Source: an optimization exercise on an open RTL-to-GDS flow (aim: small area). Production flows keep margins and buffers that such runs may drop.
In this exercise RTL edits were held to simulation tests only and were not proved equivalent to the original.
Some runs may be left out. An edit can pass the tests and still lose a function that they never use.

==> design.v <==
`timescale 1ns / 1ps
module decryption_regfile #(
			parameter addr_witdth = 8,
			parameter reg_width 	 = 16
		)(
			input clk, 
			input rst_n,
			input[addr_witdth - 1:0] addr,
			input read,
			input write,
			input [reg_width -1 : 0] wdata,
			output reg [reg_width -1 : 0] rdata,
			output reg done,
			output reg error,
			output reg[reg_width - 1 : 0] select,
			output reg[reg_width - 1 : 0] caesar_key,
			output reg[reg_width - 1 : 0] scytale_key,
			output reg[reg_width - 1 : 0] zigzag_key
    );
		reg [reg_width - 1: 0] select_register;
		reg [reg_width - 1: 0] caesar_key_register;
		reg [reg_width - 1: 0] scytale_key_register;
		reg [reg_width - 1: 0] zigzag_key_register;
		reg wtb;
		reg rdb;
		reg err;
		always @(posedge clk, negedge rst_n) begin
			if(!rst_n) begin
				select_register <= 16'h0;
				caesar_key_register <= 16'h0;
				scytale_key_register <= 16'hFFFF;
				zigzag_key_register <= 16'h02;
				rdata <= 16'h0;
				done <= 1'b0;
				error <= 1'b0;
				wtb <= 1'b0;
				rdb <= 1'b0;
				err <= 1'b0;
			end 
			else begin
				if(wtb || rdb) begin
					done <= 1;
					wtb <= 0;
					rdb <= 0;
				end
				else if(err) begin
					done <= 1;
					error <= 1;
					err <= 0;
				end
				else begin 
					error <= 0;
					done <= 0;
				end
				case(addr)
					8'h0: begin
						if(write) begin
							select_register[0] <= wdata[0];
							select_register[1] <= wdata[1];
							wtb <= 1;
						end
						else if(read) begin
							rdata <= select_register;
							rdb <= 1;
						end
					end
					8'h10: begin
						if(write) begin	
							caesar_key_register <= wdata;
							wtb <= 1;
						end
						else if (read) begin
							rdata <= caesar_key_register;
							rdb <= 1;
						end
					end
					8'h12: begin
						if(write) begin
							scytale_key_register <= wdata;
							wtb <= 1;
						end
						else if (read) begin
							rdata <= scytale_key_register;
							rdb <= 1;
						end
					end
					8'h14: begin
						if(write) begin
							zigzag_key_register <= wdata;
							wtb <= 1;
						end
						else if(read) begin
							rdata <= zigzag_key_register;
							rdb <= 1;
						end
					end
					default: err <= 1;
				endcase
			end
		end
		always @(*) begin
			select = select_register;
			caesar_key = caesar_key_register;
			scytale_key = scytale_key_register;
			zigzag_key = zigzag_key_register;
		end
endmodule
`timescale 1ns / 1ps
module demux #(
		parameter MST_DWIDTH = 32,
		parameter SYS_DWIDTH = 8
	)(
		input clk_sys,
		input clk_mst,
		input rst_n,
		input[15:0] select,
		input [MST_DWIDTH -1  : 0]	 data_i,
		input 						 	 valid_i,
		output reg [SYS_DWIDTH - 1 : 0] 	data0_o,
		output reg     						valid0_o,
		output reg [SYS_DWIDTH - 1 : 0] 	data1_o,
		output reg     						valid1_o,
		output reg [SYS_DWIDTH - 1 : 0] 	data2_o,
		output reg     						valid2_o
    );
		reg [SYS_DWIDTH+1:0] i,j;
		reg [0:(MST_DWIDTH*SYS_DWIDTH*2)-1] data;
	always @( negedge rst_n, posedge clk_sys) begin
		if(!rst_n) begin
			data0_o <= 0;
			valid0_o <= 0;
			data1_o <= 0;
			valid1_o <= 0;
			data2_o <= 0;
			valid2_o <= 0;
			data <= 0;
			i <= 0;
			j <= 0;
		end
		else if(clk_sys) begin
			if(valid_i) begin
				if(i-(4*(i>>2)) == 0)
					data[(i>>2)*MST_DWIDTH +: MST_DWIDTH] <= data_i;
				i <= i+1;
			end
			if( i>2 ) begin
					case(select)
						'h00:begin			
							valid0_o <= 1;
							data0_o <= data[j*SYS_DWIDTH +: SYS_DWIDTH];
							j <= j+1;
							if(j == i && i != 0) begin
								valid0_o <= 0;
								data0_o <=0;
								i <= 0;
								j <= 0;
								data <= 0;
							end
						end
						'h01:begin
							valid1_o <= 1;
							data1_o <= data[j*SYS_DWIDTH +: SYS_DWIDTH];
							j <= j+1;
							if(j == i && i != 0) begin
								valid1_o <= 0;
								i <= 0;
								j <= 0;
								data1_o <=0;
								data <= 0;
							end
						end
						'h02:begin
							valid2_o <= 1;
							data2_o <= data[j*SYS_DWIDTH +: SYS_DWIDTH];
							j <= j+1;
							if(j == i && i != 0) begin
								valid2_o <= 0;
								i <= 0;
								j <= 0;
								data2_o <=0;
								data<= 0;
							end
						end
					endcase
			end
		end
	end
endmodule
`timescale 1ns / 1ps
module caesar_decryption #(
				parameter D_WIDTH = 8,
				parameter KEY_WIDTH = 16
			)(
			input clk,
			input rst_n,
			input[D_WIDTH - 1:0] data_i,
			input valid_i,
			input[KEY_WIDTH - 1 : 0] key,
			output reg[D_WIDTH - 1:0] data_o,
			output reg valid_o,
			output reg busy
    );
		always @(posedge clk, negedge rst_n) begin
			if(!rst_n) begin
				valid_o <= 0;
				data_o <= 0;
				busy <= 0;
				data_o <= 0;
			end
			else begin
				if(valid_i) begin
					data_o <= data_i-key;
					valid_o <= 1;
				end
				else begin
					valid_o <= 0;
					data_o <= 0;
				end
			end
		end
endmodule
`timescale 1ns / 1ps
module scytale_decryption #(
			parameter D_WIDTH = 8, 
			parameter KEY_WIDTH = 8, 
			parameter MAX_NOF_CHARS = 50,
			parameter START_DECRYPTION_TOKEN = 8'hFA
		)(
			input clk,
			input rst_n,
			input[D_WIDTH - 1:0] data_i,
			input valid_i,
			input[KEY_WIDTH - 1 : 0] key_N,
			input[KEY_WIDTH - 1 : 0] key_M,
			output reg[D_WIDTH - 1:0] data_o,
			output reg valid_o,
			output reg busy
    );
			reg [D_WIDTH-1:0] string_mem [0:MAX_NOF_CHARS-1];  
			reg [5:0] i,j;  
			reg flag;  
			always @(posedge clk, negedge rst_n) begin
				if(!rst_n) begin
					busy <= 0;
					valid_o <= 0;
					data_o <= 0;	
					i <= 0;
					j <= 0;
					flag <= 0;
				end
				else begin
					if(valid_i && !busy) begin
						string_mem[i] <= data_i;
						i <= i+1;
					end
					if(data_i == START_DECRYPTION_TOKEN) begin
						busy <= 1;
					end
					if(busy) begin
							valid_o <= 1;
							data_o <= string_mem[j];
							if(j+key_N > i-2)
									j <= j+key_N+2-i;
							else 
									j <= j+key_N;
							if(j == i-2) begin
								flag <= 1;
								i <= 0;
							end
							if(flag) begin
								data_o <= 'h00;
								j <= 0;
								valid_o <= 0;
								busy <= 0;
								flag <= 0;
							end
					end
				end
			end
endmodule
`timescale 1ns / 1ps
module zigzag_decryption #(
				parameter D_WIDTH = 8,
				parameter KEY_WIDTH = 8,
				parameter MAX_NOF_CHARS = 50,
				parameter START_DECRYPTION_TOKEN = 8'hFA
			)(
			input clk,
			input rst_n,
			input[D_WIDTH - 1:0] data_i,
			input valid_i,
			input[KEY_WIDTH - 1 : 0] key,
			output reg[D_WIDTH - 1:0] data_o,
			output reg valid_o,
			output reg busy
    );
			reg [D_WIDTH-1:0] string_mem [0:MAX_NOF_CHARS-1];  
			reg [5:0] i,j;  
			reg flag, is_special;  
			reg [4:0] div, div3;  
			always @(posedge clk, negedge rst_n) begin
				if(!rst_n) begin
					busy <= 0;
					valid_o <= 0;
					data_o <= 0;	
					i <= 0;
					j <= 0;
					flag <= 0;
					div <= 0;
					div3 <= 0;
					is_special <= 0;
				end
				else begin
					if(valid_i && !busy) begin
						string_mem[i] <= data_i;
						i <= i+1;
						div <= i>>1;
						div3 <= (i-div)>>1;
						if(key == 2 && i[0] == 1)begin
							div <= div + 1;
						end	
					end
						if(data_i == START_DECRYPTION_TOKEN) begin
							busy <= 1;
							if(i-div-1-2*div3 == 1 && key == 3) begin
										is_special <= 1;
							end
							if(i-div-1-2*div3 == 0 && key == 3 && i[0] == 1) begin
								is_special <= 1;
								div3 <= div3 + 1;
							end
						end
						if(busy) begin
							valid_o <= 1;
							case(key)
									'h02: begin
											data_o <= string_mem[j];
											if(j < div) 
												j <= j+div; 
											else
												j <= j+1-div; 
											if((j == i-2 && i[0] == 1) || (j+div == i-1 && i[0] == 0)) begin
												flag <= 1;
												i <= 0;
											end
									end
									'h03: begin
												data_o <= string_mem[j];
												if(j < div3)
													j <= 2*j+div3;
												else if(j > div+div3-1 && j < i-1) begin
													if(!is_special) begin
															if(div[0] == 0)
																j <= j-(i-j+div3-2);
															else 
																j <= j-(i-j+div3-2)+1;
													end
													else begin
															if(div[0] == 1)
																j <= j-(i-j+div3-2);
															else 
																j <= j-(i-j+div3-2)+1;
													end
												end
												else begin
													if(div3[0] == 0) begin
														if(j[0] == 0)
															j <= j+div-((j-div3)>>1);
														else j <= ((j-div3)>>1)+1;
													end
													else begin
														if(j[0] == 1)
															j <= j+div-((j-div3)>>1);
														else j <= ((j-div3)>>1)+1;
													end
												end
												if(!is_special && ((j == i-2 && i[0] == 0) || (j+div3+1 == i-1 && i[0] == 1))) begin
													flag <= 1;
													i <= 0;
												end
												else if(is_special && ((j == div3+div-1 && i[0] == 1) || (j == div3-1 && i[0] == 0)))begin
													flag <= 1;
													i <= 0;
												end
									end
							endcase
											if(flag) begin
												data_o <= 'h00;
												j <= 0;
												valid_o <= 0;
												busy <= 0;
												flag <= 0;
												div <= 0;
												div3 <= 0;
												is_special<=0;
											end		
						end		
				end
			end
endmodule
`timescale 1ns / 1ps
module mux #(
		parameter D_WIDTH = 8
	)(
		input clk,
		input rst_n,
		input[15:0] select,
		output reg[D_WIDTH - 1 : 0] data_o,
		output reg						 valid_o,
		input [D_WIDTH - 1 : 0] 	data0_i,
		input   							valid0_i,
		input [D_WIDTH - 1 : 0] 	data1_i,
		input   							valid1_i,
		input [D_WIDTH - 1 : 0] 	data2_i,
		input     						valid2_i
    );
	always @(posedge clk, negedge rst_n) begin
		if(!rst_n) begin
			data_o <= 0;
			valid_o <= 0;
		end
		else begin
			case(select)
				'h00:begin
					data_o <= data0_i;
					if(data0_i != 'h00)
						valid_o <= 1;
					if(data0_i == 'h00 && valid_o) begin 
						valid_o <= 0;
						data_o <= 0;
					end
				end
				'h01:begin
					data_o <= data1_i;
					if(data1_i != 'h00)
						valid_o <= 1;
					if(data1_i == 'h00 && valid_o) begin
						valid_o <= 0;
						data_o <= 0;
					end
				end
				'h02:begin
					data_o <= data2_i;
					if(data2_i != 'h00)
						valid_o <= 1;
					if(data2_i == 'h00 && valid_o) begin
						valid_o <= 0;
						data_o <= 0;
					end
				end
			endcase
		end
	end
endmodule
`timescale 1ns / 1ps
module decryption_top #(
			parameter addr_witdth = 8,
			parameter reg_width 	 = 16,
			parameter MST_DWIDTH = 32,
			parameter SYS_DWIDTH = 8
		)(
		input clk_sys,
		input rst_n,
		input [MST_DWIDTH -1 : 0] data_i,
		input 						  valid_i,
		output busy,
		output [SYS_DWIDTH - 1 : 0] data_o,
		output      					 valid_o,
		input[addr_witdth - 1:0] addr,
		input read,
		input write,
		input [reg_width - 1 : 0] wdata,
		output[reg_width - 1 : 0] rdata,
		output done,
		output error
    );
		wire [reg_width-1 :0] select;
		wire [reg_width-1 :0] caesar_key;
		wire [reg_width-1 :0] scytale_key;
		wire [SYS_DWIDTH-1 :0] zigzag_key;
		wire [SYS_DWIDTH - 1 : 0] 	data0_o;
		wire     						valid0_o;
		wire [SYS_DWIDTH - 1 : 0] 	data0_o1;
		wire     						valid0_o1;
		wire [SYS_DWIDTH - 1 : 0] 	data1_o;
		wire     						valid1_o;
		wire [SYS_DWIDTH - 1 : 0] 	data1_o1;
		wire     						valid1_o1;
		wire [SYS_DWIDTH - 1 : 0] 	data2_o;
		wire     						valid2_o;
		wire [SYS_DWIDTH - 1 : 0] 	data2_o1;
		wire     						valid2_o1;
		wire busy0, busy1, busy2;
		decryption_regfile #(addr_witdth,reg_width) r(clk_sys,rst_n,addr,read,write,wdata,rdata,done,error,select,caesar_key,scytale_key,zigzag_key);
		demux #(MST_DWIDTH,SYS_DWIDTH) dm(clk_sys,1'b0,rst_n,select,data_i,valid_i,data0_o,valid0_o,data1_o,valid1_o,data2_o,valid2_o);
		caesar_decryption #(SYS_DWIDTH,reg_width) cd(clk_sys,rst_n,data0_o,valid0_o,caesar_key,data0_o1,valid0_o1, busy0);
		scytale_decryption #(SYS_DWIDTH,SYS_DWIDTH,50,8'hFA) sd(clk_sys,rst_n,data1_o,valid1_o,scytale_key[15:8],scytale_key[7:0],data1_o1,valid1_o1,busy1);
		zigzag_decryption #(SYS_DWIDTH,SYS_DWIDTH,50,8'hFA) zd(clk_sys,rst_n,data2_o,valid2_o,zigzag_key,data2_o1,valid2_o1,busy2);
		or or1(busy,busy0,busy1,busy2);
		mux #(SYS_DWIDTH) m(clk_sys,rst_n,select,data_o,valid_o, data0_o1,valid0_o1, data1_o1, valid1_o1, data2_o1, valid2_o1);
endmodule
==> run.sh <==
#!/bin/bash
# synth_recipe.tcl (not shown) runs the flow's synth.tcl, then flattens the netlist and writes it again
# the make line also repeats each setting of config.mk as NAME=value (left out here)
make -C /OpenROAD-flow-scripts/flow DESIGN_CONFIG=/design/flow/config.mk WORK_HOME=/design/flow/orfs CLKGATE_MAP_FILE= SYNTH_SCRIPT=/design/flow/synth_recipe.tcl finish
==> config.mk <==
export PLATFORM = sky130hd
export DESIGN_NAME = decryption_top
export DESIGN_NICKNAME = decryption_top
export VERILOG_FILES = /design/flow/design.v
export SDC_FILE = /design/flow/constraint.sdc
export NUM_CORES = 4
export LEC_CHECK = 0
export CAP_MARGIN = 20
export CORE_MARGIN = 2
export CORE_UTILIZATION = 40
export SLEW_MARGIN = 20
==> constraint.sdc <==
create_clock -name core_clock -period 10.0 [get_ports {clk_sys}]
set_input_delay 2.0000 -clock core_clock [delete_from_list [all_inputs] [get_ports {clk_sys}]]
set_output_delay 2.0000 -clock core_clock [all_outputs]
set_load 0.01 [all_outputs]
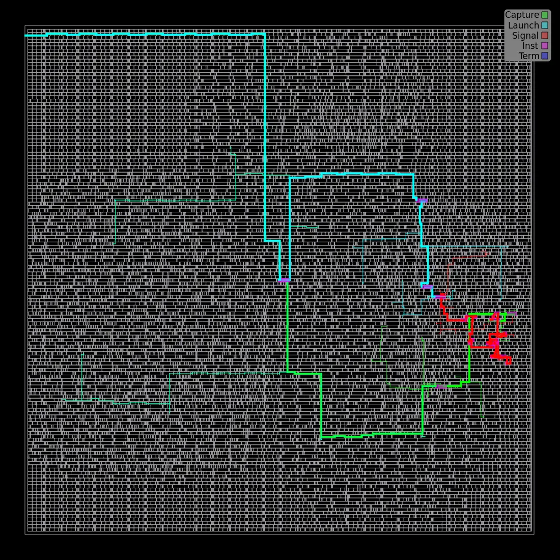
**Above:** run 1 (critical path on the layout).
final worst path period need: 6.14 ns
fin util: 45.4%
final setup margin: 3.86 ns
setup_tns: 0 ns

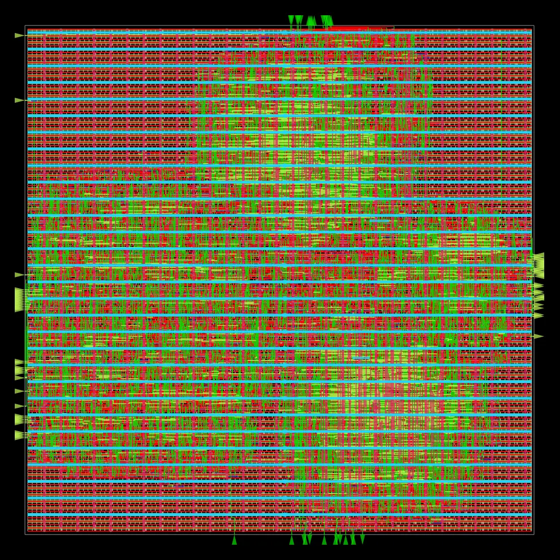
**Above:** run 1 (finished layout with every layer on).
Die X: 417 um
cell area after layout: 76900 um2
final wirelength: 213 mm
Layout Cells excl Fill: 8053
DIE HEIGHT: 417 um

==> flow_metrics.env, run 1 <==
export IMPL_status="complete, no violations"
export IMPL_gp_congestion=0.964
export IMPL_finalHoldViolations=0
export IMPL_synthDominantCellAreaShare_pct=35.3
export IMPL_grt_max_degree=230
export IMPL_grt_usage_pct=24.2
export IMPL_cap_viol_max_count=0
export IMPL_area_delta_synth_final_pct=13.0
export IMPL_ys_flop_type="edfxtp_1"
export IMPL_worstSetupStartpointType="flop"
export IMPL_io_pins=89
export IMPL_slew_viol_final=0
export IMPL_synth_edf_count=800
export IMPL_syn_instance_count=5651
export IMPL_drcViolationCount=0
export IMPL_hold_ws_ns=0.479
export IMPL_layout_drive_gt1_share_pct=13.2
export IMPL_worst_slew_pin_slew_ns=1.21
export IMPL_grt_pass1_vias=46247
export IMPL_rsz0062_at_grt="no"
export IMPL_post_cts_buffers=0
export IMPL_fin_crit_sh_pct=61.4
export IMPL_h_tree_depth=4
export IMPL_synth_fp_nets=5877
export IMPL_drtIter0Drc=6463
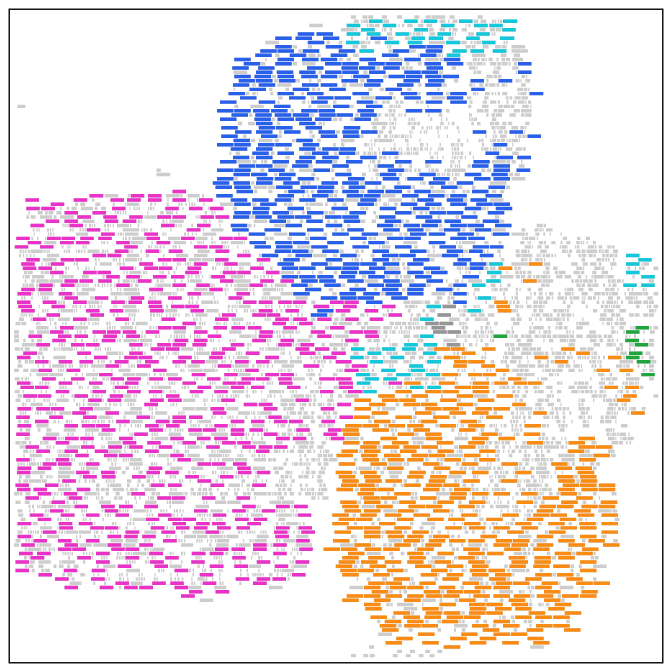
**Above:** run 1 (sequential cells colored by instance or generate block).
Other sequential cells in the stronger gray, the rest of the logic in the fainter gray.
`m` -> green  # flops 9, where middle right
`dm` -> magenta  # flops 559
`r` -> cyan  # flops 71
`zd` -> orange  # flops 433
`sd` -> blue  # flops 422
not colored = 8
die area: 174000 um2

==> run 1: final cells by class <==
class / count / area (um2)
diodes: 1 / 2.50
flip-flops and latches: 1502 / 41700
clock inverters: 69 / 828
inverters: 86 / 323
well taps: 2218 / 2780
repair buffers: 262 / 2210
clock buffers: 225 / 4460
multi-input cells: 3690 / 24700
fillers: 15339 / 92400
==> run 1: placed cells by master (no fill, tap or decap), types with 86 or more instances in the layout <==
cell,Yosys,routed
nand2_1,1127,1127
edfxtp_1,800,800
dfrtp_1,685,666
a21oi_1,578,576
nor2_1,319,305
a22oi_1,276,276
buf_4,5,171
mux4_2,168,168
clkbuf_16,0,161
ha_1,148,148
nand4_1,90,90
xnor2_1,88,88
nand3_1,86,86
==> run 1: state kept, by name, summed over array words and instances (netlist names), 8 cells and up <==
register / count
cd.data_o: 8
dm.data: 512
dm.data0_o: 8
dm.data1_o: 8
dm.data2_o: 8
dm.i: 10
dm.j: 10
m.data_o: 8
r.caesar_key_register: 16
r.rdata: 16
r.scytale_key_register: 16
r.zigzag_key_register: 16
sd.data_o: 8
sd.string_mem: 400
zd.data_o: 8
zd.string_mem: 400
==> run 1: worst max-delay path, cell delays in order (launching register included) <==
cell	delay, ns
dfrtp_1	0.69
inv_1	0.31
ha_1	0.28
nor2b_1	0.12
o21a_1	0.15
o21ai_0	0.10
nor4b_1	0.16
a2111oi_0	0.65
ha_1	0.41
nand2_1	0.09
a21oi_1	0.05
a211oi_2	0.57
nand2_1	0.13
ha_1	0.33
nor4_1	0.28
nand3b_1	0.11
nor3_1	0.23
and3_1	0.18
o2111ai_1	0.19
or3_1	0.56
mux2_1	0.36
a21oi_1	0.14
==> run 1: final timing paths <==
kind	startpoint	to	slack, ns	cells past startpoint
min reg2reg	r.err	r.done	0.48	1
min in group asynchronous	rst_n	dm.data[422]	1.15	1
max in group asynchronous	rst_n	dm.data[83]	5.98	4
max	zd.i[0]	zd.div3[0]	3.86	21
max reg2reg	zd.i[0]	zd.div3[0]	3.86	21
min	r.err	r.done	0.48	1
==> run 1: logic make-up after synthesis <==
| logic type | Yosys count | share of synthesized area, % |
|---|---|---|
| fa+ha+maj | 166 | 3.23 |
| buf+inv | 459 | 2.86 |
| simple gates | 1903 | 12.4 |
| flops | 1502 | 61.1 |
| mux | 294 | 7.51 |
| xor+xnor | 135 | 1.75 |
| compound gates | 1192 | 11.1 |
==> run 1: routing by layer <==
metal,part of all wire (%),track usage (%),wire [um]
met2,46,37.4,97100
met3,9.4,4.78,19900
met5,0.012,0,25
met4,4.0,9.04,8550
met1,41,33.7,87300
==> run 1: per-stage QoR <==
stage	instances	util [%]	instance area [um2]	setup WS (ns)
2_1_floorplan	5651	-	68100	4.86
4_1_cts	8051	45.4	76800	3.59
5_1_grt	8052	45.4	76900	3.17
6_report	8053	45.4	76900	3.86
3_5_place_dp	7757	42.3	71600	3.60
3_3_place_gp	7756	42.3	71500	3.75
**Run 1: supply network**

The bar under the picture is 100 um long. Pins as bars on the die edge. Tap cells in gray.
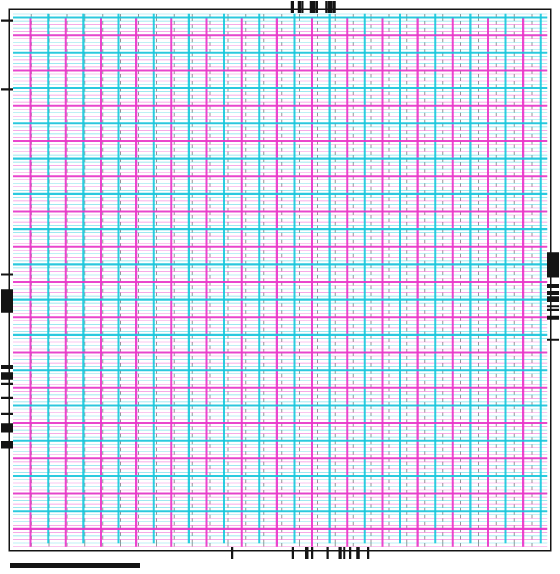

## Run 2: files that changed since run 1, shown whole
==> design.v <==
module decryption_regfile (
    input             clk,
    input             rst_n,
    input      [7:0]  addr,
    input             read,
    input             write,
    input      [15:0] wdata,
    output reg [15:0] rdata,
    output reg        done,
    output reg        error,
    output reg [1:0]  select,
    output reg [15:0] caesar_key,
    output reg [15:0] scytale_key,
    output reg [15:0] zigzag_key
);
    wire a_sel = (addr == 8'h00);
    wire a_cae = (addr == 8'h10);
    wire a_scy = (addr == 8'h12);
    wire a_zig = (addr == 8'h14);
    wire a_ok  = a_sel | a_cae | a_scy | a_zig;
    reg acc;    
    reg err;    
    always @(posedge clk or negedge rst_n) begin
        if (!rst_n) begin
            select      <= 2'b00;
            caesar_key  <= 16'h0000;
            scytale_key <= 16'hFFFF;
            zigzag_key  <= 16'h0002;
            rdata       <= 16'h0000;
            done        <= 1'b0;
            error       <= 1'b0;
            acc         <= 1'b0;
            err         <= 1'b0;
        end else begin
            done  <= acc | err;
            if (!acc) error <= err;
            acc <= a_ok & (read | write);
            err <= ~a_ok;
            if (write) begin
                if (a_sel) select      <= wdata[1:0];
                if (a_cae) caesar_key  <= wdata;
                if (a_scy) scytale_key <= wdata;
                if (a_zig) zigzag_key  <= wdata;
            end else if (read & a_ok) begin
                rdata <= ({16{a_sel}} & {14'b0, select})
                       | ({16{a_cae}} & caesar_key)
                       | ({16{a_scy}} & scytale_key)
                       | ({16{a_zig}} & zigzag_key);
            end
        end
    end
endmodule
module decryption_top #(
    parameter addr_witdth = 8,
    parameter reg_width   = 16,
    parameter MST_DWIDTH  = 32,
    parameter SYS_DWIDTH  = 8
)(
    input                       clk_sys,
    input                       rst_n,
    input  [MST_DWIDTH-1:0]     data_i,
    input                       valid_i,
    output reg                  busy,
    output reg [SYS_DWIDTH-1:0] data_o,
    output                      valid_o,
    input  [addr_witdth-1:0]    addr,
    input                       read,
    input                       write,
    input  [reg_width-1:0]      wdata,
    output [reg_width-1:0]      rdata,
    output                      done,
    output                      error
);
    wire [1:0]  select;
    wire [15:0] caesar_key, scytale_key, zigzag_key;
    decryption_regfile r (
        .clk(clk_sys), .rst_n(rst_n), .addr(addr), .read(read), .write(write),
        .wdata(wdata), .rdata(rdata), .done(done), .error(error), .select(select),
        .caesar_key(caesar_key), .scytale_key(scytale_key), .zigzag_key(zigzag_key));
    assign valid_o = |data_o;
    wire sel_c = (select == 2'd0);
    wire sel_s = (select == 2'd1);
    wire sel_z = (select == 2'd2);
    reg [31:0] mem [0:11];
    reg [7:0]  mem48;
    reg        act;         
    reg        rx;          
    reg [6:0]  n;           
    reg [6:0]  k;           
    reg [5:0]  ra;          
    wire       k_neg = k[6] & k[5];
    wire [5:0] t     = k[5:0];
    wire [6:0] nw   = act ? n : 7'd0;
    wire       wr   = valid_i & (nw[1:0] == 2'b00);
    wire [3:0] q    = nw[5:2];
    wire [3:0] slot = (q[3] & q[2]) ? {2'b00, q[1:0]} : q;
    wire       wr_w = wr & (~(q[3] & q[2]) | sel_c);
    always @(posedge clk_sys) begin
        if (wr_w) mem[slot] <= data_i;
        if (wr & (q == 4'd12)) mem48 <= data_i[31:24];
    end
    wire       z3   = zigzag_key[0];
    wire [5:0] L1   = n[5:0] - 6'd1;                  
    wire [5:0] h2   = n[6:1];                         
    wire [5:0] a3   = {2'b00, n[5:2]} + {5'b0, n[1]};  
    wire [5:0] ab3  = L1 - {2'b00, n[5:2]};           
    wire [5:0] zoff = (t[0] | ~z3) ? {1'b0, t[5:1]} : {2'b00, t[5:2]};
    wire [5:0] zbas = t[0] ? (z3 ? a3 : h2) : ((z3 & t[1]) ? ab3 : 6'd0);
    wire [5:0] zidx = zbas + zoff;
    wire [5:0] N    = scytale_key[13:8];
    wire [6:0] s1   = {1'b0, ra} + {1'b0, N};
    wire [6:0] s2   = s1 + 7'd2 - n;                  
    wire       wrap = ~s2[6] & (s2 != 7'd0);
    wire [5:0] cidx = (t[5] & t[4]) ? {2'b00, t[3:0]} : t;
    wire [5:0] ridx = sel_c ? cidx : (sel_s ? ra : zidx);
    reg [7:0] rbyte;
    always @(*) begin
        if (ridx[5:2] < 4'd12) rbyte = mem[ridx[5:2]][31 - 8*ridx[1:0] -: 8];
        else                   rbyte = mem48;
    end
    always @(posedge clk_sys or negedge rst_n) begin
        if (!rst_n) begin
            act    <= 1'b0;
            rx     <= 1'b0;
            busy   <= 1'b0;
            data_o <= 8'h00;
        end else if (!act) begin
            if (valid_i) begin
                act <= 1'b1;
                rx  <= 1'b1;
            end
        end else begin
            if (rx & ~valid_i) rx <= 1'b0;
            if (sel_c) begin
                if (!k_neg) begin
                    if (k == n & ~rx) begin
                        data_o <= 8'h00;
                        act    <= 1'b0;
                    end else begin
                        data_o <= rbyte - caesar_key[7:0];
                    end
                end
            end else if (!rx) begin
                if (k == 7'd126) busy <= 1'b1;
                if (!k_neg) begin
                    if (busy) begin
                        data_o <= rbyte;
                        if (t == n[5:0] - 6'd2) busy <= 1'b0;
                    end else begin
                        data_o <= 8'h00;
                        act    <= 1'b0;
                    end
                end
            end
        end
    end
    always @(posedge clk_sys) begin
        if (!act) begin
            n <= 7'd1;
            k <= 7'd124;
        end else begin
            if (valid_i) n <= n + 7'd1;
            if (rx & ~valid_i & ~sel_c) k <= 7'd124;
            else k <= k + 7'd1;
        end
        if (k_neg) ra <= 6'd0;
        else if (busy) ra <= wrap ? s2[5:0] : s1[5:0];
    end
endmodule
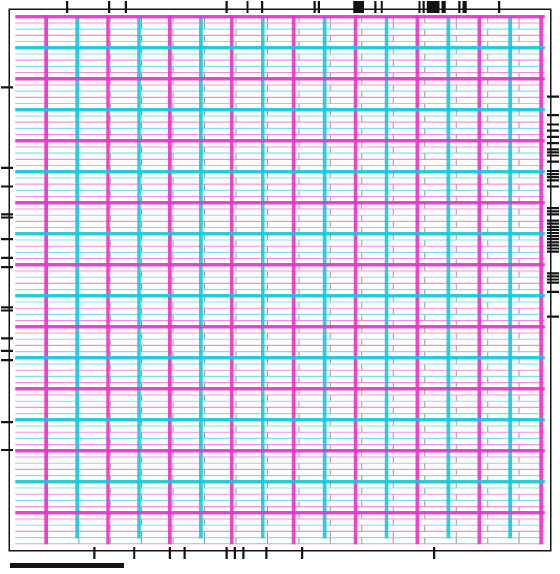
**Above:** run 2 (supply network).
The bar under the picture is 50 um long. Pins as bars on the die edge. Tap cells in gray.
VDD -> cyan
VSS -> magenta
met5 straps = 17
met4 straps = 17
Core ar.: 53700 um2
Die X: 237 um

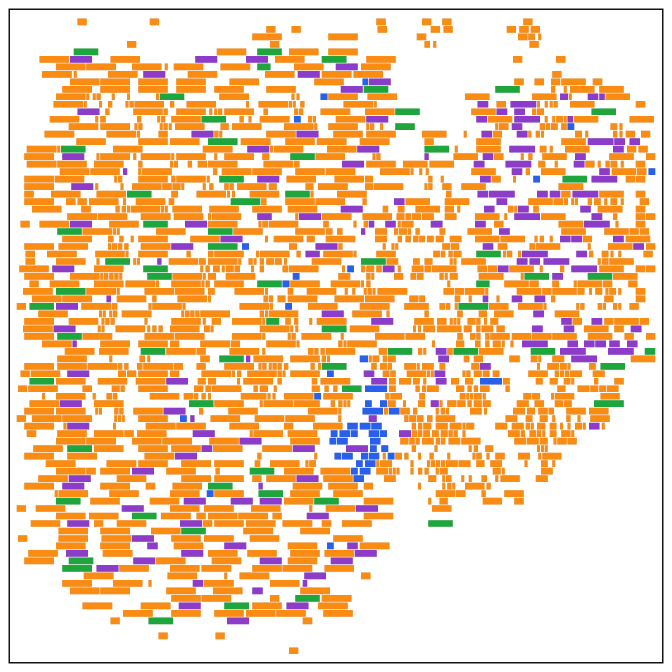
**Above:** run 2 (cell sizes after repair).
_6 and larger -> green  # cells 65, most used clkbuf_16
_3 and _4 cells -> blue  # cells 46, most used buf_4
_0 and _1 cells -> orange  # cells 1316, most used edfxtp_1
_2 cells -> purple  # cells 170
final setup margin: 2.42 ns
Area Overhead vs Synth: 15.3%
cell area after layout: 25000 um2
bufs w/o clock: 114

==> run 2 against run 1 <==
Via count down 74%. Critical path depth up 6. Count of clock-buffer cells in the layout down 157. First-iteration DRC count down 83%. Critical endpoint is now data_o[7]. Highest routed layer unchanged. Non-clock buffer count down 148. Cell count down 72%. Clock skew down 0.038 ns. Sequential cell count down 1009. Global-route usage down 5.5 points.
==> flow_metrics.env, run 2 <==
export IMPL_drtIter0Drc=1095
export IMPL_final_cell_mix="edfxtp_1, nand2_1, clkdlybuf4s50_1"
export IMPL_gp_congestion=0.812
export IMPL_synth_edf_count=392
export IMPL_synth_area_top_cells="edfxtp_1, dfrtp_1, mux4_2"
export IMPL_worstSetupStartpointType="flop"
export IMPL_rsz0062_at_grt="no"
export IMPL_drcViolationCount=0
export IMPL_skew_ns=0.0160
export IMPL_worstSetupEndpointType="flop"
export IMPL_status="complete, no violations"
export IMPL_cts_root_buf="clkbuf_16"
export IMPL_grt_pass1_vias=12859
export IMPL_slew_viol_final=0
export IMPL_post_cts_buffers=0
export IMPL_antenna_found_initial=2
export IMPL_cap_viol_max_count=0
export IMPL_syn_instance_count=1470
export IMPL_fin_crit_ns=7.58
export IMPL_firstDrtPassIters=5
export IMPL_finalSetupTns_ns=0
export IMPL_viasPerCell=5.51
export IMPL_synth_seq_cells=493
export IMPL_postSynthAreaPerCell_um2=14.8
export IMPL_fin_crit_sh_pct=75.8
export IMPL_largest_register_ff_count=384
export IMPL_h_tree_depth=2
export IMPL_rows=85
export IMPL_pre_cts_slack_ns=2.45
export IMPL_max_freq_ghz=0.132
export IMPL_grt_usage_pct=18.6
export IMPL_synth_largest_area_cell="edfxtp_1"
export IMPL_register_area_um2=14200
export IMPL_reg2reg_slack_ns=2.42
export IMPL_layout_drive_gt1_share_pct=17.6
export IMPL_cts_buffers=51
export IMPL_nFillCells=4665
export IMPL_finalHoldViolations=0
export IMPL_ys_flop_type="edfxtp_1"
export IMPL_grt_max_degree=82
export IMPL_synth_fp_nets=1580
export IMPL_multi_input_area_um2=6980
export IMPL_diodes=0
export IMPL_setup_violations=0
export IMPL_fin_nets=1666
export IMPL_worst_slew_pin_slew_ns=0.969
export IMPL_final_common_cell="edfxtp_1"
export IMPL_top_register="mem"
export IMPL_path_class="reg2reg"
export IMPL_critical_path_max_fanout=50
export IMPL_synthDominantCellAreaShare_pct=54.3
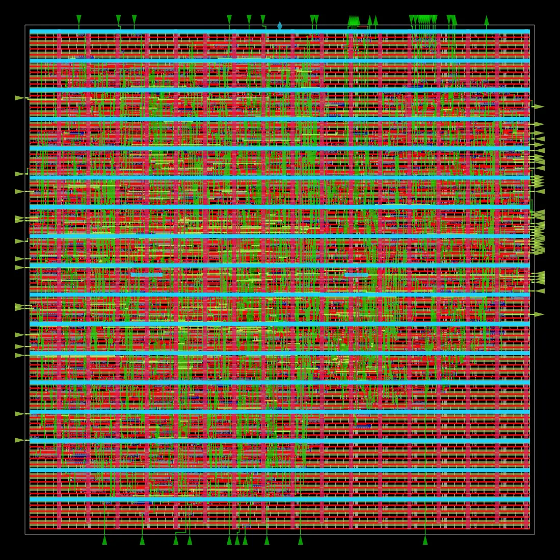
**Above:** run 2 (finished layout with every layer on).
Layout Cells excl Fill: 2293
io pins: 89
die area: 56100 um2
DIE HEIGHT: 237 um
final wirelength: 51.6 mm

## run 2: changes by cell type in the layout (fill, tap and decap cells not counted), moves of 104 or more
cell       delta
edfxtp_1    -408
clkbuf_16   -109
a21oi_1     -502
nand2_1     -949
buf_4       -146
nor2_1      -247
a22oi_1     -273
dfrtp_1     -602
ha_1        -104
## run 2: stage by stage
stage	std cells	cell area, um2	util [%]	hold WS, ns
4_1_cts	2293	25000	46.6	0.460
2_1_floorplan	1470	21700	-	0.435
5_1_grt	2293	25000	46.6	0.481
3_5_place_dp	2199	23300	43.4	0.446
6_report	2293	25000	46.6	0.458
3_3_place_gp	2199	23300	43.4	0.443
## run 2: cell type report
cell class                      count  share of cell area, %
Clock buffer                       68                   5.61
Multi-Input combinational cell    861                   27.9
Tap cell                          696                   3.48
Clock inverter                     26                   1.25
Sequential cell                   493                   56.9
Timing Repair Buffer              114                   4.36
Inverter                           35                  0.525
## run 2: final timing paths
path,from,endpoint,cells after the start
worst max-delay path,n[3],data_o[7],27
worst min-delay path,r.err,r.done,1
worst max register to register,n[3],data_o[7],27
worst min register to register,r.err,r.done,1
max in group asynchronous,rst_n,r.zigzag_key[15],1
min in group asynchronous,rst_n,r.caesar_key[9],1
## run 2: metal layers
| layer | vias up | part of all wire (%) | GRT usage, % | routed length (um) |
|---|---|---|---|---|
| met2 | 373 | 48 | 30.6 | 24700 |
| met3 | 99 | 5.5 | 3.19 | 2850 |
| met4 | 4 | 2.9 | 6.16 | 1500 |
| li1 | 5746 | - | - | - |
| met1 | 6408 | 44 | 25.2 | 22600 |
| met5 | - | 0.043 | 0 | 22 |
## run 2: critical path, stage by stage, from the launching register on
cell and delay [ns]:
dfxtp_1 0.65, inv_1 0.24, ha_1 0.35, a211oi_1 0.37
o21ai_0 0.16, o31ai_1 0.26, ha_1 0.34, and3_1 0.21
a211oi_1 0.24, and2_4 0.65, buf_4 0.67, mux4_2 0.32
nand3_1 0.08, a31oi_1 0.18, nor3b_1 0.09, a221oi_2 0.36
ha_1 0.32, nor2b_1 0.14, o21ai_0 0.14, nand2b_1 0.10
a21o_1 0.19, a21o_1 0.20, a21o_1 0.18, a21oi_1 0.18
xor2_1 0.11, a311o_1 0.32, mux2_1 0.29, a21oi_1 0.12
## run 2: cells by family after synthesis
kind of cell	synth area share (%)
buffers and inverters	2.71
multiplexers	12.9
AO/OA/AOI/OAI	6.42
AND/OR/NAND/NOR	7.69
flip-flops	65.5
XOR/XNOR	1.65
adder cells (fa/ha/maj)	3.05
**Run 2: routed metal per tile**

The bar under the picture is 50 um long. The die is cut into 24 by 24 equal tiles; dark blue is low, red is high, scaled to the fullest tile. Values are wire area over tile area, all layers added.
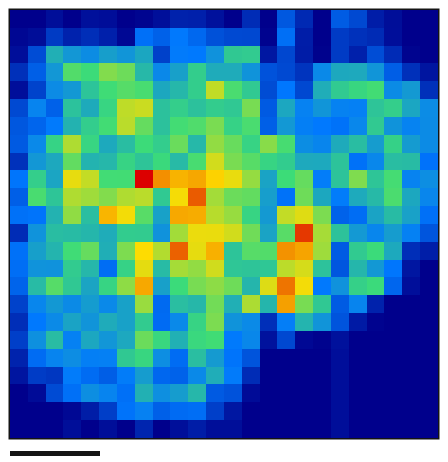

--- run 3 (diff from run 2) ---
--- a/design.v
+++ b/design.v
@@ -83,23 +83,24 @@
     wire sel_z = (select == 2'd2);
-    reg [31:0] mem [0:11];
-    reg [7:0]  mem48;
+    reg [7:0]  st [0:48];
     reg        act;         
     reg        rx;          
-    reg [6:0]  n;           
-    reg [6:0]  k;           
+    reg [5:0]  n;           
+    reg [5:0]  k;           
     reg [5:0]  ra;          
-    wire       k_neg = k[6] & k[5];
-    wire [5:0] t     = k[5:0];
-    wire [6:0] nw   = act ? n : 7'd0;
-    wire       wr   = valid_i & (nw[1:0] == 2'b00);
-    wire [3:0] q    = nw[5:2];
-    wire [3:0] slot = (q[3] & q[2]) ? {2'b00, q[1:0]} : q;
-    wire       wr_w = wr & (~(q[3] & q[2]) | sel_c);
+    reg [5:0]  z;           
+    wire       k_neg = k[5] & k[4] & k[3] & k[2];
+    wire [5:0] t     = k;
+    wire       wr   = valid_i & (~act | (n[1:0] == 2'b00));
+    wire       wr_l = wr & (~act | ~(n[5] & n[4]) | sel_c);
+    integer s;
     always @(posedge clk_sys) begin
-        if (wr_w) mem[slot] <= data_i;
-        if (wr & (q == 4'd12)) mem48 <= data_i[31:24];
+        for (s = 4; s < 49; s = s + 1) st[s] <= st[s-1];
+        st[3] <= wr   ? data_i[31:24] : st[2];
+        st[2] <= wr_l ? data_i[23:16] : st[1];
+        st[1] <= wr_l ? data_i[15:8]  : st[0];
+        st[0] <= wr_l ? data_i[7:0]   : st[48];
     end
     wire       z3   = zigzag_key[0];
-    wire [5:0] L1   = n[5:0] - 6'd1;                  
-    wire [5:0] h2   = n[6:1];                         
+    wire [5:0] L1   = n - 6'd1;                       
+    wire [5:0] h2   = {1'b0, n[5:1]};                 
     wire [5:0] a3   = {2'b00, n[5:2]} + {5'b0, n[1]};  
@@ -111,11 +112,9 @@
     wire [6:0] s1   = {1'b0, ra} + {1'b0, N};
-    wire [6:0] s2   = s1 + 7'd2 - n;                  
+    wire [6:0] s2   = s1 + 7'd2 - {1'b0, n};          
     wire       wrap = ~s2[6] & (s2 != 7'd0);
-    wire [5:0] cidx = (t[5] & t[4]) ? {2'b00, t[3:0]} : t;
-    wire [5:0] ridx = sel_c ? cidx : (sel_s ? ra : zidx);
-    reg [7:0] rbyte;
-    always @(*) begin
-        if (ridx[5:2] < 4'd12) rbyte = mem[ridx[5:2]][31 - 8*ridx[1:0] -: 8];
-        else                   rbyte = mem48;
-    end
+    wire [5:0] ridx = sel_s ? ra : zidx;
+    wire [6:0] sd   = {1'b0, z} - {1'b0, ridx};
+    wire [5:0] sdm  = sd[6] ? sd[5:0] + 6'd49 : sd[5:0];
+    wire [5:0] stg  = sel_c ? 6'd7 : sdm;
+    wire [7:0] rbyte = st[stg];
     always @(posedge clk_sys or negedge rst_n) begin
@@ -134,12 +133,10 @@
             if (sel_c) begin
-                if (!k_neg) begin
-                    if (k == n & ~rx) begin
-                        data_o <= 8'h00;
-                        act    <= 1'b0;
-                    end else begin
-                        data_o <= rbyte - caesar_key[7:0];
-                    end
+                if (~rx & ~k_neg) begin
+                    data_o <= 8'h00;
+                    act    <= 1'b0;
+                end else if (rx ^ k_neg) begin
+                    data_o <= rbyte - caesar_key[7:0];
                 end
             end else if (!rx) begin
-                if (k == 7'd126) busy <= 1'b1;
+                if (k == 6'd62) busy <= 1'b1;
                 if (!k_neg) begin
@@ -147,3 +144,3 @@
                         data_o <= rbyte;
-                        if (t == n[5:0] - 6'd2) busy <= 1'b0;
+                        if (t == n - 6'd2) busy <= 1'b0;
                     end else begin
@@ -158,8 +155,10 @@
         if (!act) begin
-            n <= 7'd1;
-            k <= 7'd124;
+            n <= 6'd1;
+            k <= 6'd60;
+            z <= 6'd3;
         end else begin
-            if (valid_i) n <= n + 7'd1;
-            if (rx & ~valid_i & ~sel_c) k <= 7'd124;
-            else k <= k + 7'd1;
+            if (valid_i) n <= n + 6'd1;
+            if (rx & ~valid_i) k <= 6'd60;
+            else k <= k + 6'd1;
+            z <= (z == 6'd48) ? 6'd0 : z + 6'd1;
         end
--- a/config.mk
+++ b/config.mk
@@ -7,5 +7,6 @@
 export LEC_CHECK = 0
-export CAP_MARGIN = 20
+export CAP_MARGIN = 0
 export CORE_MARGIN = 2
-export CORE_UTILIZATION = 40
-export SLEW_MARGIN = 20
+export CORE_UTILIZATION = 70
+export PLACE_DENSITY = 0.8
+export SLEW_MARGIN = 0
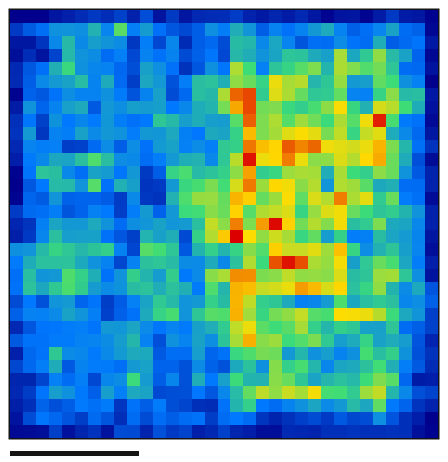
**Above:** run 3 (routed metal per tile).
The bar under the picture is 50 um long. The die is cut into 33 by 33 equal tiles; dark blue is low, red is high, scaled to the fullest tile. Values are wire area over tile area, all layers added.
fullest tile = 0.95
tiles over half the peak = 23%
mean over tiles = 0.34
densest ninth of the die = center
via count: 14043
final wirelength: 54.0 mm
overall routing resource usage: 38.9%
drt wl/cell: 26.1 um

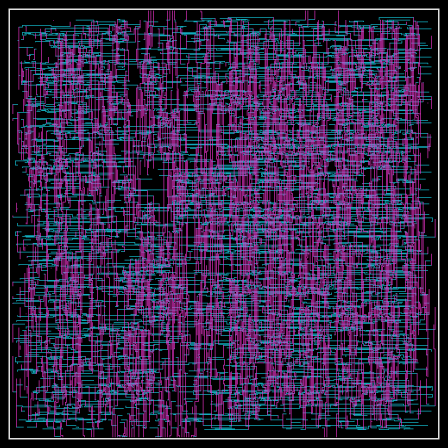
**Above:** run 3 (routed metal, one color a layer).
Only two layers are drawn.
metal 1 -> cyan  # wire length 20.3 mm
metal 2 -> magenta  # wire length 24.9 mm

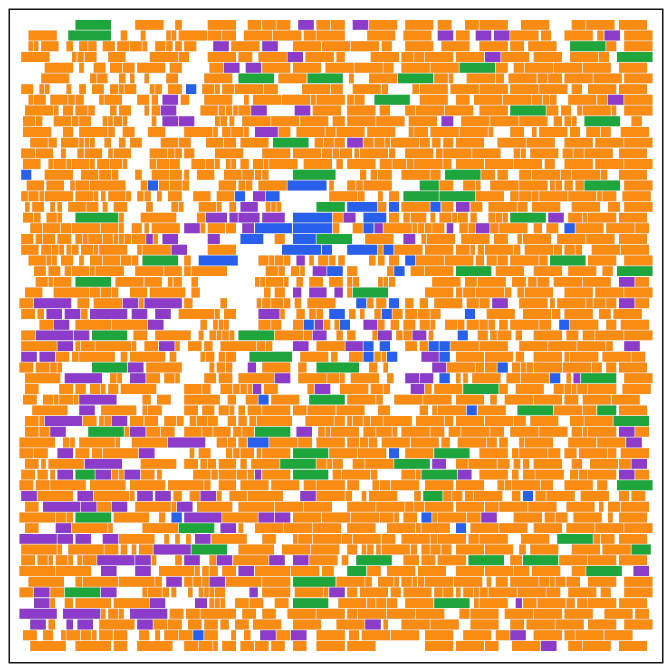
**Above:** run 3 (cell sizes after repair).
_2 cells -> purple  # cells 162, most used mux2_2
_3 and _4 cells -> blue  # cells 53, most used buf_4
_0 and _1 cells -> orange  # cells 1453, most used dfxtp_1
_6 and larger -> green  # cells 64, most used clkbuf_16
bufs w/o clock: 125
cell area after layout: 21300 um2
final setup margin: 0.689 ns
Area Overhead vs Synth: 16.3%

==> run 3 against run 2 <==
Still clean. Setup slack worse by 1.7 ns. Design area fell by 15%. Clock skew about the same. Count of clock-buffer cells in the layout is 1 lower. Fmax is 19% lower. Cell count is 9.8% lower. Via count up 11%.
==> flow_metrics.env, run 3 <==
export IMPL_status="complete, no violations"
export IMPL_gp_congestion=0.963
export IMPL_largest_register_ff_count=392
export IMPL_synth_largest_area_cell="dfxtp_1"
export IMPL_dieArea_um2=27400
export IMPL_core_um2=25800
export IMPL_synth_seq_cells=497
export IMPL_ys_flop_type="dfxtp_1"
export IMPL_r2r_start="n[1]"
export IMPL_cts_root_buf="clkbuf_16"
export IMPL_slowest_delay_ns=0.82
export IMPL_rr_endpoint="data_o[7]"
export IMPL_syn_instance_count=1604
export IMPL_fin_crit_ns=9.31
export IMPL_r2r_cells=30
export IMPL_worst_slew_pin_slew_ns=1.15
export IMPL_fin_nets=1819
export IMPL_drtIter0Drc=1827
export IMPL_h_tree_depth=2
export IMPL_hold_path_cell_count=0
export IMPL_top_register="st"
export IMPL_drcViolationCount=0
export IMPL_synth_area_top_cells="dfxtp_1, dfrtp_1, mux2_2"
export IMPL_finalHoldViolations=0
export IMPL_postSynthAreaPerCell_um2=11.4
export IMPL_io_pins=89
export IMPL_firstDrtPassIters=8
export IMPL_worstSetupEndpointType="flop"
export IMPL_final_common_cell="dfxtp_1"
==> run 3: how the worst max path moves through the flow <==
stage          from        end  slack (ns)  depth (start not counted)
5_1_grt        n[2]  data_o[7]        0.31                         37
3_3_place_gp   n[1]  data_o[7]        1.18                         30
3_5_place_dp   n[1]  data_o[7]        0.94                         30
6_report       n[1]  data_o[7]        0.69                         30
2_1_floorplan  n[2]  data_o[7]        2.60                         37
4_1_cts        n[1]  data_o[7]        0.96                         30
==> run 3: routing by layer <==
layer,up-vias,track usage (%),share of wire [%]
met1,6806,48.0,38
met5,-,0,0.065
li1,6106,-,-
met2,878,63.3,46
met3,247,10.3,11
met4,6,19.8,5.6
==> run 3: through the flow <==
stage	hold WS, ns	setup WS [ns]	utilization (%)	cells
after floorplan	0.323	2.60	-	1604
after global placement	0.326	1.18	76.0	1987
after detailed placement	0.330	0.939	76.0	1987
after CTS	0.343	0.962	82.3	2067
after global routing	0.350	0.310	82.3	2067
final	0.343	0.689	82.3	2068
==> run 3: cells by family after synthesis <==
family	Yosys count	share of synthesized area (%)
xor gates and xnor gates	50	2.87
and+or+nand+nor	347	9.54
muxes	126	7.61
DFF	497	56.8
adders and majority gates	57	4.15
AOI/OAI and AO/OA	400	16.3
buffers and inverters	127	2.77
==> run 3: area by class of cell <==
| type | instances | area, um2 |
|---|---|---|
| tap | 335 | 419 |
| antenna | 1 | 2.50 |
| inverter | 50 | 188 |
| timing repair buffer | 125 | 1160 |
| clock buffer | 67 | 1400 |
| fill | 1503 | 4570 |
| multi-input combinational | 980 | 7500 |
| sequential | 497 | 10400 |
| clock inverter | 13 | 230 |
==> run 3: worst max-delay path, delay by kind of cell, from the launching register on <==
kind            cells  cell delay [ns]
xor+xnor            1             0.14
compound gates     12             2.49
buf+inv             3             0.70
fa+ha+maj           6             2.32
mux                 2             0.67
flops               1             0.52
simple gates        6             2.33
**Run 3: supply network**

The bar under the picture is 50 um long. Pins as bars on the die edge. Tap cells in gray.
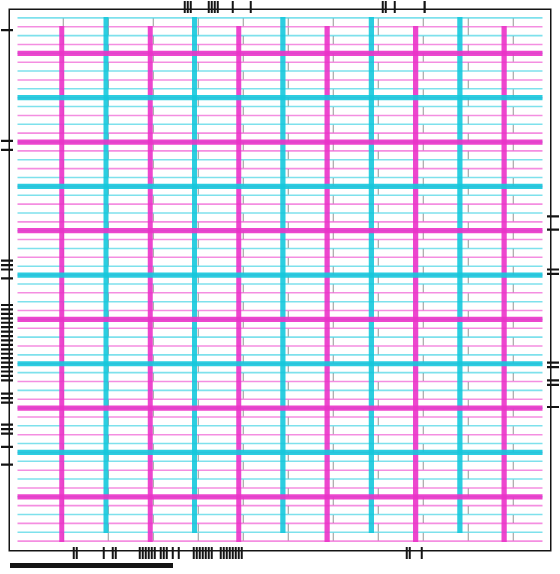

--- run 4 (diff from run 3) ---
--- a/config.mk
+++ b/config.mk
@@ -7,6 +7,5 @@
 export LEC_CHECK = 0
-export CAP_MARGIN = 0
+export CAP_MARGIN = 20
 export CORE_MARGIN = 2
-export CORE_UTILIZATION = 70
-export PLACE_DENSITY = 0.8
-export SLEW_MARGIN = 0
+export CORE_UTILIZATION = 40
+export SLEW_MARGIN = 20
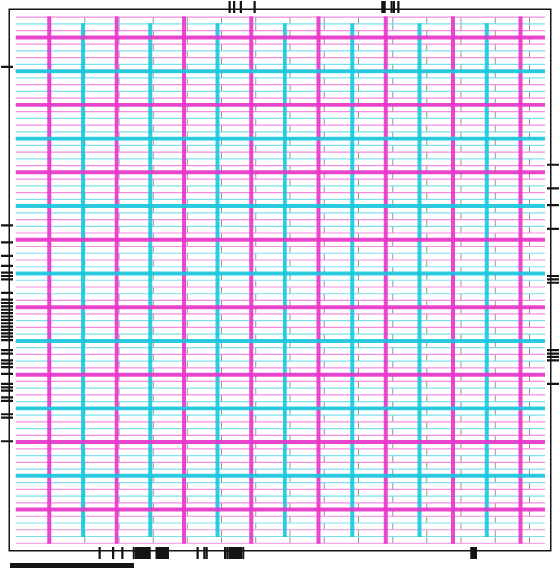
**Above:** run 4 (supply network).
The bar under the picture is 50 um long. Pins as bars on the die edge. Tap cells in gray.
VDD -> cyan
VSS -> magenta
rows = 78
met5 straps = 15
signal pins = 89
DIE HEIGHT: 218 um
Core ar.: 45300 um2

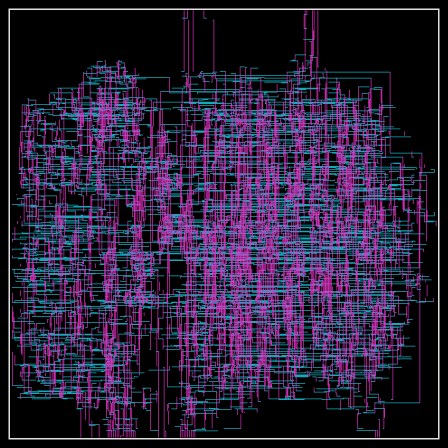
**Above:** run 4 (routed metal, one color a layer).
Only two layers are drawn.
metal 1 -> cyan  # wire length 23.8 mm
metal 2 -> magenta  # wire length 25.3 mm
via count: 13426
final wirelength: 55.0 mm
overall routing resource usage: 23.1%
drt wl/cell: 23.4 um

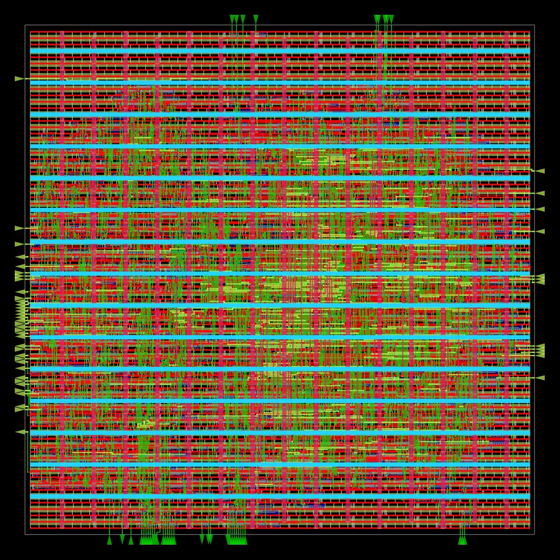
**Above:** run 4 (finished layout with every layer on).
cell area after layout: 21700 um2
Layout Cells excl Fill: 2347
die area: 47400 um2
fin util: 47.9%
# rows: 78

==> run 4 against run 3 <==
Critical path depth is 8 higher. Register-to-register slack better by 0.12 ns. Still clean. Cell count is 13% higher. Global-route usage is 16 points lower. Synthesized cell count stayed put. Largest cell class unchanged. Count of clock-buffer cells in the layout is 3 higher.
==> flow_metrics.env, run 4 <==
export IMPL_synth_largest_area_cell="dfxtp_1"
export IMPL_cts_root_buf="clkbuf_16"
export IMPL_crit_start="n[2]"
export IMPL_largest_register_ff_count=392
export IMPL_r2r_start="n[2]"
export IMPL_gp_congestion=0.919
export IMPL_cp_depth=38
export IMPL_ys_flop_type="dfxtp_1"
export IMPL_status="complete, no violations"
export IMPL_slowest_delay_ns=0.70
export IMPL_register_area_um2=10400
export IMPL_layout_drive_gt1_share_pct=16.8
export IMPL_postSynthAreaPerCell_um2=11.4
export IMPL_rr_endpoint="data_o[7]"
export IMPL_layout_setup_ws_ns=0.809
export IMPL_firstDrtPassIters=7
export IMPL_drtIter0Drc=1232
export IMPL_hold_ws_ns=0.337
export IMPL_area_delta_synth_final_pct=18.7
export IMPL_io_pins=89
export IMPL_multi_input_area_um2=7500
export IMPL_post_cts_buffers=0
export IMPL_diodes=0
export IMPL_worstSetupEndpointType="flop"
export IMPL_path_delay_family="compound AO/OA/AOI/OAI gates"
export IMPL_pre_cts_slack_ns=1.11
export IMPL_syn_instance_count=1604
export IMPL_top_register="st"
export IMPL_crit_path_end="data_o[7]"
export IMPL_fin_crit_ns=9.19
export IMPL_synth_area_top_cells="dfxtp_1, dfrtp_1, mux2_2"
export IMPL_crit_buf_inv=4
export IMPL_r2r_cells=38
export IMPL_fin_nets=1829
export IMPL_final_common_cell="dfxtp_1"
export IMPL_nFillCells=4153
export IMPL_synth_seq_cells=497
## run 4: cell families (layout without fill, tap and decap cells)
group                      Yosys count  after routing  share of synthesized area [%]
AOI/OAI and AO/OA                  400            400                           16.3
muxes                              126            126                           7.61
adders and majority gates           57             57                           4.15
DFF                                497            497                           56.8
xor gates and xnor gates            50             50                           2.87
buffers and inverters              127            270                           2.77
and+or+nand+nor                    347            347                           9.54
## run 4: worst min path at each step
| stage | cells past startpoint | from | end |
|---|---|---|---|
| floorplan | 0 | st[14][6] | st[15][6] |
| global placement | 0 | st[14][6] | st[15][6] |
| detailed placement | 0 | st[14][6] | st[15][6] |
| CTS | 0 | st[29][7] | st[30][7] |
| global route | 0 | st[29][1] | st[30][1] |
| finish | 0 | st[29][7] | st[30][7] |
## run 4: per-layer routing
metal,GRT usage (%),routed length (um),vias up,part of all wire [%]
met5,0,0,-,0
met4,8.75,2000,0,3.6
met3,3.84,3920,121,7.1
met2,37.6,25300,552,46
met1,30.7,23800,6619,43
li1,-,-,6134,-
## run 4: final cells by class
type                    instances  area share, %
multi-input cells             980           34.6
clock buffers                  70           6.43
inverters                      50          0.865
repair buffers                134           5.66
well taps                     600           3.46
flip-flops and latches        497           47.8
clock inverters                16           1.19
## run 4: per-stage QoR
stage,cells
2_1_floorplan,1604
3_3_place_gp,2261
3_5_place_dp,2261
4_1_cts,2347
5_1_grt,2347
6_report,2347
**Run 4: cell sizes after repair**

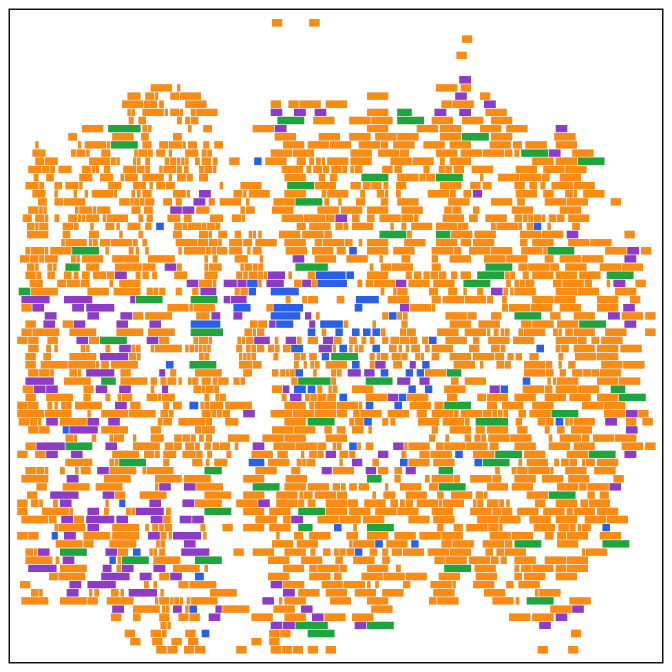

--- run 5 (diff from run 4) ---
==> flow/run.sh (new file) <==
#!/bin/bash
# Layout flow: the standard ORFS flow, with two changes.
#  - Synthesis is the standard synthesis (same script, same registers), but the
#    combinational logic is mapped by ABC with an area-oriented script
#    (flow/area.abc) instead of ORFS's speed script.
#  - Port buffers use buf_1 and CTS uses small clock buffers without dummy loads.
# Each tool's output goes to the ORFS logs under orfs/logs; make's own output
# goes to flow_make.log here.
set -euo pipefail
W=$(pwd)

# synthesis core: ORFS synth.tcl with the ABC script swapped
sed -e "s#^\(\s*\)log_cmd abc {\*}\$abc_args#\1set abc_args [lreplace \$abc_args 1 1 $W/flow/area.abc]\n\1log_cmd abc {*}\$abc_args#" \
    "$FLOW_HOME/scripts/synth.tcl" > "$W/flow_synth_core.tcl"
grep -q "flow/area.abc" "$W/flow_synth_core.tcl"
sed -e "s#^source \$::env(SCRIPTS_DIR)/synth.tcl#source $W/flow_synth_core.tcl#" \
    "$W/synth_recipe.tcl" > "$W/flow_synth.tcl"
grep -q "flow_synth_core.tcl" "$W/flow_synth.tcl"

# standard.sh with the synthesis script replaced
sed -e "s#SYNTH_SCRIPT=[^ ]*#SYNTH_SCRIPT=$W/flow_synth.tcl#" "$W/standard.sh" > "$W/flow_standard.sh"
grep -q "flow_synth.tcl" "$W/flow_standard.sh"

export BUFFER_PORTS_ARGS="-buffer_cell sky130_fd_sc_hd__buf_1"
export SYNTH_OPERATIONS_ARGS="-nofsm"
export ADDER_MAP_FILE=""
export CTS_ARGS="-sink_clustering_enable -repair_clock_nets -dont_use_dummy_load -buf_list {sky130_fd_sc_hd__clkbuf_4 sky130_fd_sc_hd__clkbuf_8}"

bash "$W/flow_standard.sh" "${@:-finish}" > "$W/flow_make.log" 2>&1
==> flow/area.abc (new file) <==
strash
&get -n
&st
&dch -f
&nf -R 1000
&put
==> standard.sh (new file) <==
#!/bin/bash
# synth_recipe.tcl (not shown) runs the flow's synth.tcl, then flattens the netlist and writes it again
# the make line also repeats each setting of config.mk as NAME=value (left out here)
make -C /OpenROAD-flow-scripts/flow DESIGN_CONFIG=/design/flow/config.mk WORK_HOME=/design/flow/orfs CLKGATE_MAP_FILE= SYNTH_SCRIPT=/design/flow/synth_recipe.tcl "${@:-finish}"
removed: run.sh
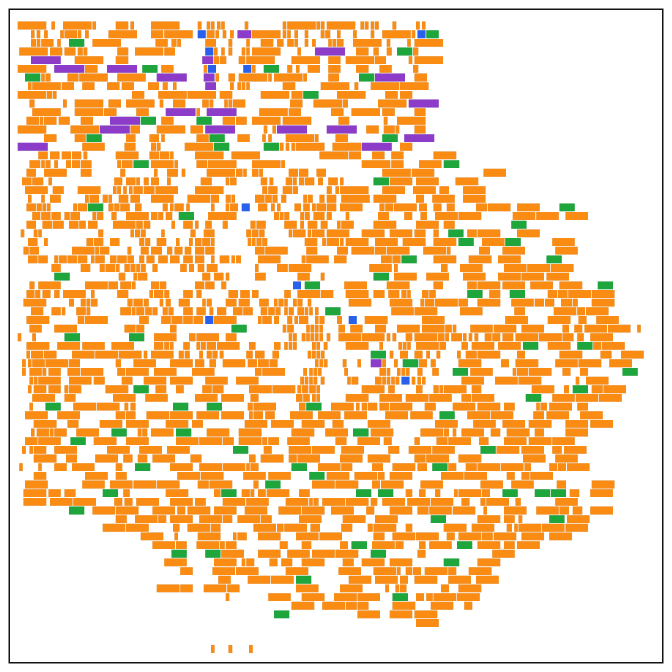
**Above:** run 5 (cell sizes after repair).
_2 cells -> purple  # cells 22, most used dfstp_2
_0 and _1 cells -> orange  # cells 1397, most used dfxtp_1
_6 and larger -> green  # cells 81, most used clkbuf_8
_3 and _4 cells -> blue  # cells 10, most used buf_4
bufs w/o clock: 98
Area Overhead vs Synth: 13.7%
cell area after layout: 18300 um2
final setup margin: 1.17 ns

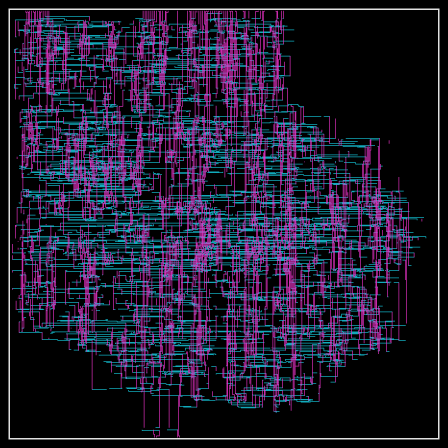
**Above:** run 5 (routed metal, one color a layer).
Only two layers are drawn.
metal 1 -> cyan  # wire length 18100 um
metal 2 -> magenta  # wire length 17600 um
overall routing resource usage: 19.5%
drt wl/cell: 19.7 um
via count: 11188
final wirelength: 40.1 mm

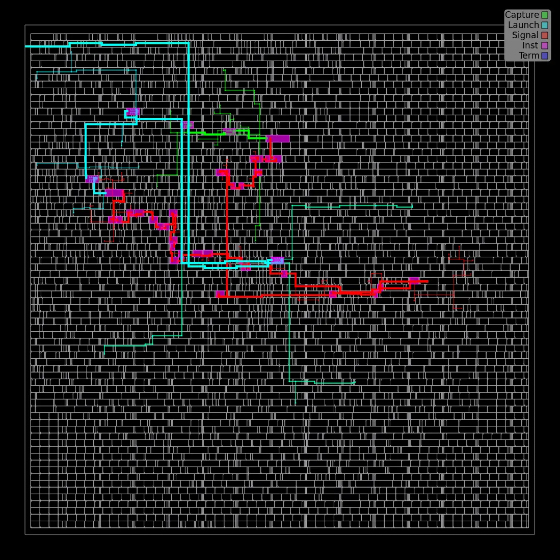
**Above:** run 5 (critical path on the layout).
Layout Cells excl Fill: 2039
final worst path period need: 8.83 ns
fin util: 46.1%

==> run 5 against run 4 <==
Still clean on timing, DRC and antenna. Core utilization is 1.8 points lower. Global-route usage is 3.6 points lower. Area after synthesis is 12% lower. Cell count is 13% lower. First-iteration DRC count is 17% lower. Routed wire length is 27% lower. Die area is 12% lower. Via count is 17% lower. Sequential share of layout area is 8.8 points higher. Critical path depth is 4 lower. Design area is 15% lower. Critical path type unchanged. Highest routed layer is now met5.
==> flow_metrics.env, run 5 <==
export IMPL_crit_arrival_ns=9.30
export IMPL_nFillCells=3759
export IMPL_core_um2=39700
export IMPL_hold_path_cell_count=0
export IMPL_place_area_um2=17200
export IMPL_rows=73
export IMPL_pre_cts_slack_ns=1.27
export IMPL_h_tree_depth=3
export IMPL_r2r_cells=34
export IMPL_rr_endpoint="data_o[7]"
export IMPL_gp_congestion=0.888
export IMPL_reg2reg_slack_ns=1.17
export IMPL_synth_largest_area_cell="dfxtp_1"
export IMPL_firstDrtPassIters=8
export IMPL_synth_seq_cells=497
export IMPL_largest_register_ff_count=392
export IMPL_synth_area_top_cells="dfxtp_1, dfrtp_1, mux2_1"
export IMPL_drtIter0Drc=1023
export IMPL_top_register="st"
export IMPL_postSynthAreaPerCell_um2=12.1
export IMPL_r2r_start="n[1]"
export IMPL_synth_commonest_cells="dfxtp_1, nor2_1, nand2_1"
export IMPL_path_clk_slew_ns=0.06
export IMPL_hold_start="st[26][7]"
export IMPL_final_common_cell="dfxtp_1"
export IMPL_ys_flop_type="dfxtp_1"
export IMPL_multi_input_area_um2=5740
export IMPL_syn_instance_count=1332
export IMPL_slowest_delay_ns=0.71
export IMPL_placed_cells=1955
export IMPL_post_cts_buffers=0
export IMPL_dieArea_um2=41900
export IMPL_status="complete, no violations"
export IMPL_worstSetupEndpointType="flop"
export IMPL_synth_distinct_cells=44
export IMPL_cts_root_buf="clkbuf_8"
export IMPL_layout_drive_gt1_share_pct=7.48
export IMPL_clk_insertion_delay_late_ns=0.62
export IMPL_register_area_um2=10400
export IMPL_min_to="st[27][7]"
export IMPL_viasPerCell=5.49
export IMPL_fp_dieH_um=205
export IMPL_fin_nets=1573
export IMPL_io_pins=89
-- run 5: cell types whose count changed after synthesis, moves of 49 or more --
| cell | before | now |
|---|---|---|
| clkbuf_1 | 60 | 0 |
| mux2_1 | 0 | 83 |
| a222oi_1 | 26 | 80 |
| mux2_2 | 100 | 0 |
| ha_1 | 51 | 0 |
| nor2_1 | 72 | 122 |
| inv_1 | 49 | 0 |
-- run 5: cell families after synthesis --
kind of cell	Yosys count	synth area share [%]
AOI/OAI and AO/OA	276	13.1
adders and majority gates	11	0.683
xor gates and xnor gates	85	4.62
buffers and inverters	10	0.233
and+or+nand+nor	354	10.2
DFF	497	64.3
muxes	99	6.79
-- run 5: per-layer routing --
metal | vias up | wire length [um] | global-route usage, %
met5 | - | 13 | 0
met4 | 2 | 1670 | 9.91
met3 | 100 | 2710 | 5.15
met2 | 366 | 17600 | 29.0
met1 | 5391 | 18100 | 26.0
li1 | 5329 | - | -
-- run 5: cell type report --
type | count | area share, %
Antenna cell | 4 | 0.0546
Clock buffer | 80 | 6.01
Inverter | 10 | 0.205
Multi-Input combinational cell | 825 | 31.3
Sequential cell | 497 | 56.6
Tap cell | 525 | 3.58
Timing Repair Buffer | 98 | 2.25
-- run 5: how the worst max path moves through the flow --
| stage | slack [ns] | endpoint | depth (start not counted) | start |
|---|---|---|---|---|
| 6_report | 1.17 | data_o[7] | 34 | n[1] |
| 2_1_floorplan | 2.29 | data_o[7] | 35 | n[1] |
| 3_5_place_dp | 1.27 | data_o[7] | 34 | n[1] |
| 5_1_grt | 0.24 | data_o[7] | 34 | n[1] |
| 4_1_cts | 1.27 | data_o[7] | 34 | n[1] |
| 3_3_place_gp | 1.47 | data_o[7] | 34 | n[1] |
-- run 5: stage by stage --
stage	utilization [%]	hold slack [ns]
6_report	46.1	0.296
5_1_grt	46.1	0.291
4_1_cts	46.1	0.287
3_5_place_dp	43.3	0.335
3_3_place_gp	43.3	0.332
2_1_floorplan	-	0.330
-- run 5: critical path: cells and delay by family (launching register included) --
family	cells	cell delay, ns
fa+ha+maj	3	1.29
xor+xnor	7	1.23
compound gates	11	2.73
simple gates	13	2.84
flops	1	0.65
**Run 5: finished layout with every layer on**

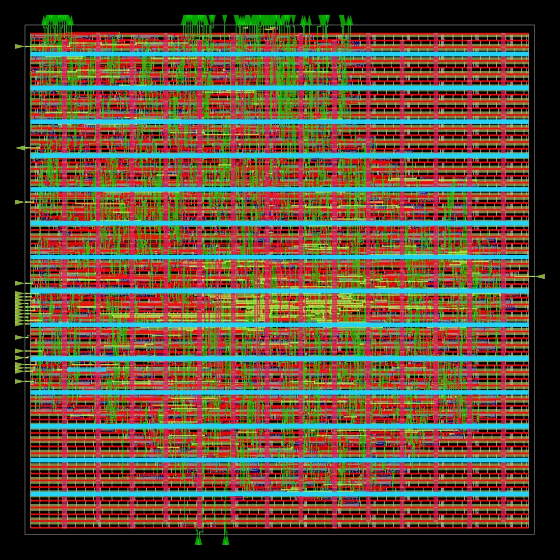

--- run 6 (diff from run 5) ---
--- a/design.v
+++ b/design.v
@@ -91,2 +91,3 @@
     wire       k_neg = k[5] & k[4] & k[3] & k[2];
+    wire       n_ge5 = ~((n[5:3] == 3'b000) & (n[2:0] != 3'd0) & (n[2:0] <= 3'd4));
     wire [5:0] t     = k;
@@ -117,4 +118,4 @@
     wire [5:0] sdm  = sd[6] ? sd[5:0] + 6'd49 : sd[5:0];
-    wire [5:0] stg  = sel_c ? 6'd7 : sdm;
-    wire [7:0] rbyte = st[stg];
+    wire [7:0] rbyte = st[sdm];
+    wire [7:0] cbyte = st[7] - caesar_key[7:0];
     always @(posedge clk_sys or negedge rst_n) begin
@@ -136,4 +137,4 @@
                     act    <= 1'b0;
-                end else if (rx ^ k_neg) begin
-                    data_o <= rbyte - caesar_key[7:0];
+                end else if (rx ? n_ge5 : 1'b1) begin
+                    data_o <= cbyte;
                 end
@@ -160,3 +161,3 @@
             if (valid_i) n <= n + 6'd1;
-            if (rx & ~valid_i) k <= 6'd60;
+            if (rx) k <= 6'd60;
             else k <= k + 6'd1;
--- a/flow/run.sh
+++ b/flow/run.sh
@@ -26,3 +26,3 @@
 export ADDER_MAP_FILE=""
-export CTS_ARGS="-sink_clustering_enable -repair_clock_nets -dont_use_dummy_load -buf_list {sky130_fd_sc_hd__clkbuf_4 sky130_fd_sc_hd__clkbuf_8}"
+export CTS_ARGS="-sink_clustering_enable -repair_clock_nets -dont_use_dummy_load -buf_list {sky130_fd_sc_hd__clkbuf_4} -sink_clustering_size 10 -sink_clustering_max_diameter 40"
 
--- a/config.mk
+++ b/config.mk
@@ -9,3 +9,3 @@
 export CORE_MARGIN = 2
-export CORE_UTILIZATION = 40
+export CORE_UTILIZATION = 50
 export SLEW_MARGIN = 20
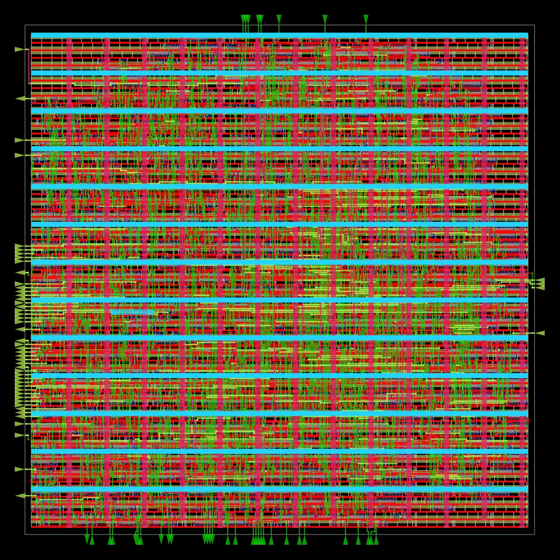
**Above:** run 6 (finished layout with every layer on).
die area: 33600 um2
Die X: 183 um

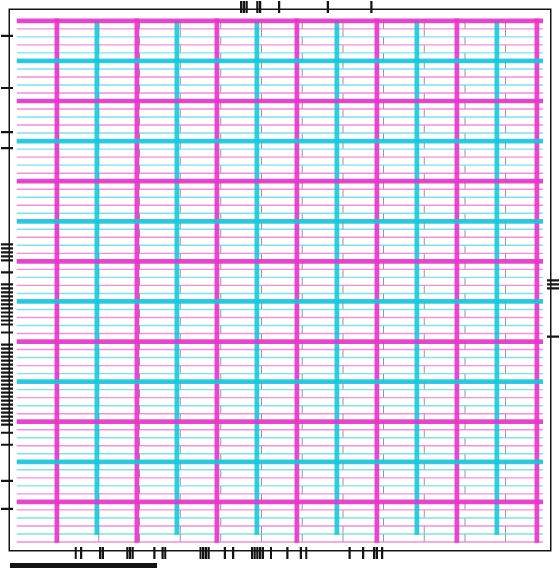
**Above:** run 6 (supply network).
The bar under the picture is 50 um long. Pins as bars on the die edge. Tap cells in gray.
VDD -> cyan
VSS -> magenta
rows = 65
met5 straps = 13
signal pins = 89
DIE HEIGHT: 183 um
Core ar.: 31600 um2

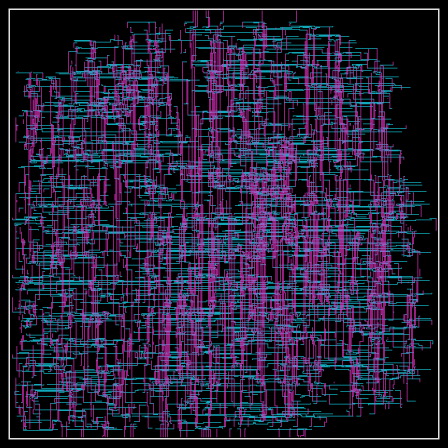
**Above:** run 6 (routed metal, one color a layer).
Only two layers are drawn.
metal 1 -> cyan  # wire length 18100 um
metal 2 -> magenta  # wire length 19100 um
final wirelength: 42.1 mm
via count: 11269
overall routing resource usage: 25.6%
drt wl/cell: 22.3 um

==> run 6 against run 5 <==
Highest routed layer unchanged. Design area fell by 4.7%. Register-to-register slack better by 1.4 ns. Global-route usage grew 6.1 points. Routed wire length grew 5.0%. Die area down 20%. Fmax rose by 19%. Count of clock-buffer cells in the layout is 14 lower. Setup slack better by 1.4 ns. Critical path type unchanged. Cell count decreased by 7.5%.
==> flow_metrics.env, run 6 <==
export IMPL_dp_hpwl_mm=29.1
export IMPL_area_delta_synth_final_pct=8.81
export IMPL_crit_arrival_ns=8.04
export IMPL_ys_flop_type="dfxtp_1"
export IMPL_gp_congestion=0.921
export IMPL_slowest_delay_ns=0.92
export IMPL_finalHoldViolations=0
export IMPL_largest_register_ff_count=392
export IMPL_slowest_stage="nor3_1"
export IMPL_final_cell_mix="dfxtp_1, nor2_1, a222oi_1"
export IMPL_h_tree_depth=3
export IMPL_post_cts_buffers=0
export IMPL_fin_crit_ns=7.40
export IMPL_status="complete, no violations"
export IMPL_clk_insertion_delay_late_ns=0.74
export IMPL_path_delay_family="simple AND/OR/NAND/NOR gates"
export IMPL_synth_largest_area_cell="dfxtp_1"
export IMPL_layout_drive_gt1_share_pct=6.41
export IMPL_pre_cts_slack_ns=2.63
export IMPL_antenna_found_initial=2
export IMPL_cp_depth=27
export IMPL_r2r_cells=27
export IMPL_io_pins=89
export IMPL_synth_distinct_cells=42
export IMPL_viasPerCell=5.98
export IMPL_layout_setup_ws_ns=2.60
export IMPL_fin_nets=1546
export IMPL_synth_commonest_cells="dfxtp_1, nor2_1, a222oi_1"
export IMPL_crit_buf_inv=1
export IMPL_seq_area_frac_synth_pct=64.6
export IMPL_finalSetupTns_ns=0
export IMPL_cts_root_buf="clkbuf_4"
export IMPL_grt_remaining_overflow=0
export IMPL_synth_area_top_cells="dfxtp_1, dfrtp_1, a222oi_1"
export IMPL_hp_class="reg2reg"
export IMPL_postSynthAreaPerCell_um2=12.2
export IMPL_syn_instance_count=1319
export IMPL_firstDrtPassIters=9
export IMPL_yosys_warnings=3
export IMPL_nFillCells=2773
export IMPL_top_register="st"
export IMPL_hold_path_cell_count=0
export IMPL_synth_seq_cells=497
export IMPL_drtIter0Drc=1209
export IMPL_final_common_cell="dfxtp_1"
export IMPL_grt_pass1_wl_mm=64.7
export IMPL_rows=65
export IMPL_path_clk_slew_ns=0.11
export IMPL_worstSetupEndpointType="flop"
==> run 6: through the flow <==
stage          hold WS [ns]  std cells  utilization (%)  instance area (um2)
6_report              0.306       1886             55.4                17500
5_1_grt               0.318       1886             55.4                17500
4_1_cts               0.315       1885             55.4                17500
3_5_place_dp          0.336       1819             53.8                17000
3_3_place_gp          0.331       1819             53.8                17000
2_1_floorplan         0.327       1319                -                16100
==> run 6: logic make-up (layout without fill, tap and decap cells) <==
group           after synthesis  count (layout)  synth area share (%)
xor+xnor                     87              87                  4.83
compound gates              254             254                  12.5
simple gates                359             359                  10.5
flops                       497             497                  64.6
fa+ha+maj                    12              12                 0.748
other cells                   0               1                     0
buf+inv                      16             180                 0.374
mux                          94              94                  6.49
==> run 6: worst paths after layout <==
path | start | endpoint | slack, ns
worst min-delay path | st[38][2] | st[39][2] | 0.31
worst max register to register | n[0] | data_o[2] | 2.60
min in group asynchronous | rst_n | data_o[0] | 1.20
worst min register to register | st[38][2] | st[39][2] | 0.31
max in group asynchronous | rst_n | r.caesar_key[15] | 7.65
worst max-delay path | n[0] | data_o[2] | 2.60
==> run 6: cell type report <==
cell class / count / area (um2) / share of cell area (%)
inverters: 16 / 60.1 / 0.344
multi-input cells: 806 / 5620 / 32.2
well taps: 402 / 503 / 2.88
flip-flops and latches: 497 / 10400 / 59.4
diodes: 1 / 2.50 / 0.0143
repair buffers: 98 / 409 / 2.34
clock buffers: 66 / 495 / 2.84
==> run 6: metal layers <==
metal,wire length (um),vias to the layer above,global-route usage [%]
li1,-,5290,-
met1,18100,5488,33.1
met2,19100,389,40.6
met3,3250,100,6.79
met4,1590,2,10.9
met5,13,-,0
**Run 6: routed metal per tile**

The bar under the picture is 50 um long. The die is cut into 37 by 37 equal tiles; dark blue is low, red is high, scaled to the fullest tile. Values are wire area over tile area, all layers added.
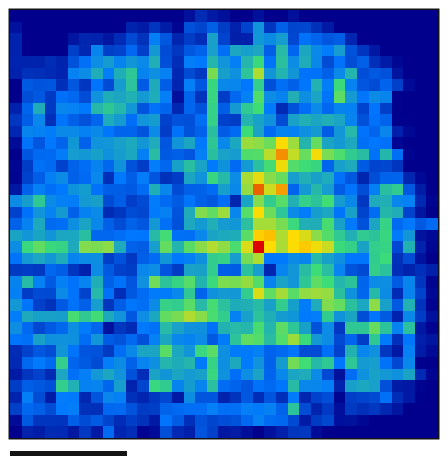

--- run 7 (diff from run 6) ---
==> flow/area.abc (replaced) <==
strash
ifraig
scorr
dc2
strash
&get -n
&st
&dch -f
&nf -R 1000
&put
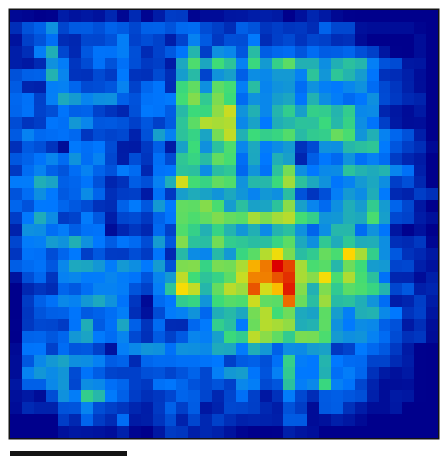
**Above:** run 7 (routed metal per tile).
The bar under the picture is 50 um long. The die is cut into 36 by 36 equal tiles; dark blue is low, red is high, scaled to the fullest tile. Values are wire area over tile area, all layers added.
nearly empty tiles = 6.9%
fullest tile = 1.0
tiles over half the peak = 9.4%
via count: 11857
drt wl/cell: 26.4 um
final wirelength: 49.8 mm

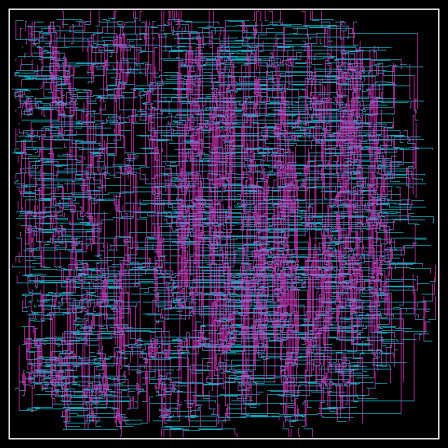
**Above:** run 7 (routed metal, one color a layer).
Only two layers are drawn.
metal 2 -> magenta  # wire length 22.1 mm
metal 1 -> cyan  # wire length 20.5 mm
overall routing resource usage: 30.1%

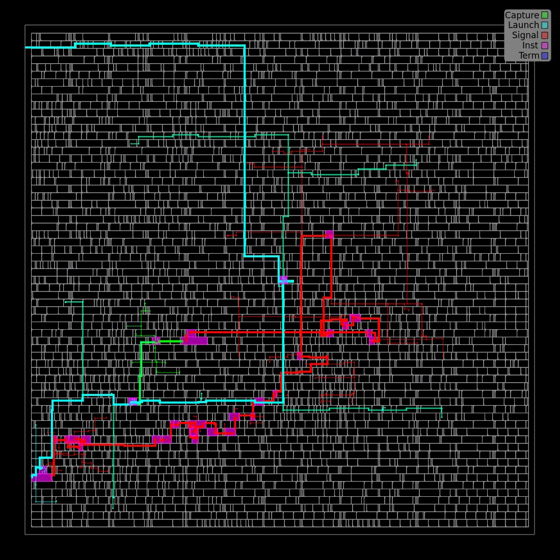
**Above:** run 7 (critical path on the layout).
final worst path period need: 7.81 ns
fin util: 55.8%
Layout Cells excl Fill: 1889
final setup margin: 2.19 ns

==> run 7 against run 6 <==
Still clean on timing, DRC and antenna. Design area grew 0.53%. Sequential share of layout area is 0.31 points lower. First-iteration DRC count is 33% higher. Highest routed layer is now met4.
==> flow_metrics.env, run 7 <==
export IMPL_status="complete, no violations"
export IMPL_syn_instance_count=1293
export IMPL_viasPerCell=6.28
export IMPL_area_delta_synth_final_pct=10.3
export IMPL_cts_root_buf="clkbuf_4"
export IMPL_dp_hpwl_mm=34.7
export IMPL_synth_distinct_cells=46
export IMPL_finalSetupTns_ns=0
export IMPL_rows=65
export IMPL_dieArea_um2=33300
export IMPL_synth_area_top_cells="dfxtp_1, dfrtp_1, a222oi_1"
export IMPL_yosys_warnings=3
export IMPL_fp_dieH_um=182
export IMPL_fin_nets=1549
export IMPL_postSynthAreaPerCell_um2=12.3
export IMPL_seq_area_frac_synth_pct=65.2
export IMPL_antenna_found_initial=2
export IMPL_gp_congestion=1.02
export IMPL_path_delay_family="simple AND/OR/NAND/NOR gates"
export IMPL_firstDrtPassIters=9
export IMPL_largest_register_ff_count=392
export IMPL_layout_drive_gt1_share_pct=8.48
export IMPL_post_cts_buffers=0
export IMPL_drtIter0Drc=1603
export IMPL_grt_remaining_overflow=0
## run 7: cell types whose count changed after synthesis, sizes merged, moves of 6 or more
cell / change
a2111oi: +9
a222oi: -7
a22o: +6
a31oi: -7
nand2: +18
nand3: -38
nand4: +13
nor2: -27
nor2b: +7
o21ai: +25
o22a: +8
or3: -6
xnor2: -12
## run 7: per-layer routing
metal  track usage, %  up-vias  routed length [um]
met5                0        -                   0
met3             8.32      157                4970
met1             39.7     5788               20500
li1                 -     5286                   -
met4             13.1        0                2200
met2             46.6      626               22100
## run 7: cell type report
| cell class | instances | area, um2 |
|---|---|---|
| clock buffer | 68 | 510 |
| antenna | 1 | 2.50 |
| fill | 2692 | 13900 |
| sequential | 497 | 10400 |
| inverter | 13 | 48.8 |
| multi-input combinational | 783 | 5510 |
| timing repair buffer | 125 | 612 |
| tap | 402 | 503 |
## run 7: final timing paths
path / cells past startpoint / from / slack (ns) / end
max in group asynchronous: 2 / rst_n / 7.65 / busy
hold reg to reg: 0 / st[16][6] / 0.30 / st[17][6]
setup reg to reg: 27 / n[3] / 2.19 / data_o[2]
setup / recovery: 27 / n[3] / 2.19 / data_o[2]
hold / removal: 0 / st[16][6] / 0.30 / st[17][6]
min in group asynchronous: 1 / rst_n / 1.18 / data_o[4]
## run 7: cells by family (layout without fill, tap and decap cells)
kind of cell | Yosys count | after routing | share of synthesized area [%]
DFF | 497 | 497 | 65.2
and+or+nand+nor | 314 | 314 | 9.16
muxes | 88 | 88 | 6.15
AOI/OAI and AO/OA | 289 | 289 | 14.1
buffers and inverters | 13 | 206 | 0.306
other | 0 | 1 | 0
adders and majority gates | 13 | 13 | 0.817
xor gates and xnor gates | 79 | 79 | 4.34
## run 7: metrics by stage
stage | std cells | area (um2) | worst slack (ns)
2_1_floorplan | 1293 | 15900 | 3.79
3_3_place_gp | 1820 | 17100 | 2.59
4_1_cts | 1888 | 17600 | 2.45
5_1_grt | 1889 | 17600 | 1.78
6_report | 1889 | 17600 | 2.19
3_5_place_dp | 1820 | 17100 | 2.44
**Run 7: finished layout with every layer on**

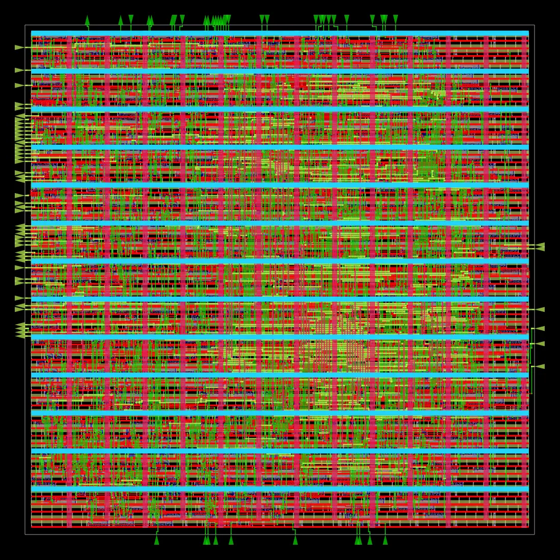

--- run 8 (diff from run 7) ---
--- a/design.v
+++ b/design.v
@@ -88,3 +88,2 @@
     reg [5:0]  k;           
-    reg [5:0]  ra;          
     reg [5:0]  z;           
@@ -112,6 +111,6 @@
     wire [5:0] N    = scytale_key[13:8];
-    wire [6:0] s1   = {1'b0, ra} + {1'b0, N};
+    wire [6:0] s1   = {1'b0, k} + {1'b0, N};
     wire [6:0] s2   = s1 + 7'd2 - {1'b0, n};          
     wire       wrap = ~s2[6] & (s2 != 7'd0);
-    wire [5:0] ridx = sel_s ? ra : zidx;
+    wire [5:0] ridx = sel_s ? k : zidx;
     wire [6:0] sd   = {1'b0, z} - {1'b0, ridx};
@@ -162,2 +161,3 @@
             if (rx) k <= 6'd60;
+            else if (sel_s & ~k_neg) k <= wrap ? s2[5:0] : s1[5:0];
             else k <= k + 6'd1;
@@ -165,4 +165,2 @@
         end
-        if (k_neg) ra <= 6'd0;
-        else if (busy) ra <= wrap ? s2[5:0] : s1[5:0];
     end
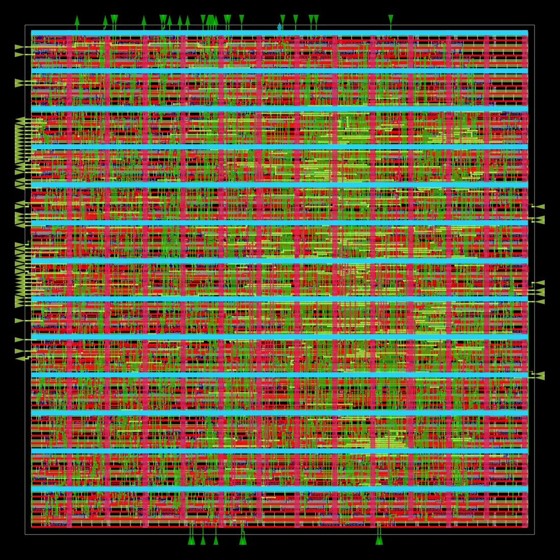
**Above:** run 8 (finished layout with every layer on).
Layout Cells excl Fill: 1913
Die X: 182 um
# rows: 65
final wirelength: 50.6 mm
die area: 33200 um2

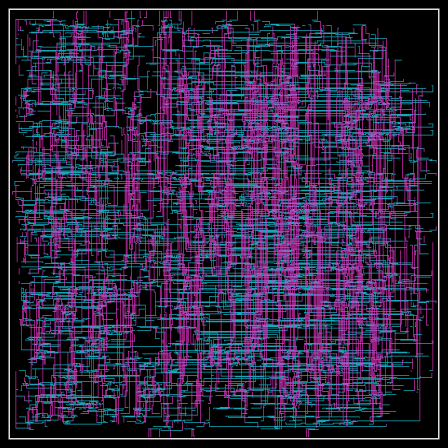
**Above:** run 8 (routed metal, one color a layer).
Only two layers are drawn.
metal 1 -> cyan  # wire length 21.5 mm
metal 2 -> magenta  # wire length 23.1 mm
overall routing resource usage: 30.6%
drt wl/cell: 26.4 um
via count: 11809

==> run 8 against run 7 <==
Global-route usage grew 0.48 points. Routed wire length up 1.6%. Worst hold slack better by 0.016 ns. Count of clock-buffer cells in the layout down 2. Largest cell class unchanged. Still clean. Area after synthesis down 0.20%.
==> flow_metrics.env, run 8 <==
export IMPL_crit_start="k[0]"
export IMPL_use_met3_pct=6.69
export IMPL_synth_area_top_cells="dfxtp_1, dfrtp_1, a222oi_1"
export IMPL_rr_endpoint="data_o[6]"
export IMPL_finalSetupTns_ns=0
export IMPL_status="complete, no violations"
export IMPL_reg2reg_slack_ns=2.29
export IMPL_r2r_start="k[0]"
export IMPL_postSynthAreaPerCell_um2=12.0
export IMPL_synth_distinct_cells=50
export IMPL_area_delta_synth_final_pct=9.96
export IMPL_grt_remaining_overflow=0
export IMPL_grt_most_used_layer="met2"
export IMPL_post_cts_buffers=0
export IMPL_nFillCells=2794
export IMPL_fin_crit_ns=7.71
export IMPL_r2r_cells=23
export IMPL_gp_congestion=0.958
export IMPL_firstDrtPassIters=8
export IMPL_seq_area_frac_synth_pct=64.5
export IMPL_drtIter0Drc=1499
export IMPL_crit_path_end="data_o[6]"
export IMPL_antenna_found_initial=4
export IMPL_largest_register_ff_count=392
export IMPL_viasPerCell=6.17
export IMPL_fin_nets=1572
export IMPL_dp_hpwl_mm=35.6
export IMPL_cts_root_buf="clkbuf_4"
export IMPL_path_delay_family="simple AND/OR/NAND/NOR gates"
export IMPL_layout_drive_gt1_share_pct=7.89
export IMPL_use_met1_pct=40.6
export IMPL_yosys_warnings=3
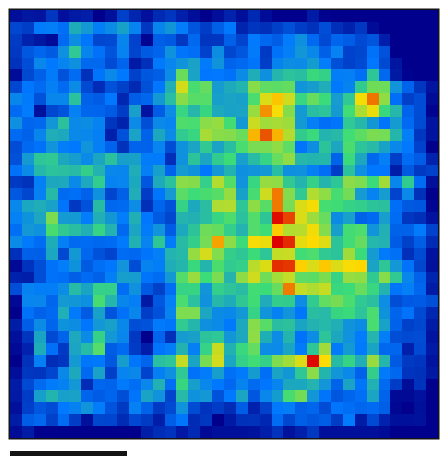
**Above:** run 8 (routed metal per tile).
The bar under the picture is 50 um long. The die is cut into 36 by 36 equal tiles; dark blue is low, red is high, scaled to the fullest tile. Values are wire area over tile area, all layers added.
tiles over half the peak = 15%
nearly empty tiles = 4.9%
fullest tile = 0.84

run 8: changes by cell type in the layout (fill, tap and decap cells not counted), sizes merged, moves of 7 or more:
cell | before | now
a2111oi | 11 | 2
nor2 | 92 | 118
o21ai | 56 | 46
o22a | 8 | 1
a21oi | 37 | 44
clkinv | 13 | 26
run 8: logic make-up after synthesis:
| group | count (synthesis) | share of synthesized area, % |
|---|---|---|
| flip-flops | 491 | 64.5 |
| AND/OR/NAND/NOR | 353 | 10.3 |
| AO/OA/AOI/OAI | 285 | 13.8 |
| XOR/XNOR | 76 | 4.36 |
| multiplexers | 76 | 5.36 |
| buffers and inverters | 26 | 0.614 |
| adder cells (fa/ha/maj) | 17 | 1.07 |
run 8: per-layer routing:
layer,share of wire [%],wire (um)
met5,0,0
met2,46,23100
met1,43,21500
met4,3.7,1890
met3,8.0,4060
run 8: final cells by class:
| type | instances | area, um2 | share of cell area (%) |
|---|---|---|---|
| Antenna cell | 2 | 5.00 | 0.0286 |
| Clock buffer | 66 | 495 | 2.84 |
| Inverter | 26 | 97.6 | 0.558 |
| Multi-Input combinational cell | 807 | 5550 | 31.8 |
| Sequential cell | 491 | 10300 | 58.7 |
| Tap cell | 402 | 503 | 2.88 |
| Timing Repair Buffer | 119 | 571 | 3.26 |
run 8: per-stage QoR:
| step | hold slack (ns) | setup WS, ns | utilization, % | cell area, um2 |
|---|---|---|---|---|
| 3_5_place_dp | 0.336 | 2.29 | 54.1 | 17000 |
| 2_1_floorplan | 0.327 | 3.60 | - | 15900 |
| 4_1_cts | 0.313 | 2.32 | 55.6 | 17500 |
| 6_report | 0.314 | 2.29 | 55.7 | 17500 |
| 5_1_grt | 0.317 | 1.68 | 55.7 | 17500 |
| 3_3_place_gp | 0.332 | 2.45 | 54.0 | 17000 |
run 8: how the worst min path moves through the flow:
stage              start        end  slack (ns)  cells after the start
2_1_floorplan  st[27][7]  st[28][7]        0.33                      0
3_3_place_gp    st[6][6]   st[7][6]        0.33                      0
3_5_place_dp   st[19][6]  st[20][6]        0.34                      0
4_1_cts        st[46][4]  st[47][4]        0.31                      0
5_1_grt        st[46][4]  st[47][4]        0.32                      0
6_report       st[46][4]  st[47][4]        0.31                      0
**Run 8: supply network**

The bar under the picture is 50 um long. Pins as bars on the die edge. Tap cells in gray.
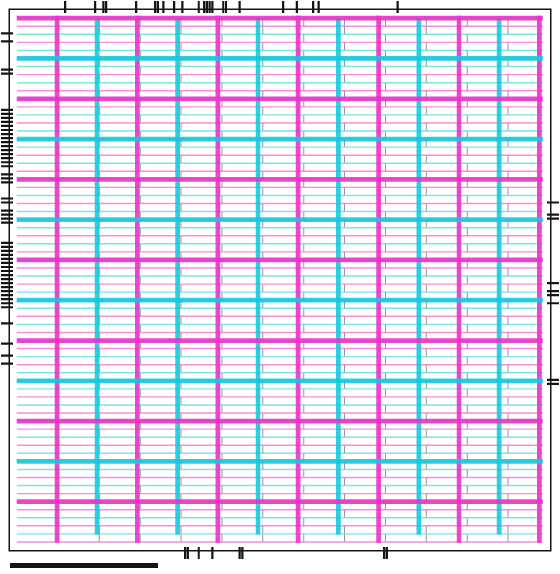

--- run 9 (diff from run 8) ---
--- a/design.v
+++ b/design.v
@@ -119,2 +119,4 @@
     wire [7:0] cbyte = st[7] - caesar_key[7:0];
+    wire cae_out = act & sel_c & (rx ? n_ge5 : k_neg);
+    wire sz_out  = act & ~sel_c & ~rx & ~k_neg & busy;
     always @(posedge clk_sys or negedge rst_n) begin
@@ -125,25 +127,21 @@
             data_o <= 8'h00;
-        end else if (!act) begin
-            if (valid_i) begin
-                act <= 1'b1;
-                rx  <= 1'b1;
-            end
         end else begin
-            if (rx & ~valid_i) rx <= 1'b0;
-            if (sel_c) begin
-                if (~rx & ~k_neg) begin
-                    data_o <= 8'h00;
-                    act    <= 1'b0;
-                end else if (rx ? n_ge5 : 1'b1) begin
-                    data_o <= cbyte;
+            data_o <= cae_out ? cbyte : (sz_out ? rbyte : 8'h00);
+            if (!act) begin
+                if (valid_i) begin
+                    act <= 1'b1;
+                    rx  <= 1'b1;
                 end
-            end else if (!rx) begin
-                if (k == 6'd62) busy <= 1'b1;
-                if (!k_neg) begin
-                    if (busy) begin
-                        data_o <= rbyte;
-                        if (t == n - 6'd2) busy <= 1'b0;
-                    end else begin
-                        data_o <= 8'h00;
-                        act    <= 1'b0;
+            end else begin
+                if (rx & ~valid_i) rx <= 1'b0;
+                if (sel_c) begin
+                    if (~rx & ~k_neg) act <= 1'b0;
+                end else if (!rx) begin
+                    if (k == 6'd62) busy <= 1'b1;
+                    if (!k_neg) begin
+                        if (busy) begin
+                            if (t == n - 6'd2) busy <= 1'b0;
+                        end else begin
+                            act <= 1'b0;
+                        end
                     end
--- a/flow/run.sh
+++ b/flow/run.sh
@@ -26,3 +26,3 @@
 export ADDER_MAP_FILE=""
-export CTS_ARGS="-sink_clustering_enable -repair_clock_nets -dont_use_dummy_load -buf_list {sky130_fd_sc_hd__clkbuf_4} -sink_clustering_size 10 -sink_clustering_max_diameter 40"
+export CTS_ARGS="-sink_clustering_enable -repair_clock_nets -dont_use_dummy_load -buf_list {sky130_fd_sc_hd__clkbuf_4} -sink_clustering_size 8 -sink_clustering_max_diameter 40"
 
--- a/config.mk
+++ b/config.mk
@@ -9,3 +9,4 @@
 export CORE_MARGIN = 2
-export CORE_UTILIZATION = 50
+export CORE_UTILIZATION = 70
+export GPL_TIMING_DRIVEN = 0
 export SLEW_MARGIN = 20
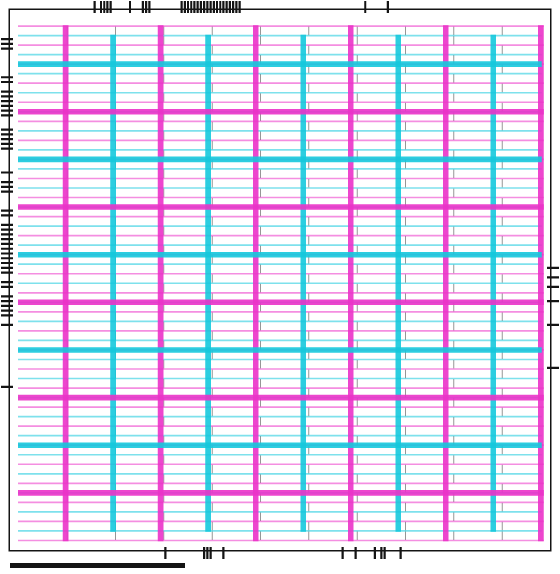
**Above:** run 9 (supply network).
The bar under the picture is 50 um long. Pins as bars on the die edge. Tap cells in gray.
VDD -> cyan
VSS -> magenta
met5 straps = 10
rows = 54
Die X: 154 um
Core ar.: 22000 um2

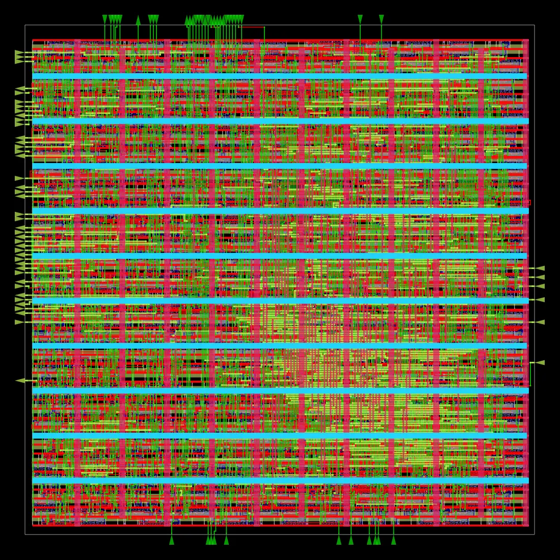
**Above:** run 9 (finished layout with every layer on).
final wirelength: 44.8 mm
DIE HEIGHT: 154 um

==> run 9 against run 8 <==
Non-clock buffer count shrank 18. Global-route usage grew 7.2 points. Clock skew grew 0.0052 ns. First-iteration DRC count grew 8.2%. Core utilization grew 23 points. Synthesized cell count shrank 2.1%. Still clean on timing, DRC and antenna. Register-to-register slack lost 0.31 ns. Fmax shrank 3.9%.
==> flow_metrics.env, run 9 <==
export IMPL_post_cts_buffers=0
export IMPL_pre_cts_slack_ns=2.21
export IMPL_place_area_um2=16600
export IMPL_hold_start="st[3][3]"
export IMPL_postSynthAreaPerCell_um2=12.2
export IMPL_seq_area_frac_synth_pct=65.0
export IMPL_fin_crit_ns=8.02
export IMPL_rr_endpoint="data_o[5]"
export IMPL_cap_viol_max_count=0
export IMPL_fin_nets=1532
export IMPL_min_to="st[4][3]"
export IMPL_largest_register_ff_count=392
export IMPL_dp_hpwl_mm=29.4
export IMPL_layout_drive_gt1_share_pct=9.12
export IMPL_antenna_found_initial=1
export IMPL_grt_remaining_overflow=0
export IMPL_dieArea_um2=23800
export IMPL_status="complete, no violations"
export IMPL_final_cells=1750
export IMPL_finish_instance_area_um2=17200
export IMPL_firstDrtPassIters=26
export IMPL_cts_root_buf="clkbuf_4"
export IMPL_register_area_um2=10300
export IMPL_multi_input_area_um2=5570
export IMPL_r2r_cells=23
export IMPL_layout_setup_ws_ns=1.98
export IMPL_gp_congestion=0.914
export IMPL_drtIter0Drc=1622
export IMPL_rows=54
export IMPL_reg2reg_slack_ns=1.98
export IMPL_tritoncts="built"
export IMPL_hold_path_cell_count=0
export IMPL_r2r_start="r.zigzag_key[0]"
export IMPL_yosys_warnings=3
export IMPL_area_delta_synth_final_pct=9.13
export IMPL_synth_distinct_cells=51
export IMPL_viasPerCell=6.74
export IMPL_synth_area_top_cells="dfxtp_1, dfrtp_1, a222oi_1"
export IMPL_finalSetupTns_ns=0
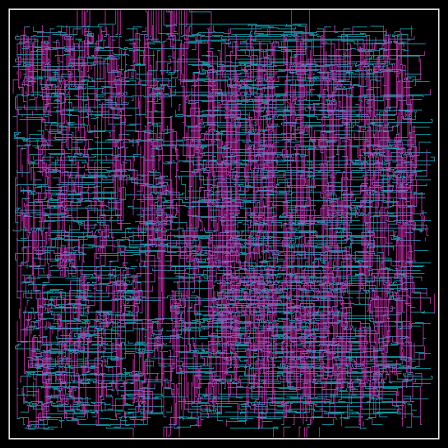
**Above:** run 9 (routed metal, one color a layer).
Only two layers are drawn.
metal 2 -> magenta  # wire length 20.4 mm
metal 1 -> cyan  # wire length 16400 um
drt wl/cell: 25.6 um
via count: 11790
overall routing resource usage: 37.9%

## run 9: routing by layer
layer / routed length (um) / GRT usage, %
met1: 16400 / 46.8
met2: 20400 / 60.1
met3: 5470 / 11.4
met4: 2530 / 20.6
met5: 0 / 0
## run 9: cells by family after synthesis
kind of cell             count (synthesis)  share of synthesized area (%)
XOR/XNOR                                75                           4.16
adder cells (fa/ha/maj)                 12                          0.761
AO/OA/AOI/OAI                          287                           13.9
flip-flops                             491                           65.0
buffers and inverters                   13                          0.309
multiplexers                            85                           6.03
AND/OR/NAND/NOR                        333                           9.85
## run 9: metrics by stage
step	hold WS [ns]	utilization [%]
detailed placement	0.336	75.8
finish	0.291	78.5
CTS	0.265	78.2
floorplan	0.326	-
global route	0.273	78.5
global placement	0.331	75.0
## run 9: worst max path at each step
stage / start / to / slack [ns] / depth (start not counted)
after global routing: r.zigzag_key[0] / data_o[5] / 1.58 / 23
final: r.zigzag_key[0] / data_o[5] / 1.98 / 23
after floorplan: r.zigzag_key[0] / data_o[7] / 3.85 / 22
after detailed placement: r.zigzag_key[0] / data_o[2] / 2.21 / 23
after CTS: r.zigzag_key[0] / data_o[2] / 2.16 / 23
after global placement: r.zigzag_key[0] / data_o[5] / 1.55 / 21
## run 9: worst max-delay path, delay by kind of cell (launching register included)
kind	cells	cell delay, ns
compound gates	8	2.11
fa+ha+maj	4	1.68
flops	1	0.59
simple gates	7	2.56
mux	1	0.17
xor+xnor	3	0.75
## run 9: layout make-up
| class | instances | area share [%] |
|---|---|---|
| multi-input combinational | 792 | 32.3 |
| sequential | 491 | 59.5 |
| antenna | 1 | 0.0145 |
| clock buffer | 72 | 3.14 |
| tap | 280 | 2.03 |
| inverter | 13 | 0.283 |
| timing repair buffer | 101 | 2.70 |
**Run 9: cell sizes after repair**

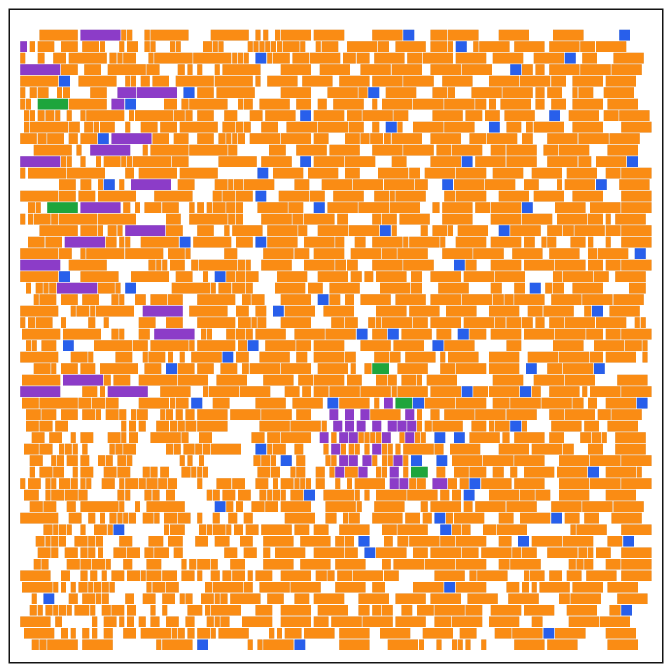

--- run 10 (diff from run 9) ---
--- a/config.mk
+++ b/config.mk
@@ -9,3 +9,3 @@
 export CORE_MARGIN = 2
-export CORE_UTILIZATION = 70
+export CORE_UTILIZATION = 60
 export GPL_TIMING_DRIVEN = 0
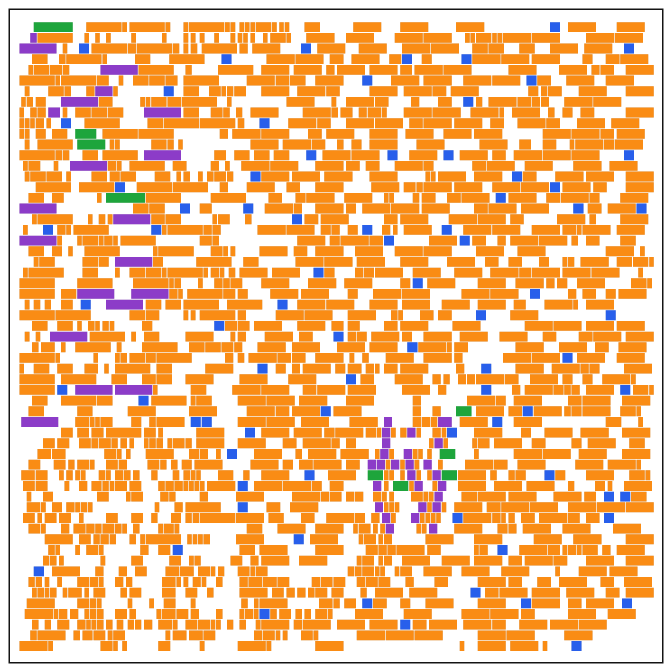
**Above:** run 10 (cell sizes after repair).
_0 and _1 cells -> orange  # cells 1338, most used dfxtp_1
_2 cells -> purple  # cells 46, most used nor2_2
_6 and larger -> green  # cells 9, most used buf_6
_3 and _4 cells -> blue  # cells 78, most used clkbuf_4
final setup margin: 2.30 ns
cell area after layout: 17400 um2
Area Overhead vs Synth: 9.90%
bufs w/o clock: 102

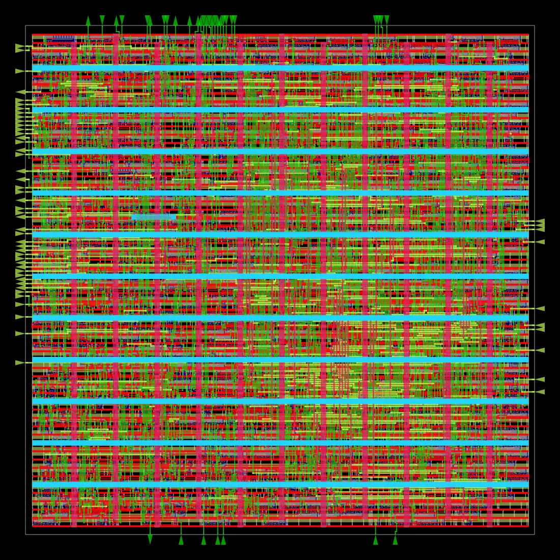
**Above:** run 10 (finished layout with every layer on).
fin util: 66.8%
# rows: 59
Layout Cells excl Fill: 1808
final wirelength: 44.5 mm

==> run 10 against run 9 <==
Critical path type unchanged. Largest cell class unchanged. Sequential cell count is the same. Via count shrank 1.8%. Non-clock buffer count grew 1. Clock skew grew 0.063 ns. Die area grew 16%. Routed wire length shrank 0.74%. Design area grew 0.70%. Still clean on timing, DRC and antenna. Critical path depth is the same. Worst hold slack lost 0.0099 ns. Global-route usage shrank 5.7 points.
==> flow_metrics.env, run 10 <==
export IMPL_drtIter0Drc=1479
export IMPL_avgRoutedWirePerCell_um=24.6
export IMPL_largest_register_ff_count=392
export IMPL_status="complete, no violations"
export IMPL_grt_remaining_overflow=0
export IMPL_hold_ws_ns=0.281
export IMPL_hold_start="st[9][5]"
export IMPL_drcViolationCount=0
export IMPL_synth_area_top_cells="dfxtp_1, dfrtp_1, a222oi_1"
export IMPL_synth_distinct_cells=51
export IMPL_core_um2=26000
export IMPL_reg2reg_slack_ns=2.30
export IMPL_r2r_start="k[1]"
export IMPL_grt_max_degree=24
export IMPL_viasPerCell=6.40
export IMPL_die_x_um=166
export IMPL_slowest_delay_ns=1.12
export IMPL_min_to="st[10][5]"
export IMPL_rr_endpoint="data_o[7]"
export IMPL_placed_cells=1732
export IMPL_worst_slew_pin_slew_ns=1.24
export IMPL_vias=11577
export IMPL_cts_resized=0
export IMPL_seq_area_frac_synth_pct=65.0
export IMPL_dieArea_um2=27600
export IMPL_path_cells="nand2_1 -> nor2_1 -> a31oi_1 -> or2_0 -> maj3_1 -> maj3_1 -> maj3_1 -> xnor2_1 -> nand2_1 -> o21ai_0 -> xnor2_1 -> o21ai_0 -> maj3_1 -> a21oi_1 -> xor2_1 -> nand2_1 -> nor2_1 -> nor4_1 -> nand3_1 -> nor3_2 -> buf_6 -> a2111oi_0 -> o21ai_0"
export IMPL_cap_viol_max_count=0
export IMPL_fin_nets=1534
export IMPL_pre_cts_slack_ns=2.19
export IMPL_firstDrtPassIters=6
export IMPL_yosys_warnings=3
export IMPL_post_cts_buffers=0
export IMPL_final_cell_mix="dfxtp_1, nand2_1, a222oi_1"
export IMPL_cts_root_buf="clkbuf_4"
export IMPL_antenna_found_initial=3
export IMPL_synth_commonest_cells="dfxtp_1, nor2_1, nand2_1"
export IMPL_gp_congestion=0.913
export IMPL_finalSetupTns_ns=0
export IMPL_slew_viol_final=0
export IMPL_fp_dieH_um=166
export IMPL_layout_drive_gt1_share_pct=9.04
export IMPL_postSynthAreaPerCell_um2=12.2
export IMPL_multi_input_area_um2=5560
export IMPL_r2r_cells=23
export IMPL_grt_usage_pct=32.2
export IMPL_tritoncts="built"
export IMPL_hold_path_cell_count=0
export IMPL_dp_hpwl_mm=29.7
export IMPL_register_area_um2=10300
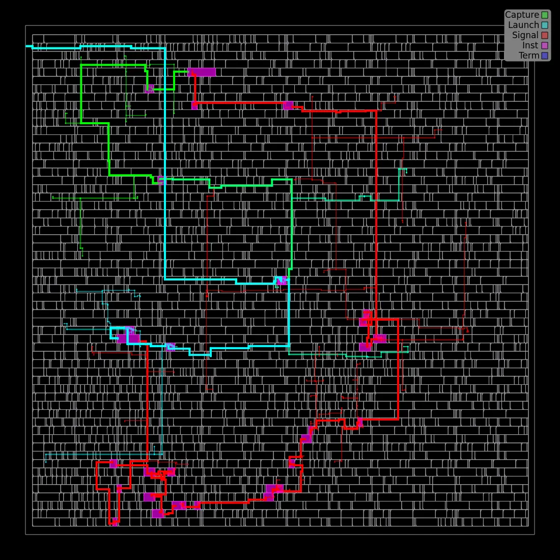
**Above:** run 10 (critical path on the layout).
final worst path period need: 7.70 ns

[run 10: cell types whose count changed in the layout (fill, tap and decap cells not counted)]
cell,change
buf_12,-1
buf_8,+1
nor2_2,-3
diode_2,+1
clkbuf_4,+1
nor2_1,+3
buf_4,-3
buf_6,+2
buf_16,+2
[run 10: kinds of logic (layout without fill, tap and decap cells)]
family | after synthesis | count (layout) | synth area share (%)
AOI/OAI and AO/OA | 287 | 287 | 13.9
buffers and inverters | 13 | 188 | 0.309
adders and majority gates | 12 | 12 | 0.761
DFF | 491 | 491 | 65.0
xor gates and xnor gates | 75 | 75 | 4.16
other | 0 | 2 | 0
muxes | 85 | 85 | 6.03
and+or+nand+nor | 333 | 333 | 9.85
[run 10: metrics by stage]
stage / utilization (%) / area, um2
after floorplan: - / 15800
after global placement: 63.6 / 16500
after detailed placement: 64.6 / 16800
after CTS: 66.7 / 17300
after global routing: 66.8 / 17300
final: 66.8 / 17400
[run 10: critical path, delay by kind of cell, from the launching register on]
| family | cells | cell delay (ns) |
|---|---|---|
| flip-flops | 1 | 0.61 |
| adder cells (fa/ha/maj) | 4 | 1.68 |
| AO/OA/AOI/OAI | 6 | 1.53 |
| AND/OR/NAND/NOR | 9 | 2.82 |
| XOR/XNOR | 3 | 0.75 |
| buffers and inverters | 1 | 0.17 |
[run 10: cell type report]
class | count | area share (%)
multi-input cells | 792 | 32.0
inverters | 13 | 0.281
repair buffers | 102 | 2.97
diodes | 2 | 0.0288
well taps | 335 | 2.42
clock buffers | 73 | 3.16
flip-flops and latches | 491 | 59.1
[run 10: per-layer routing]
layer / up-vias / part of all wire (%) / wire, um / global-route usage (%)
li1: 5263 / - / - / -
met4: 2 / 4.1 / 1820 / 12.8
met1: 5562 / 40 / 17600 / 41.4
met5: - / 0.027 / 12 / 0
met2: 606 / 46 / 20400 / 51.9
met3: 144 / 10 / 4660 / 8.84
[run 10: worst max-delay path by stage]
stage / start / to / depth (start not counted)
after floorplan: r.zigzag_key[0] / data_o[7] / 22
after detailed placement: k[1] / data_o[7] / 24
final: k[1] / data_o[7] / 23
after global placement: r.zigzag_key[0] / data_o[5] / 21
after global routing: k[1] / data_o[7] / 23
after CTS: k[1] / data_o[5] / 24
**Run 10: routed metal, one color a layer**

Only two layers are drawn.
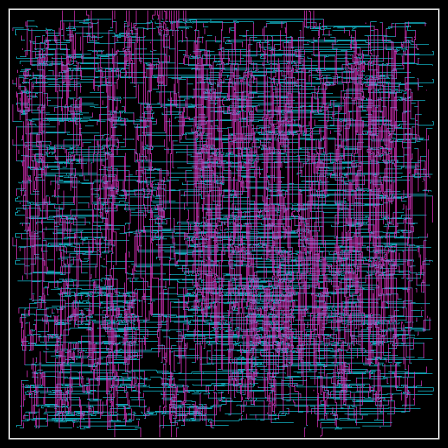

--- run 11 (diff from run 10) ---
--- a/config.mk
+++ b/config.mk
@@ -9,3 +9,3 @@
 export CORE_MARGIN = 2
-export CORE_UTILIZATION = 60
+export CORE_UTILIZATION = 50
 export GPL_TIMING_DRIVEN = 0
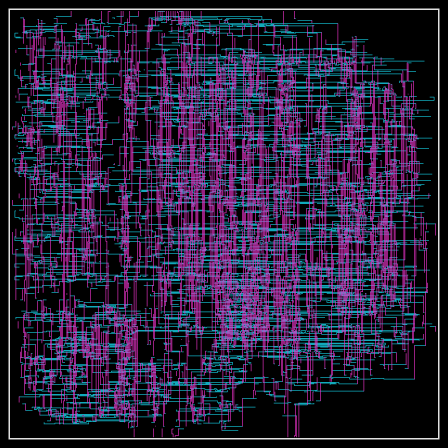
**Above:** run 11 (routed metal, one color a layer).
Only two layers are drawn.
metal 2 -> magenta  # wire length 21.0 mm
metal 1 -> cyan  # wire length 19200 um
drt wl/cell: 24.5 um
via count: 11537
final wirelength: 45.9 mm
overall routing resource usage: 28.2%

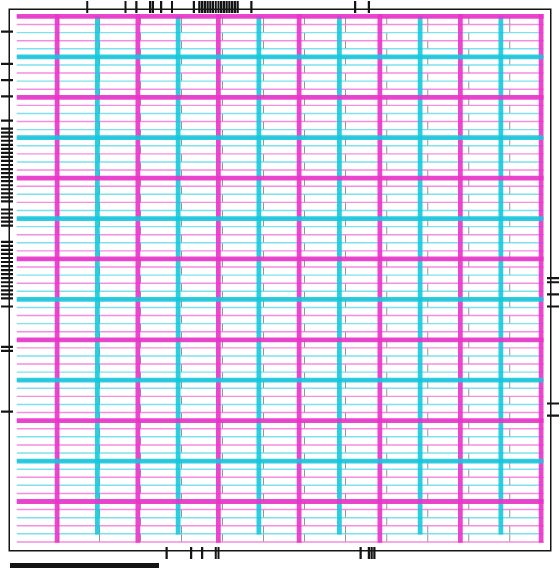
**Above:** run 11 (supply network).
The bar under the picture is 50 um long. Pins as bars on the die edge. Tap cells in gray.
VSS -> magenta
VDD -> cyan
rows = 65
met4 straps = 13
tap cells = 402
Core ar.: 31300 um2
Die X: 182 um

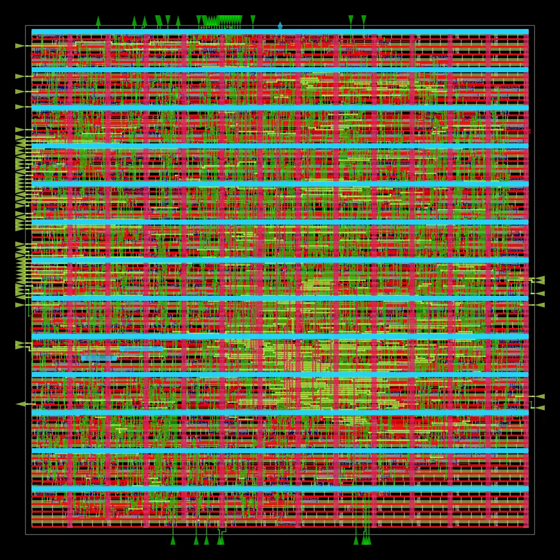
**Above:** run 11 (finished layout with every layer on).
Layout Cells excl Fill: 1873
# rows: 65
DIE HEIGHT: 182 um

==> run 11 against run 10 <==
Routed wire length rose by 3.1%. Global-route usage fell by 4.0 points. Largest cell class unchanged. Area after synthesis did not move. Count of clock-buffer cells in the layout rose by 1. Clock skew fell by 0.048 ns. Still clean on timing, DRC and antenna. Non-clock buffer count fell by 2.
==> flow_metrics.env, run 11 <==
export IMPL_synth_xor_area_share_pct=4.16
export IMPL_synth_top_family_by_area="compound AO/OA/AOI/OAI gates"
export IMPL_worst_slew_pin_slew_ns=1.30
export IMPL_synth_commonest_cells="dfxtp_1, nor2_1, nand2_1"
export IMPL_post_cts_buffers=0
export IMPL_postSynthAreaPerCell_um2=12.2
export IMPL_wl_met1_mm=19.2
export IMPL_gp_congestion=0.890
export IMPL_cts_root_buf="clkbuf_4"
export IMPL_synth_fa_ha_area_share_pct=0.761
export IMPL_highest_layer="met5"
export IMPL_reg2reg_slack_ns=2.15
export IMPL_slew_viol_final=0
export IMPL_synth_compound_area_share_pct=13.9
export IMPL_status="complete, no violations"
export IMPL_layout_drive_gt1_share_pct=9.25
export IMPL_grt_max_degree=33
export IMPL_final_cell_mix="dfxtp_1, nand2_1, a222oi_1"
export IMPL_dp_hpwl_mm=30.2
export IMPL_r2r_cells=23
export IMPL_viasPerCell=6.16
export IMPL_synth_distinct_cells=51
export IMPL_hold_path_cell_count=0
export IMPL_hold_start="st[36][2]"
export IMPL_fin_nets=1533
export IMPL_area_delta_synth_final_pct=10.1
export IMPL_drtIter0Drc=1416
export IMPL_grt_remaining_overflow=0
export IMPL_firstDrtPassIters=10
export IMPL_cap_viol_max_count=0
export IMPL_finalSetupTns_ns=0
export IMPL_min_to="st[37][2]"
export IMPL_wl_met2_mm=21.0
export IMPL_largest_register_ff_count=392
export IMPL_antenna_found_initial=3
export IMPL_synth_mux_area_share_pct=6.03
export IMPL_fin_crit_ns=7.85
export IMPL_synth_area_top_cells="dfxtp_1, dfrtp_1, a222oi_1"
export IMPL_rr_endpoint="data_o[5]"
export IMPL_finish_instance_area_um2=17400
export IMPL_wl_met3_mm=4.15
export IMPL_placed_cells=1795
export IMPL_r2r_start="r.zigzag_key[0]"
## run 11: cell types whose count changed in the layout (fill, tap and decap cells not counted), moves of 2 or more
| cell | delta |
|---|---|
| nor2_2 | +4 |
| buf_16 | -2 |
| buf_6 | -3 |
| buf_4 | +3 |
| nor2_1 | -4 |
## run 11: final cells by class
| class | count | area (um2) |
|---|---|---|
| diodes | 1 | 2.50 |
| fillers | 2720 | 13900 |
| clock buffers | 74 | 556 |
| multi-input cells | 792 | 5570 |
| well taps | 402 | 503 |
| repair buffers | 100 | 454 |
| inverters | 13 | 48.8 |
| flip-flops and latches | 491 | 10300 |
## run 11: kinds of logic (layout without fill, tap and decap cells)
| group | after synthesis | after routing |
|---|---|---|
| buf+inv | 13 | 187 |
| compound gates | 287 | 287 |
| flops | 491 | 491 |
| xor+xnor | 75 | 75 |
| simple gates | 333 | 333 |
| fa+ha+maj | 12 | 12 |
| mux | 85 | 85 |
| other cells | 0 | 1 |
## run 11: metal layers
| layer | GRT usage (%) | up-vias |
|---|---|---|
| li1 | - | 5253 |
| met1 | 36.8 | 5615 |
| met2 | 45.1 | 546 |
| met3 | 7.16 | 119 |
| met4 | 11.1 | 4 |
| met5 | 0 | - |
## run 11: worst max-delay path: stages (launching register included)
cell and delay, ns:
dfrtp_1 0.58, nor2b_1 0.48, mux2i_1 0.19, or2_0 0.29, maj3_1 0.41, maj3_1 0.41
maj3_1 0.41, xnor2_1 0.14, nand2_1 0.06, o21ai_0 0.16, xnor2_1 0.26, o21ai_0 0.19
maj3_1 0.46, a21oi_1 0.22, xor2_1 0.32, or2_0 0.71, nor2_1 0.53, a22o_1 0.36
a221oi_1 0.23, nand3_1 0.12, a221oi_1 0.22, nand4_1 0.13, a21oi_1 0.58, o32ai_1 0.25
## run 11: worst max-delay path by stage
stage / startpoint / to / slack [ns] / cells after the start
6_report: r.zigzag_key[0] / data_o[5] / 2.15 / 23
3_3_place_gp: n[1] / data_o[5] / 1.19 / 23
5_1_grt: r.zigzag_key[0] / data_o[5] / 1.75 / 23
2_1_floorplan: r.zigzag_key[0] / data_o[7] / 3.85 / 22
4_1_cts: r.zigzag_key[0] / data_o[5] / 2.31 / 23
3_5_place_dp: n[1] / data_o[5] / 2.29 / 24
## run 11: metrics by stage
step | setup slack [ns] | utilization (%)
finish | 2.15 | 55.5
floorplan | 3.85 | -
CTS | 2.31 | 55.4
global route | 1.75 | 55.5
detailed placement | 2.29 | 53.7
global placement | 1.19 | 53.1

afterwards: timing with drivers on the ports:
In the flow no input, the clock included, has a driving cell. The finished layouts below were timed again as built, in two steps.
Step 1 assumes that a clkbuf_16 drives the clock port and a buf_2 every other input.
Step 2 moves the port delays by t, midway between the first and last clock arrival at a register: inputs arrive t later, outputs are due t later. That takes back most of the time a late clock gives input paths.
Slacks: no drivers / after step 1 / after step 2; pairs: no drivers / after step 1.
run | shift t [ns] | slack for setup (ns) | worst setup path at the end | worst slew at a driven data input, ns
run 1 | 0.886 | 3.865 / 3.865 / 3.865 | register to register | 0.10
run 2 | 0.650 | 2.425 / 2.425 / 2.425 | register to register | 0.11
run 3 | 0.605 | 0.689 / 0.689 / 0.689 | register to register | 0.08
run 4 | 0.637 | 0.809 / 0.809 / 0.809 | register to register | 0.05
run 5 | 0.643 | 1.172 / 1.172 / 1.172 | register to register | 0.10
run 6 | 0.755 | 2.599 / 2.599 / 2.599 | register to register | 0.07
run 7 | 0.768 | 2.194 / 2.194 / 2.194 | register to register | 0.05
run 8 | 0.731 | 2.289 / 2.289 / 2.289 | register to register | 0.06
run 9 | 0.730 | 1.975 / 1.975 / 1.975 | register to register | 0.07
run 10 | 0.729 | 2.300 / 2.300 / 2.300 | register to register | 0.07
run 11 | 0.725 | 2.151 / 2.151 / 2.151 | register to register | 0.08
After both steps setup and hold are still met in every run listed.
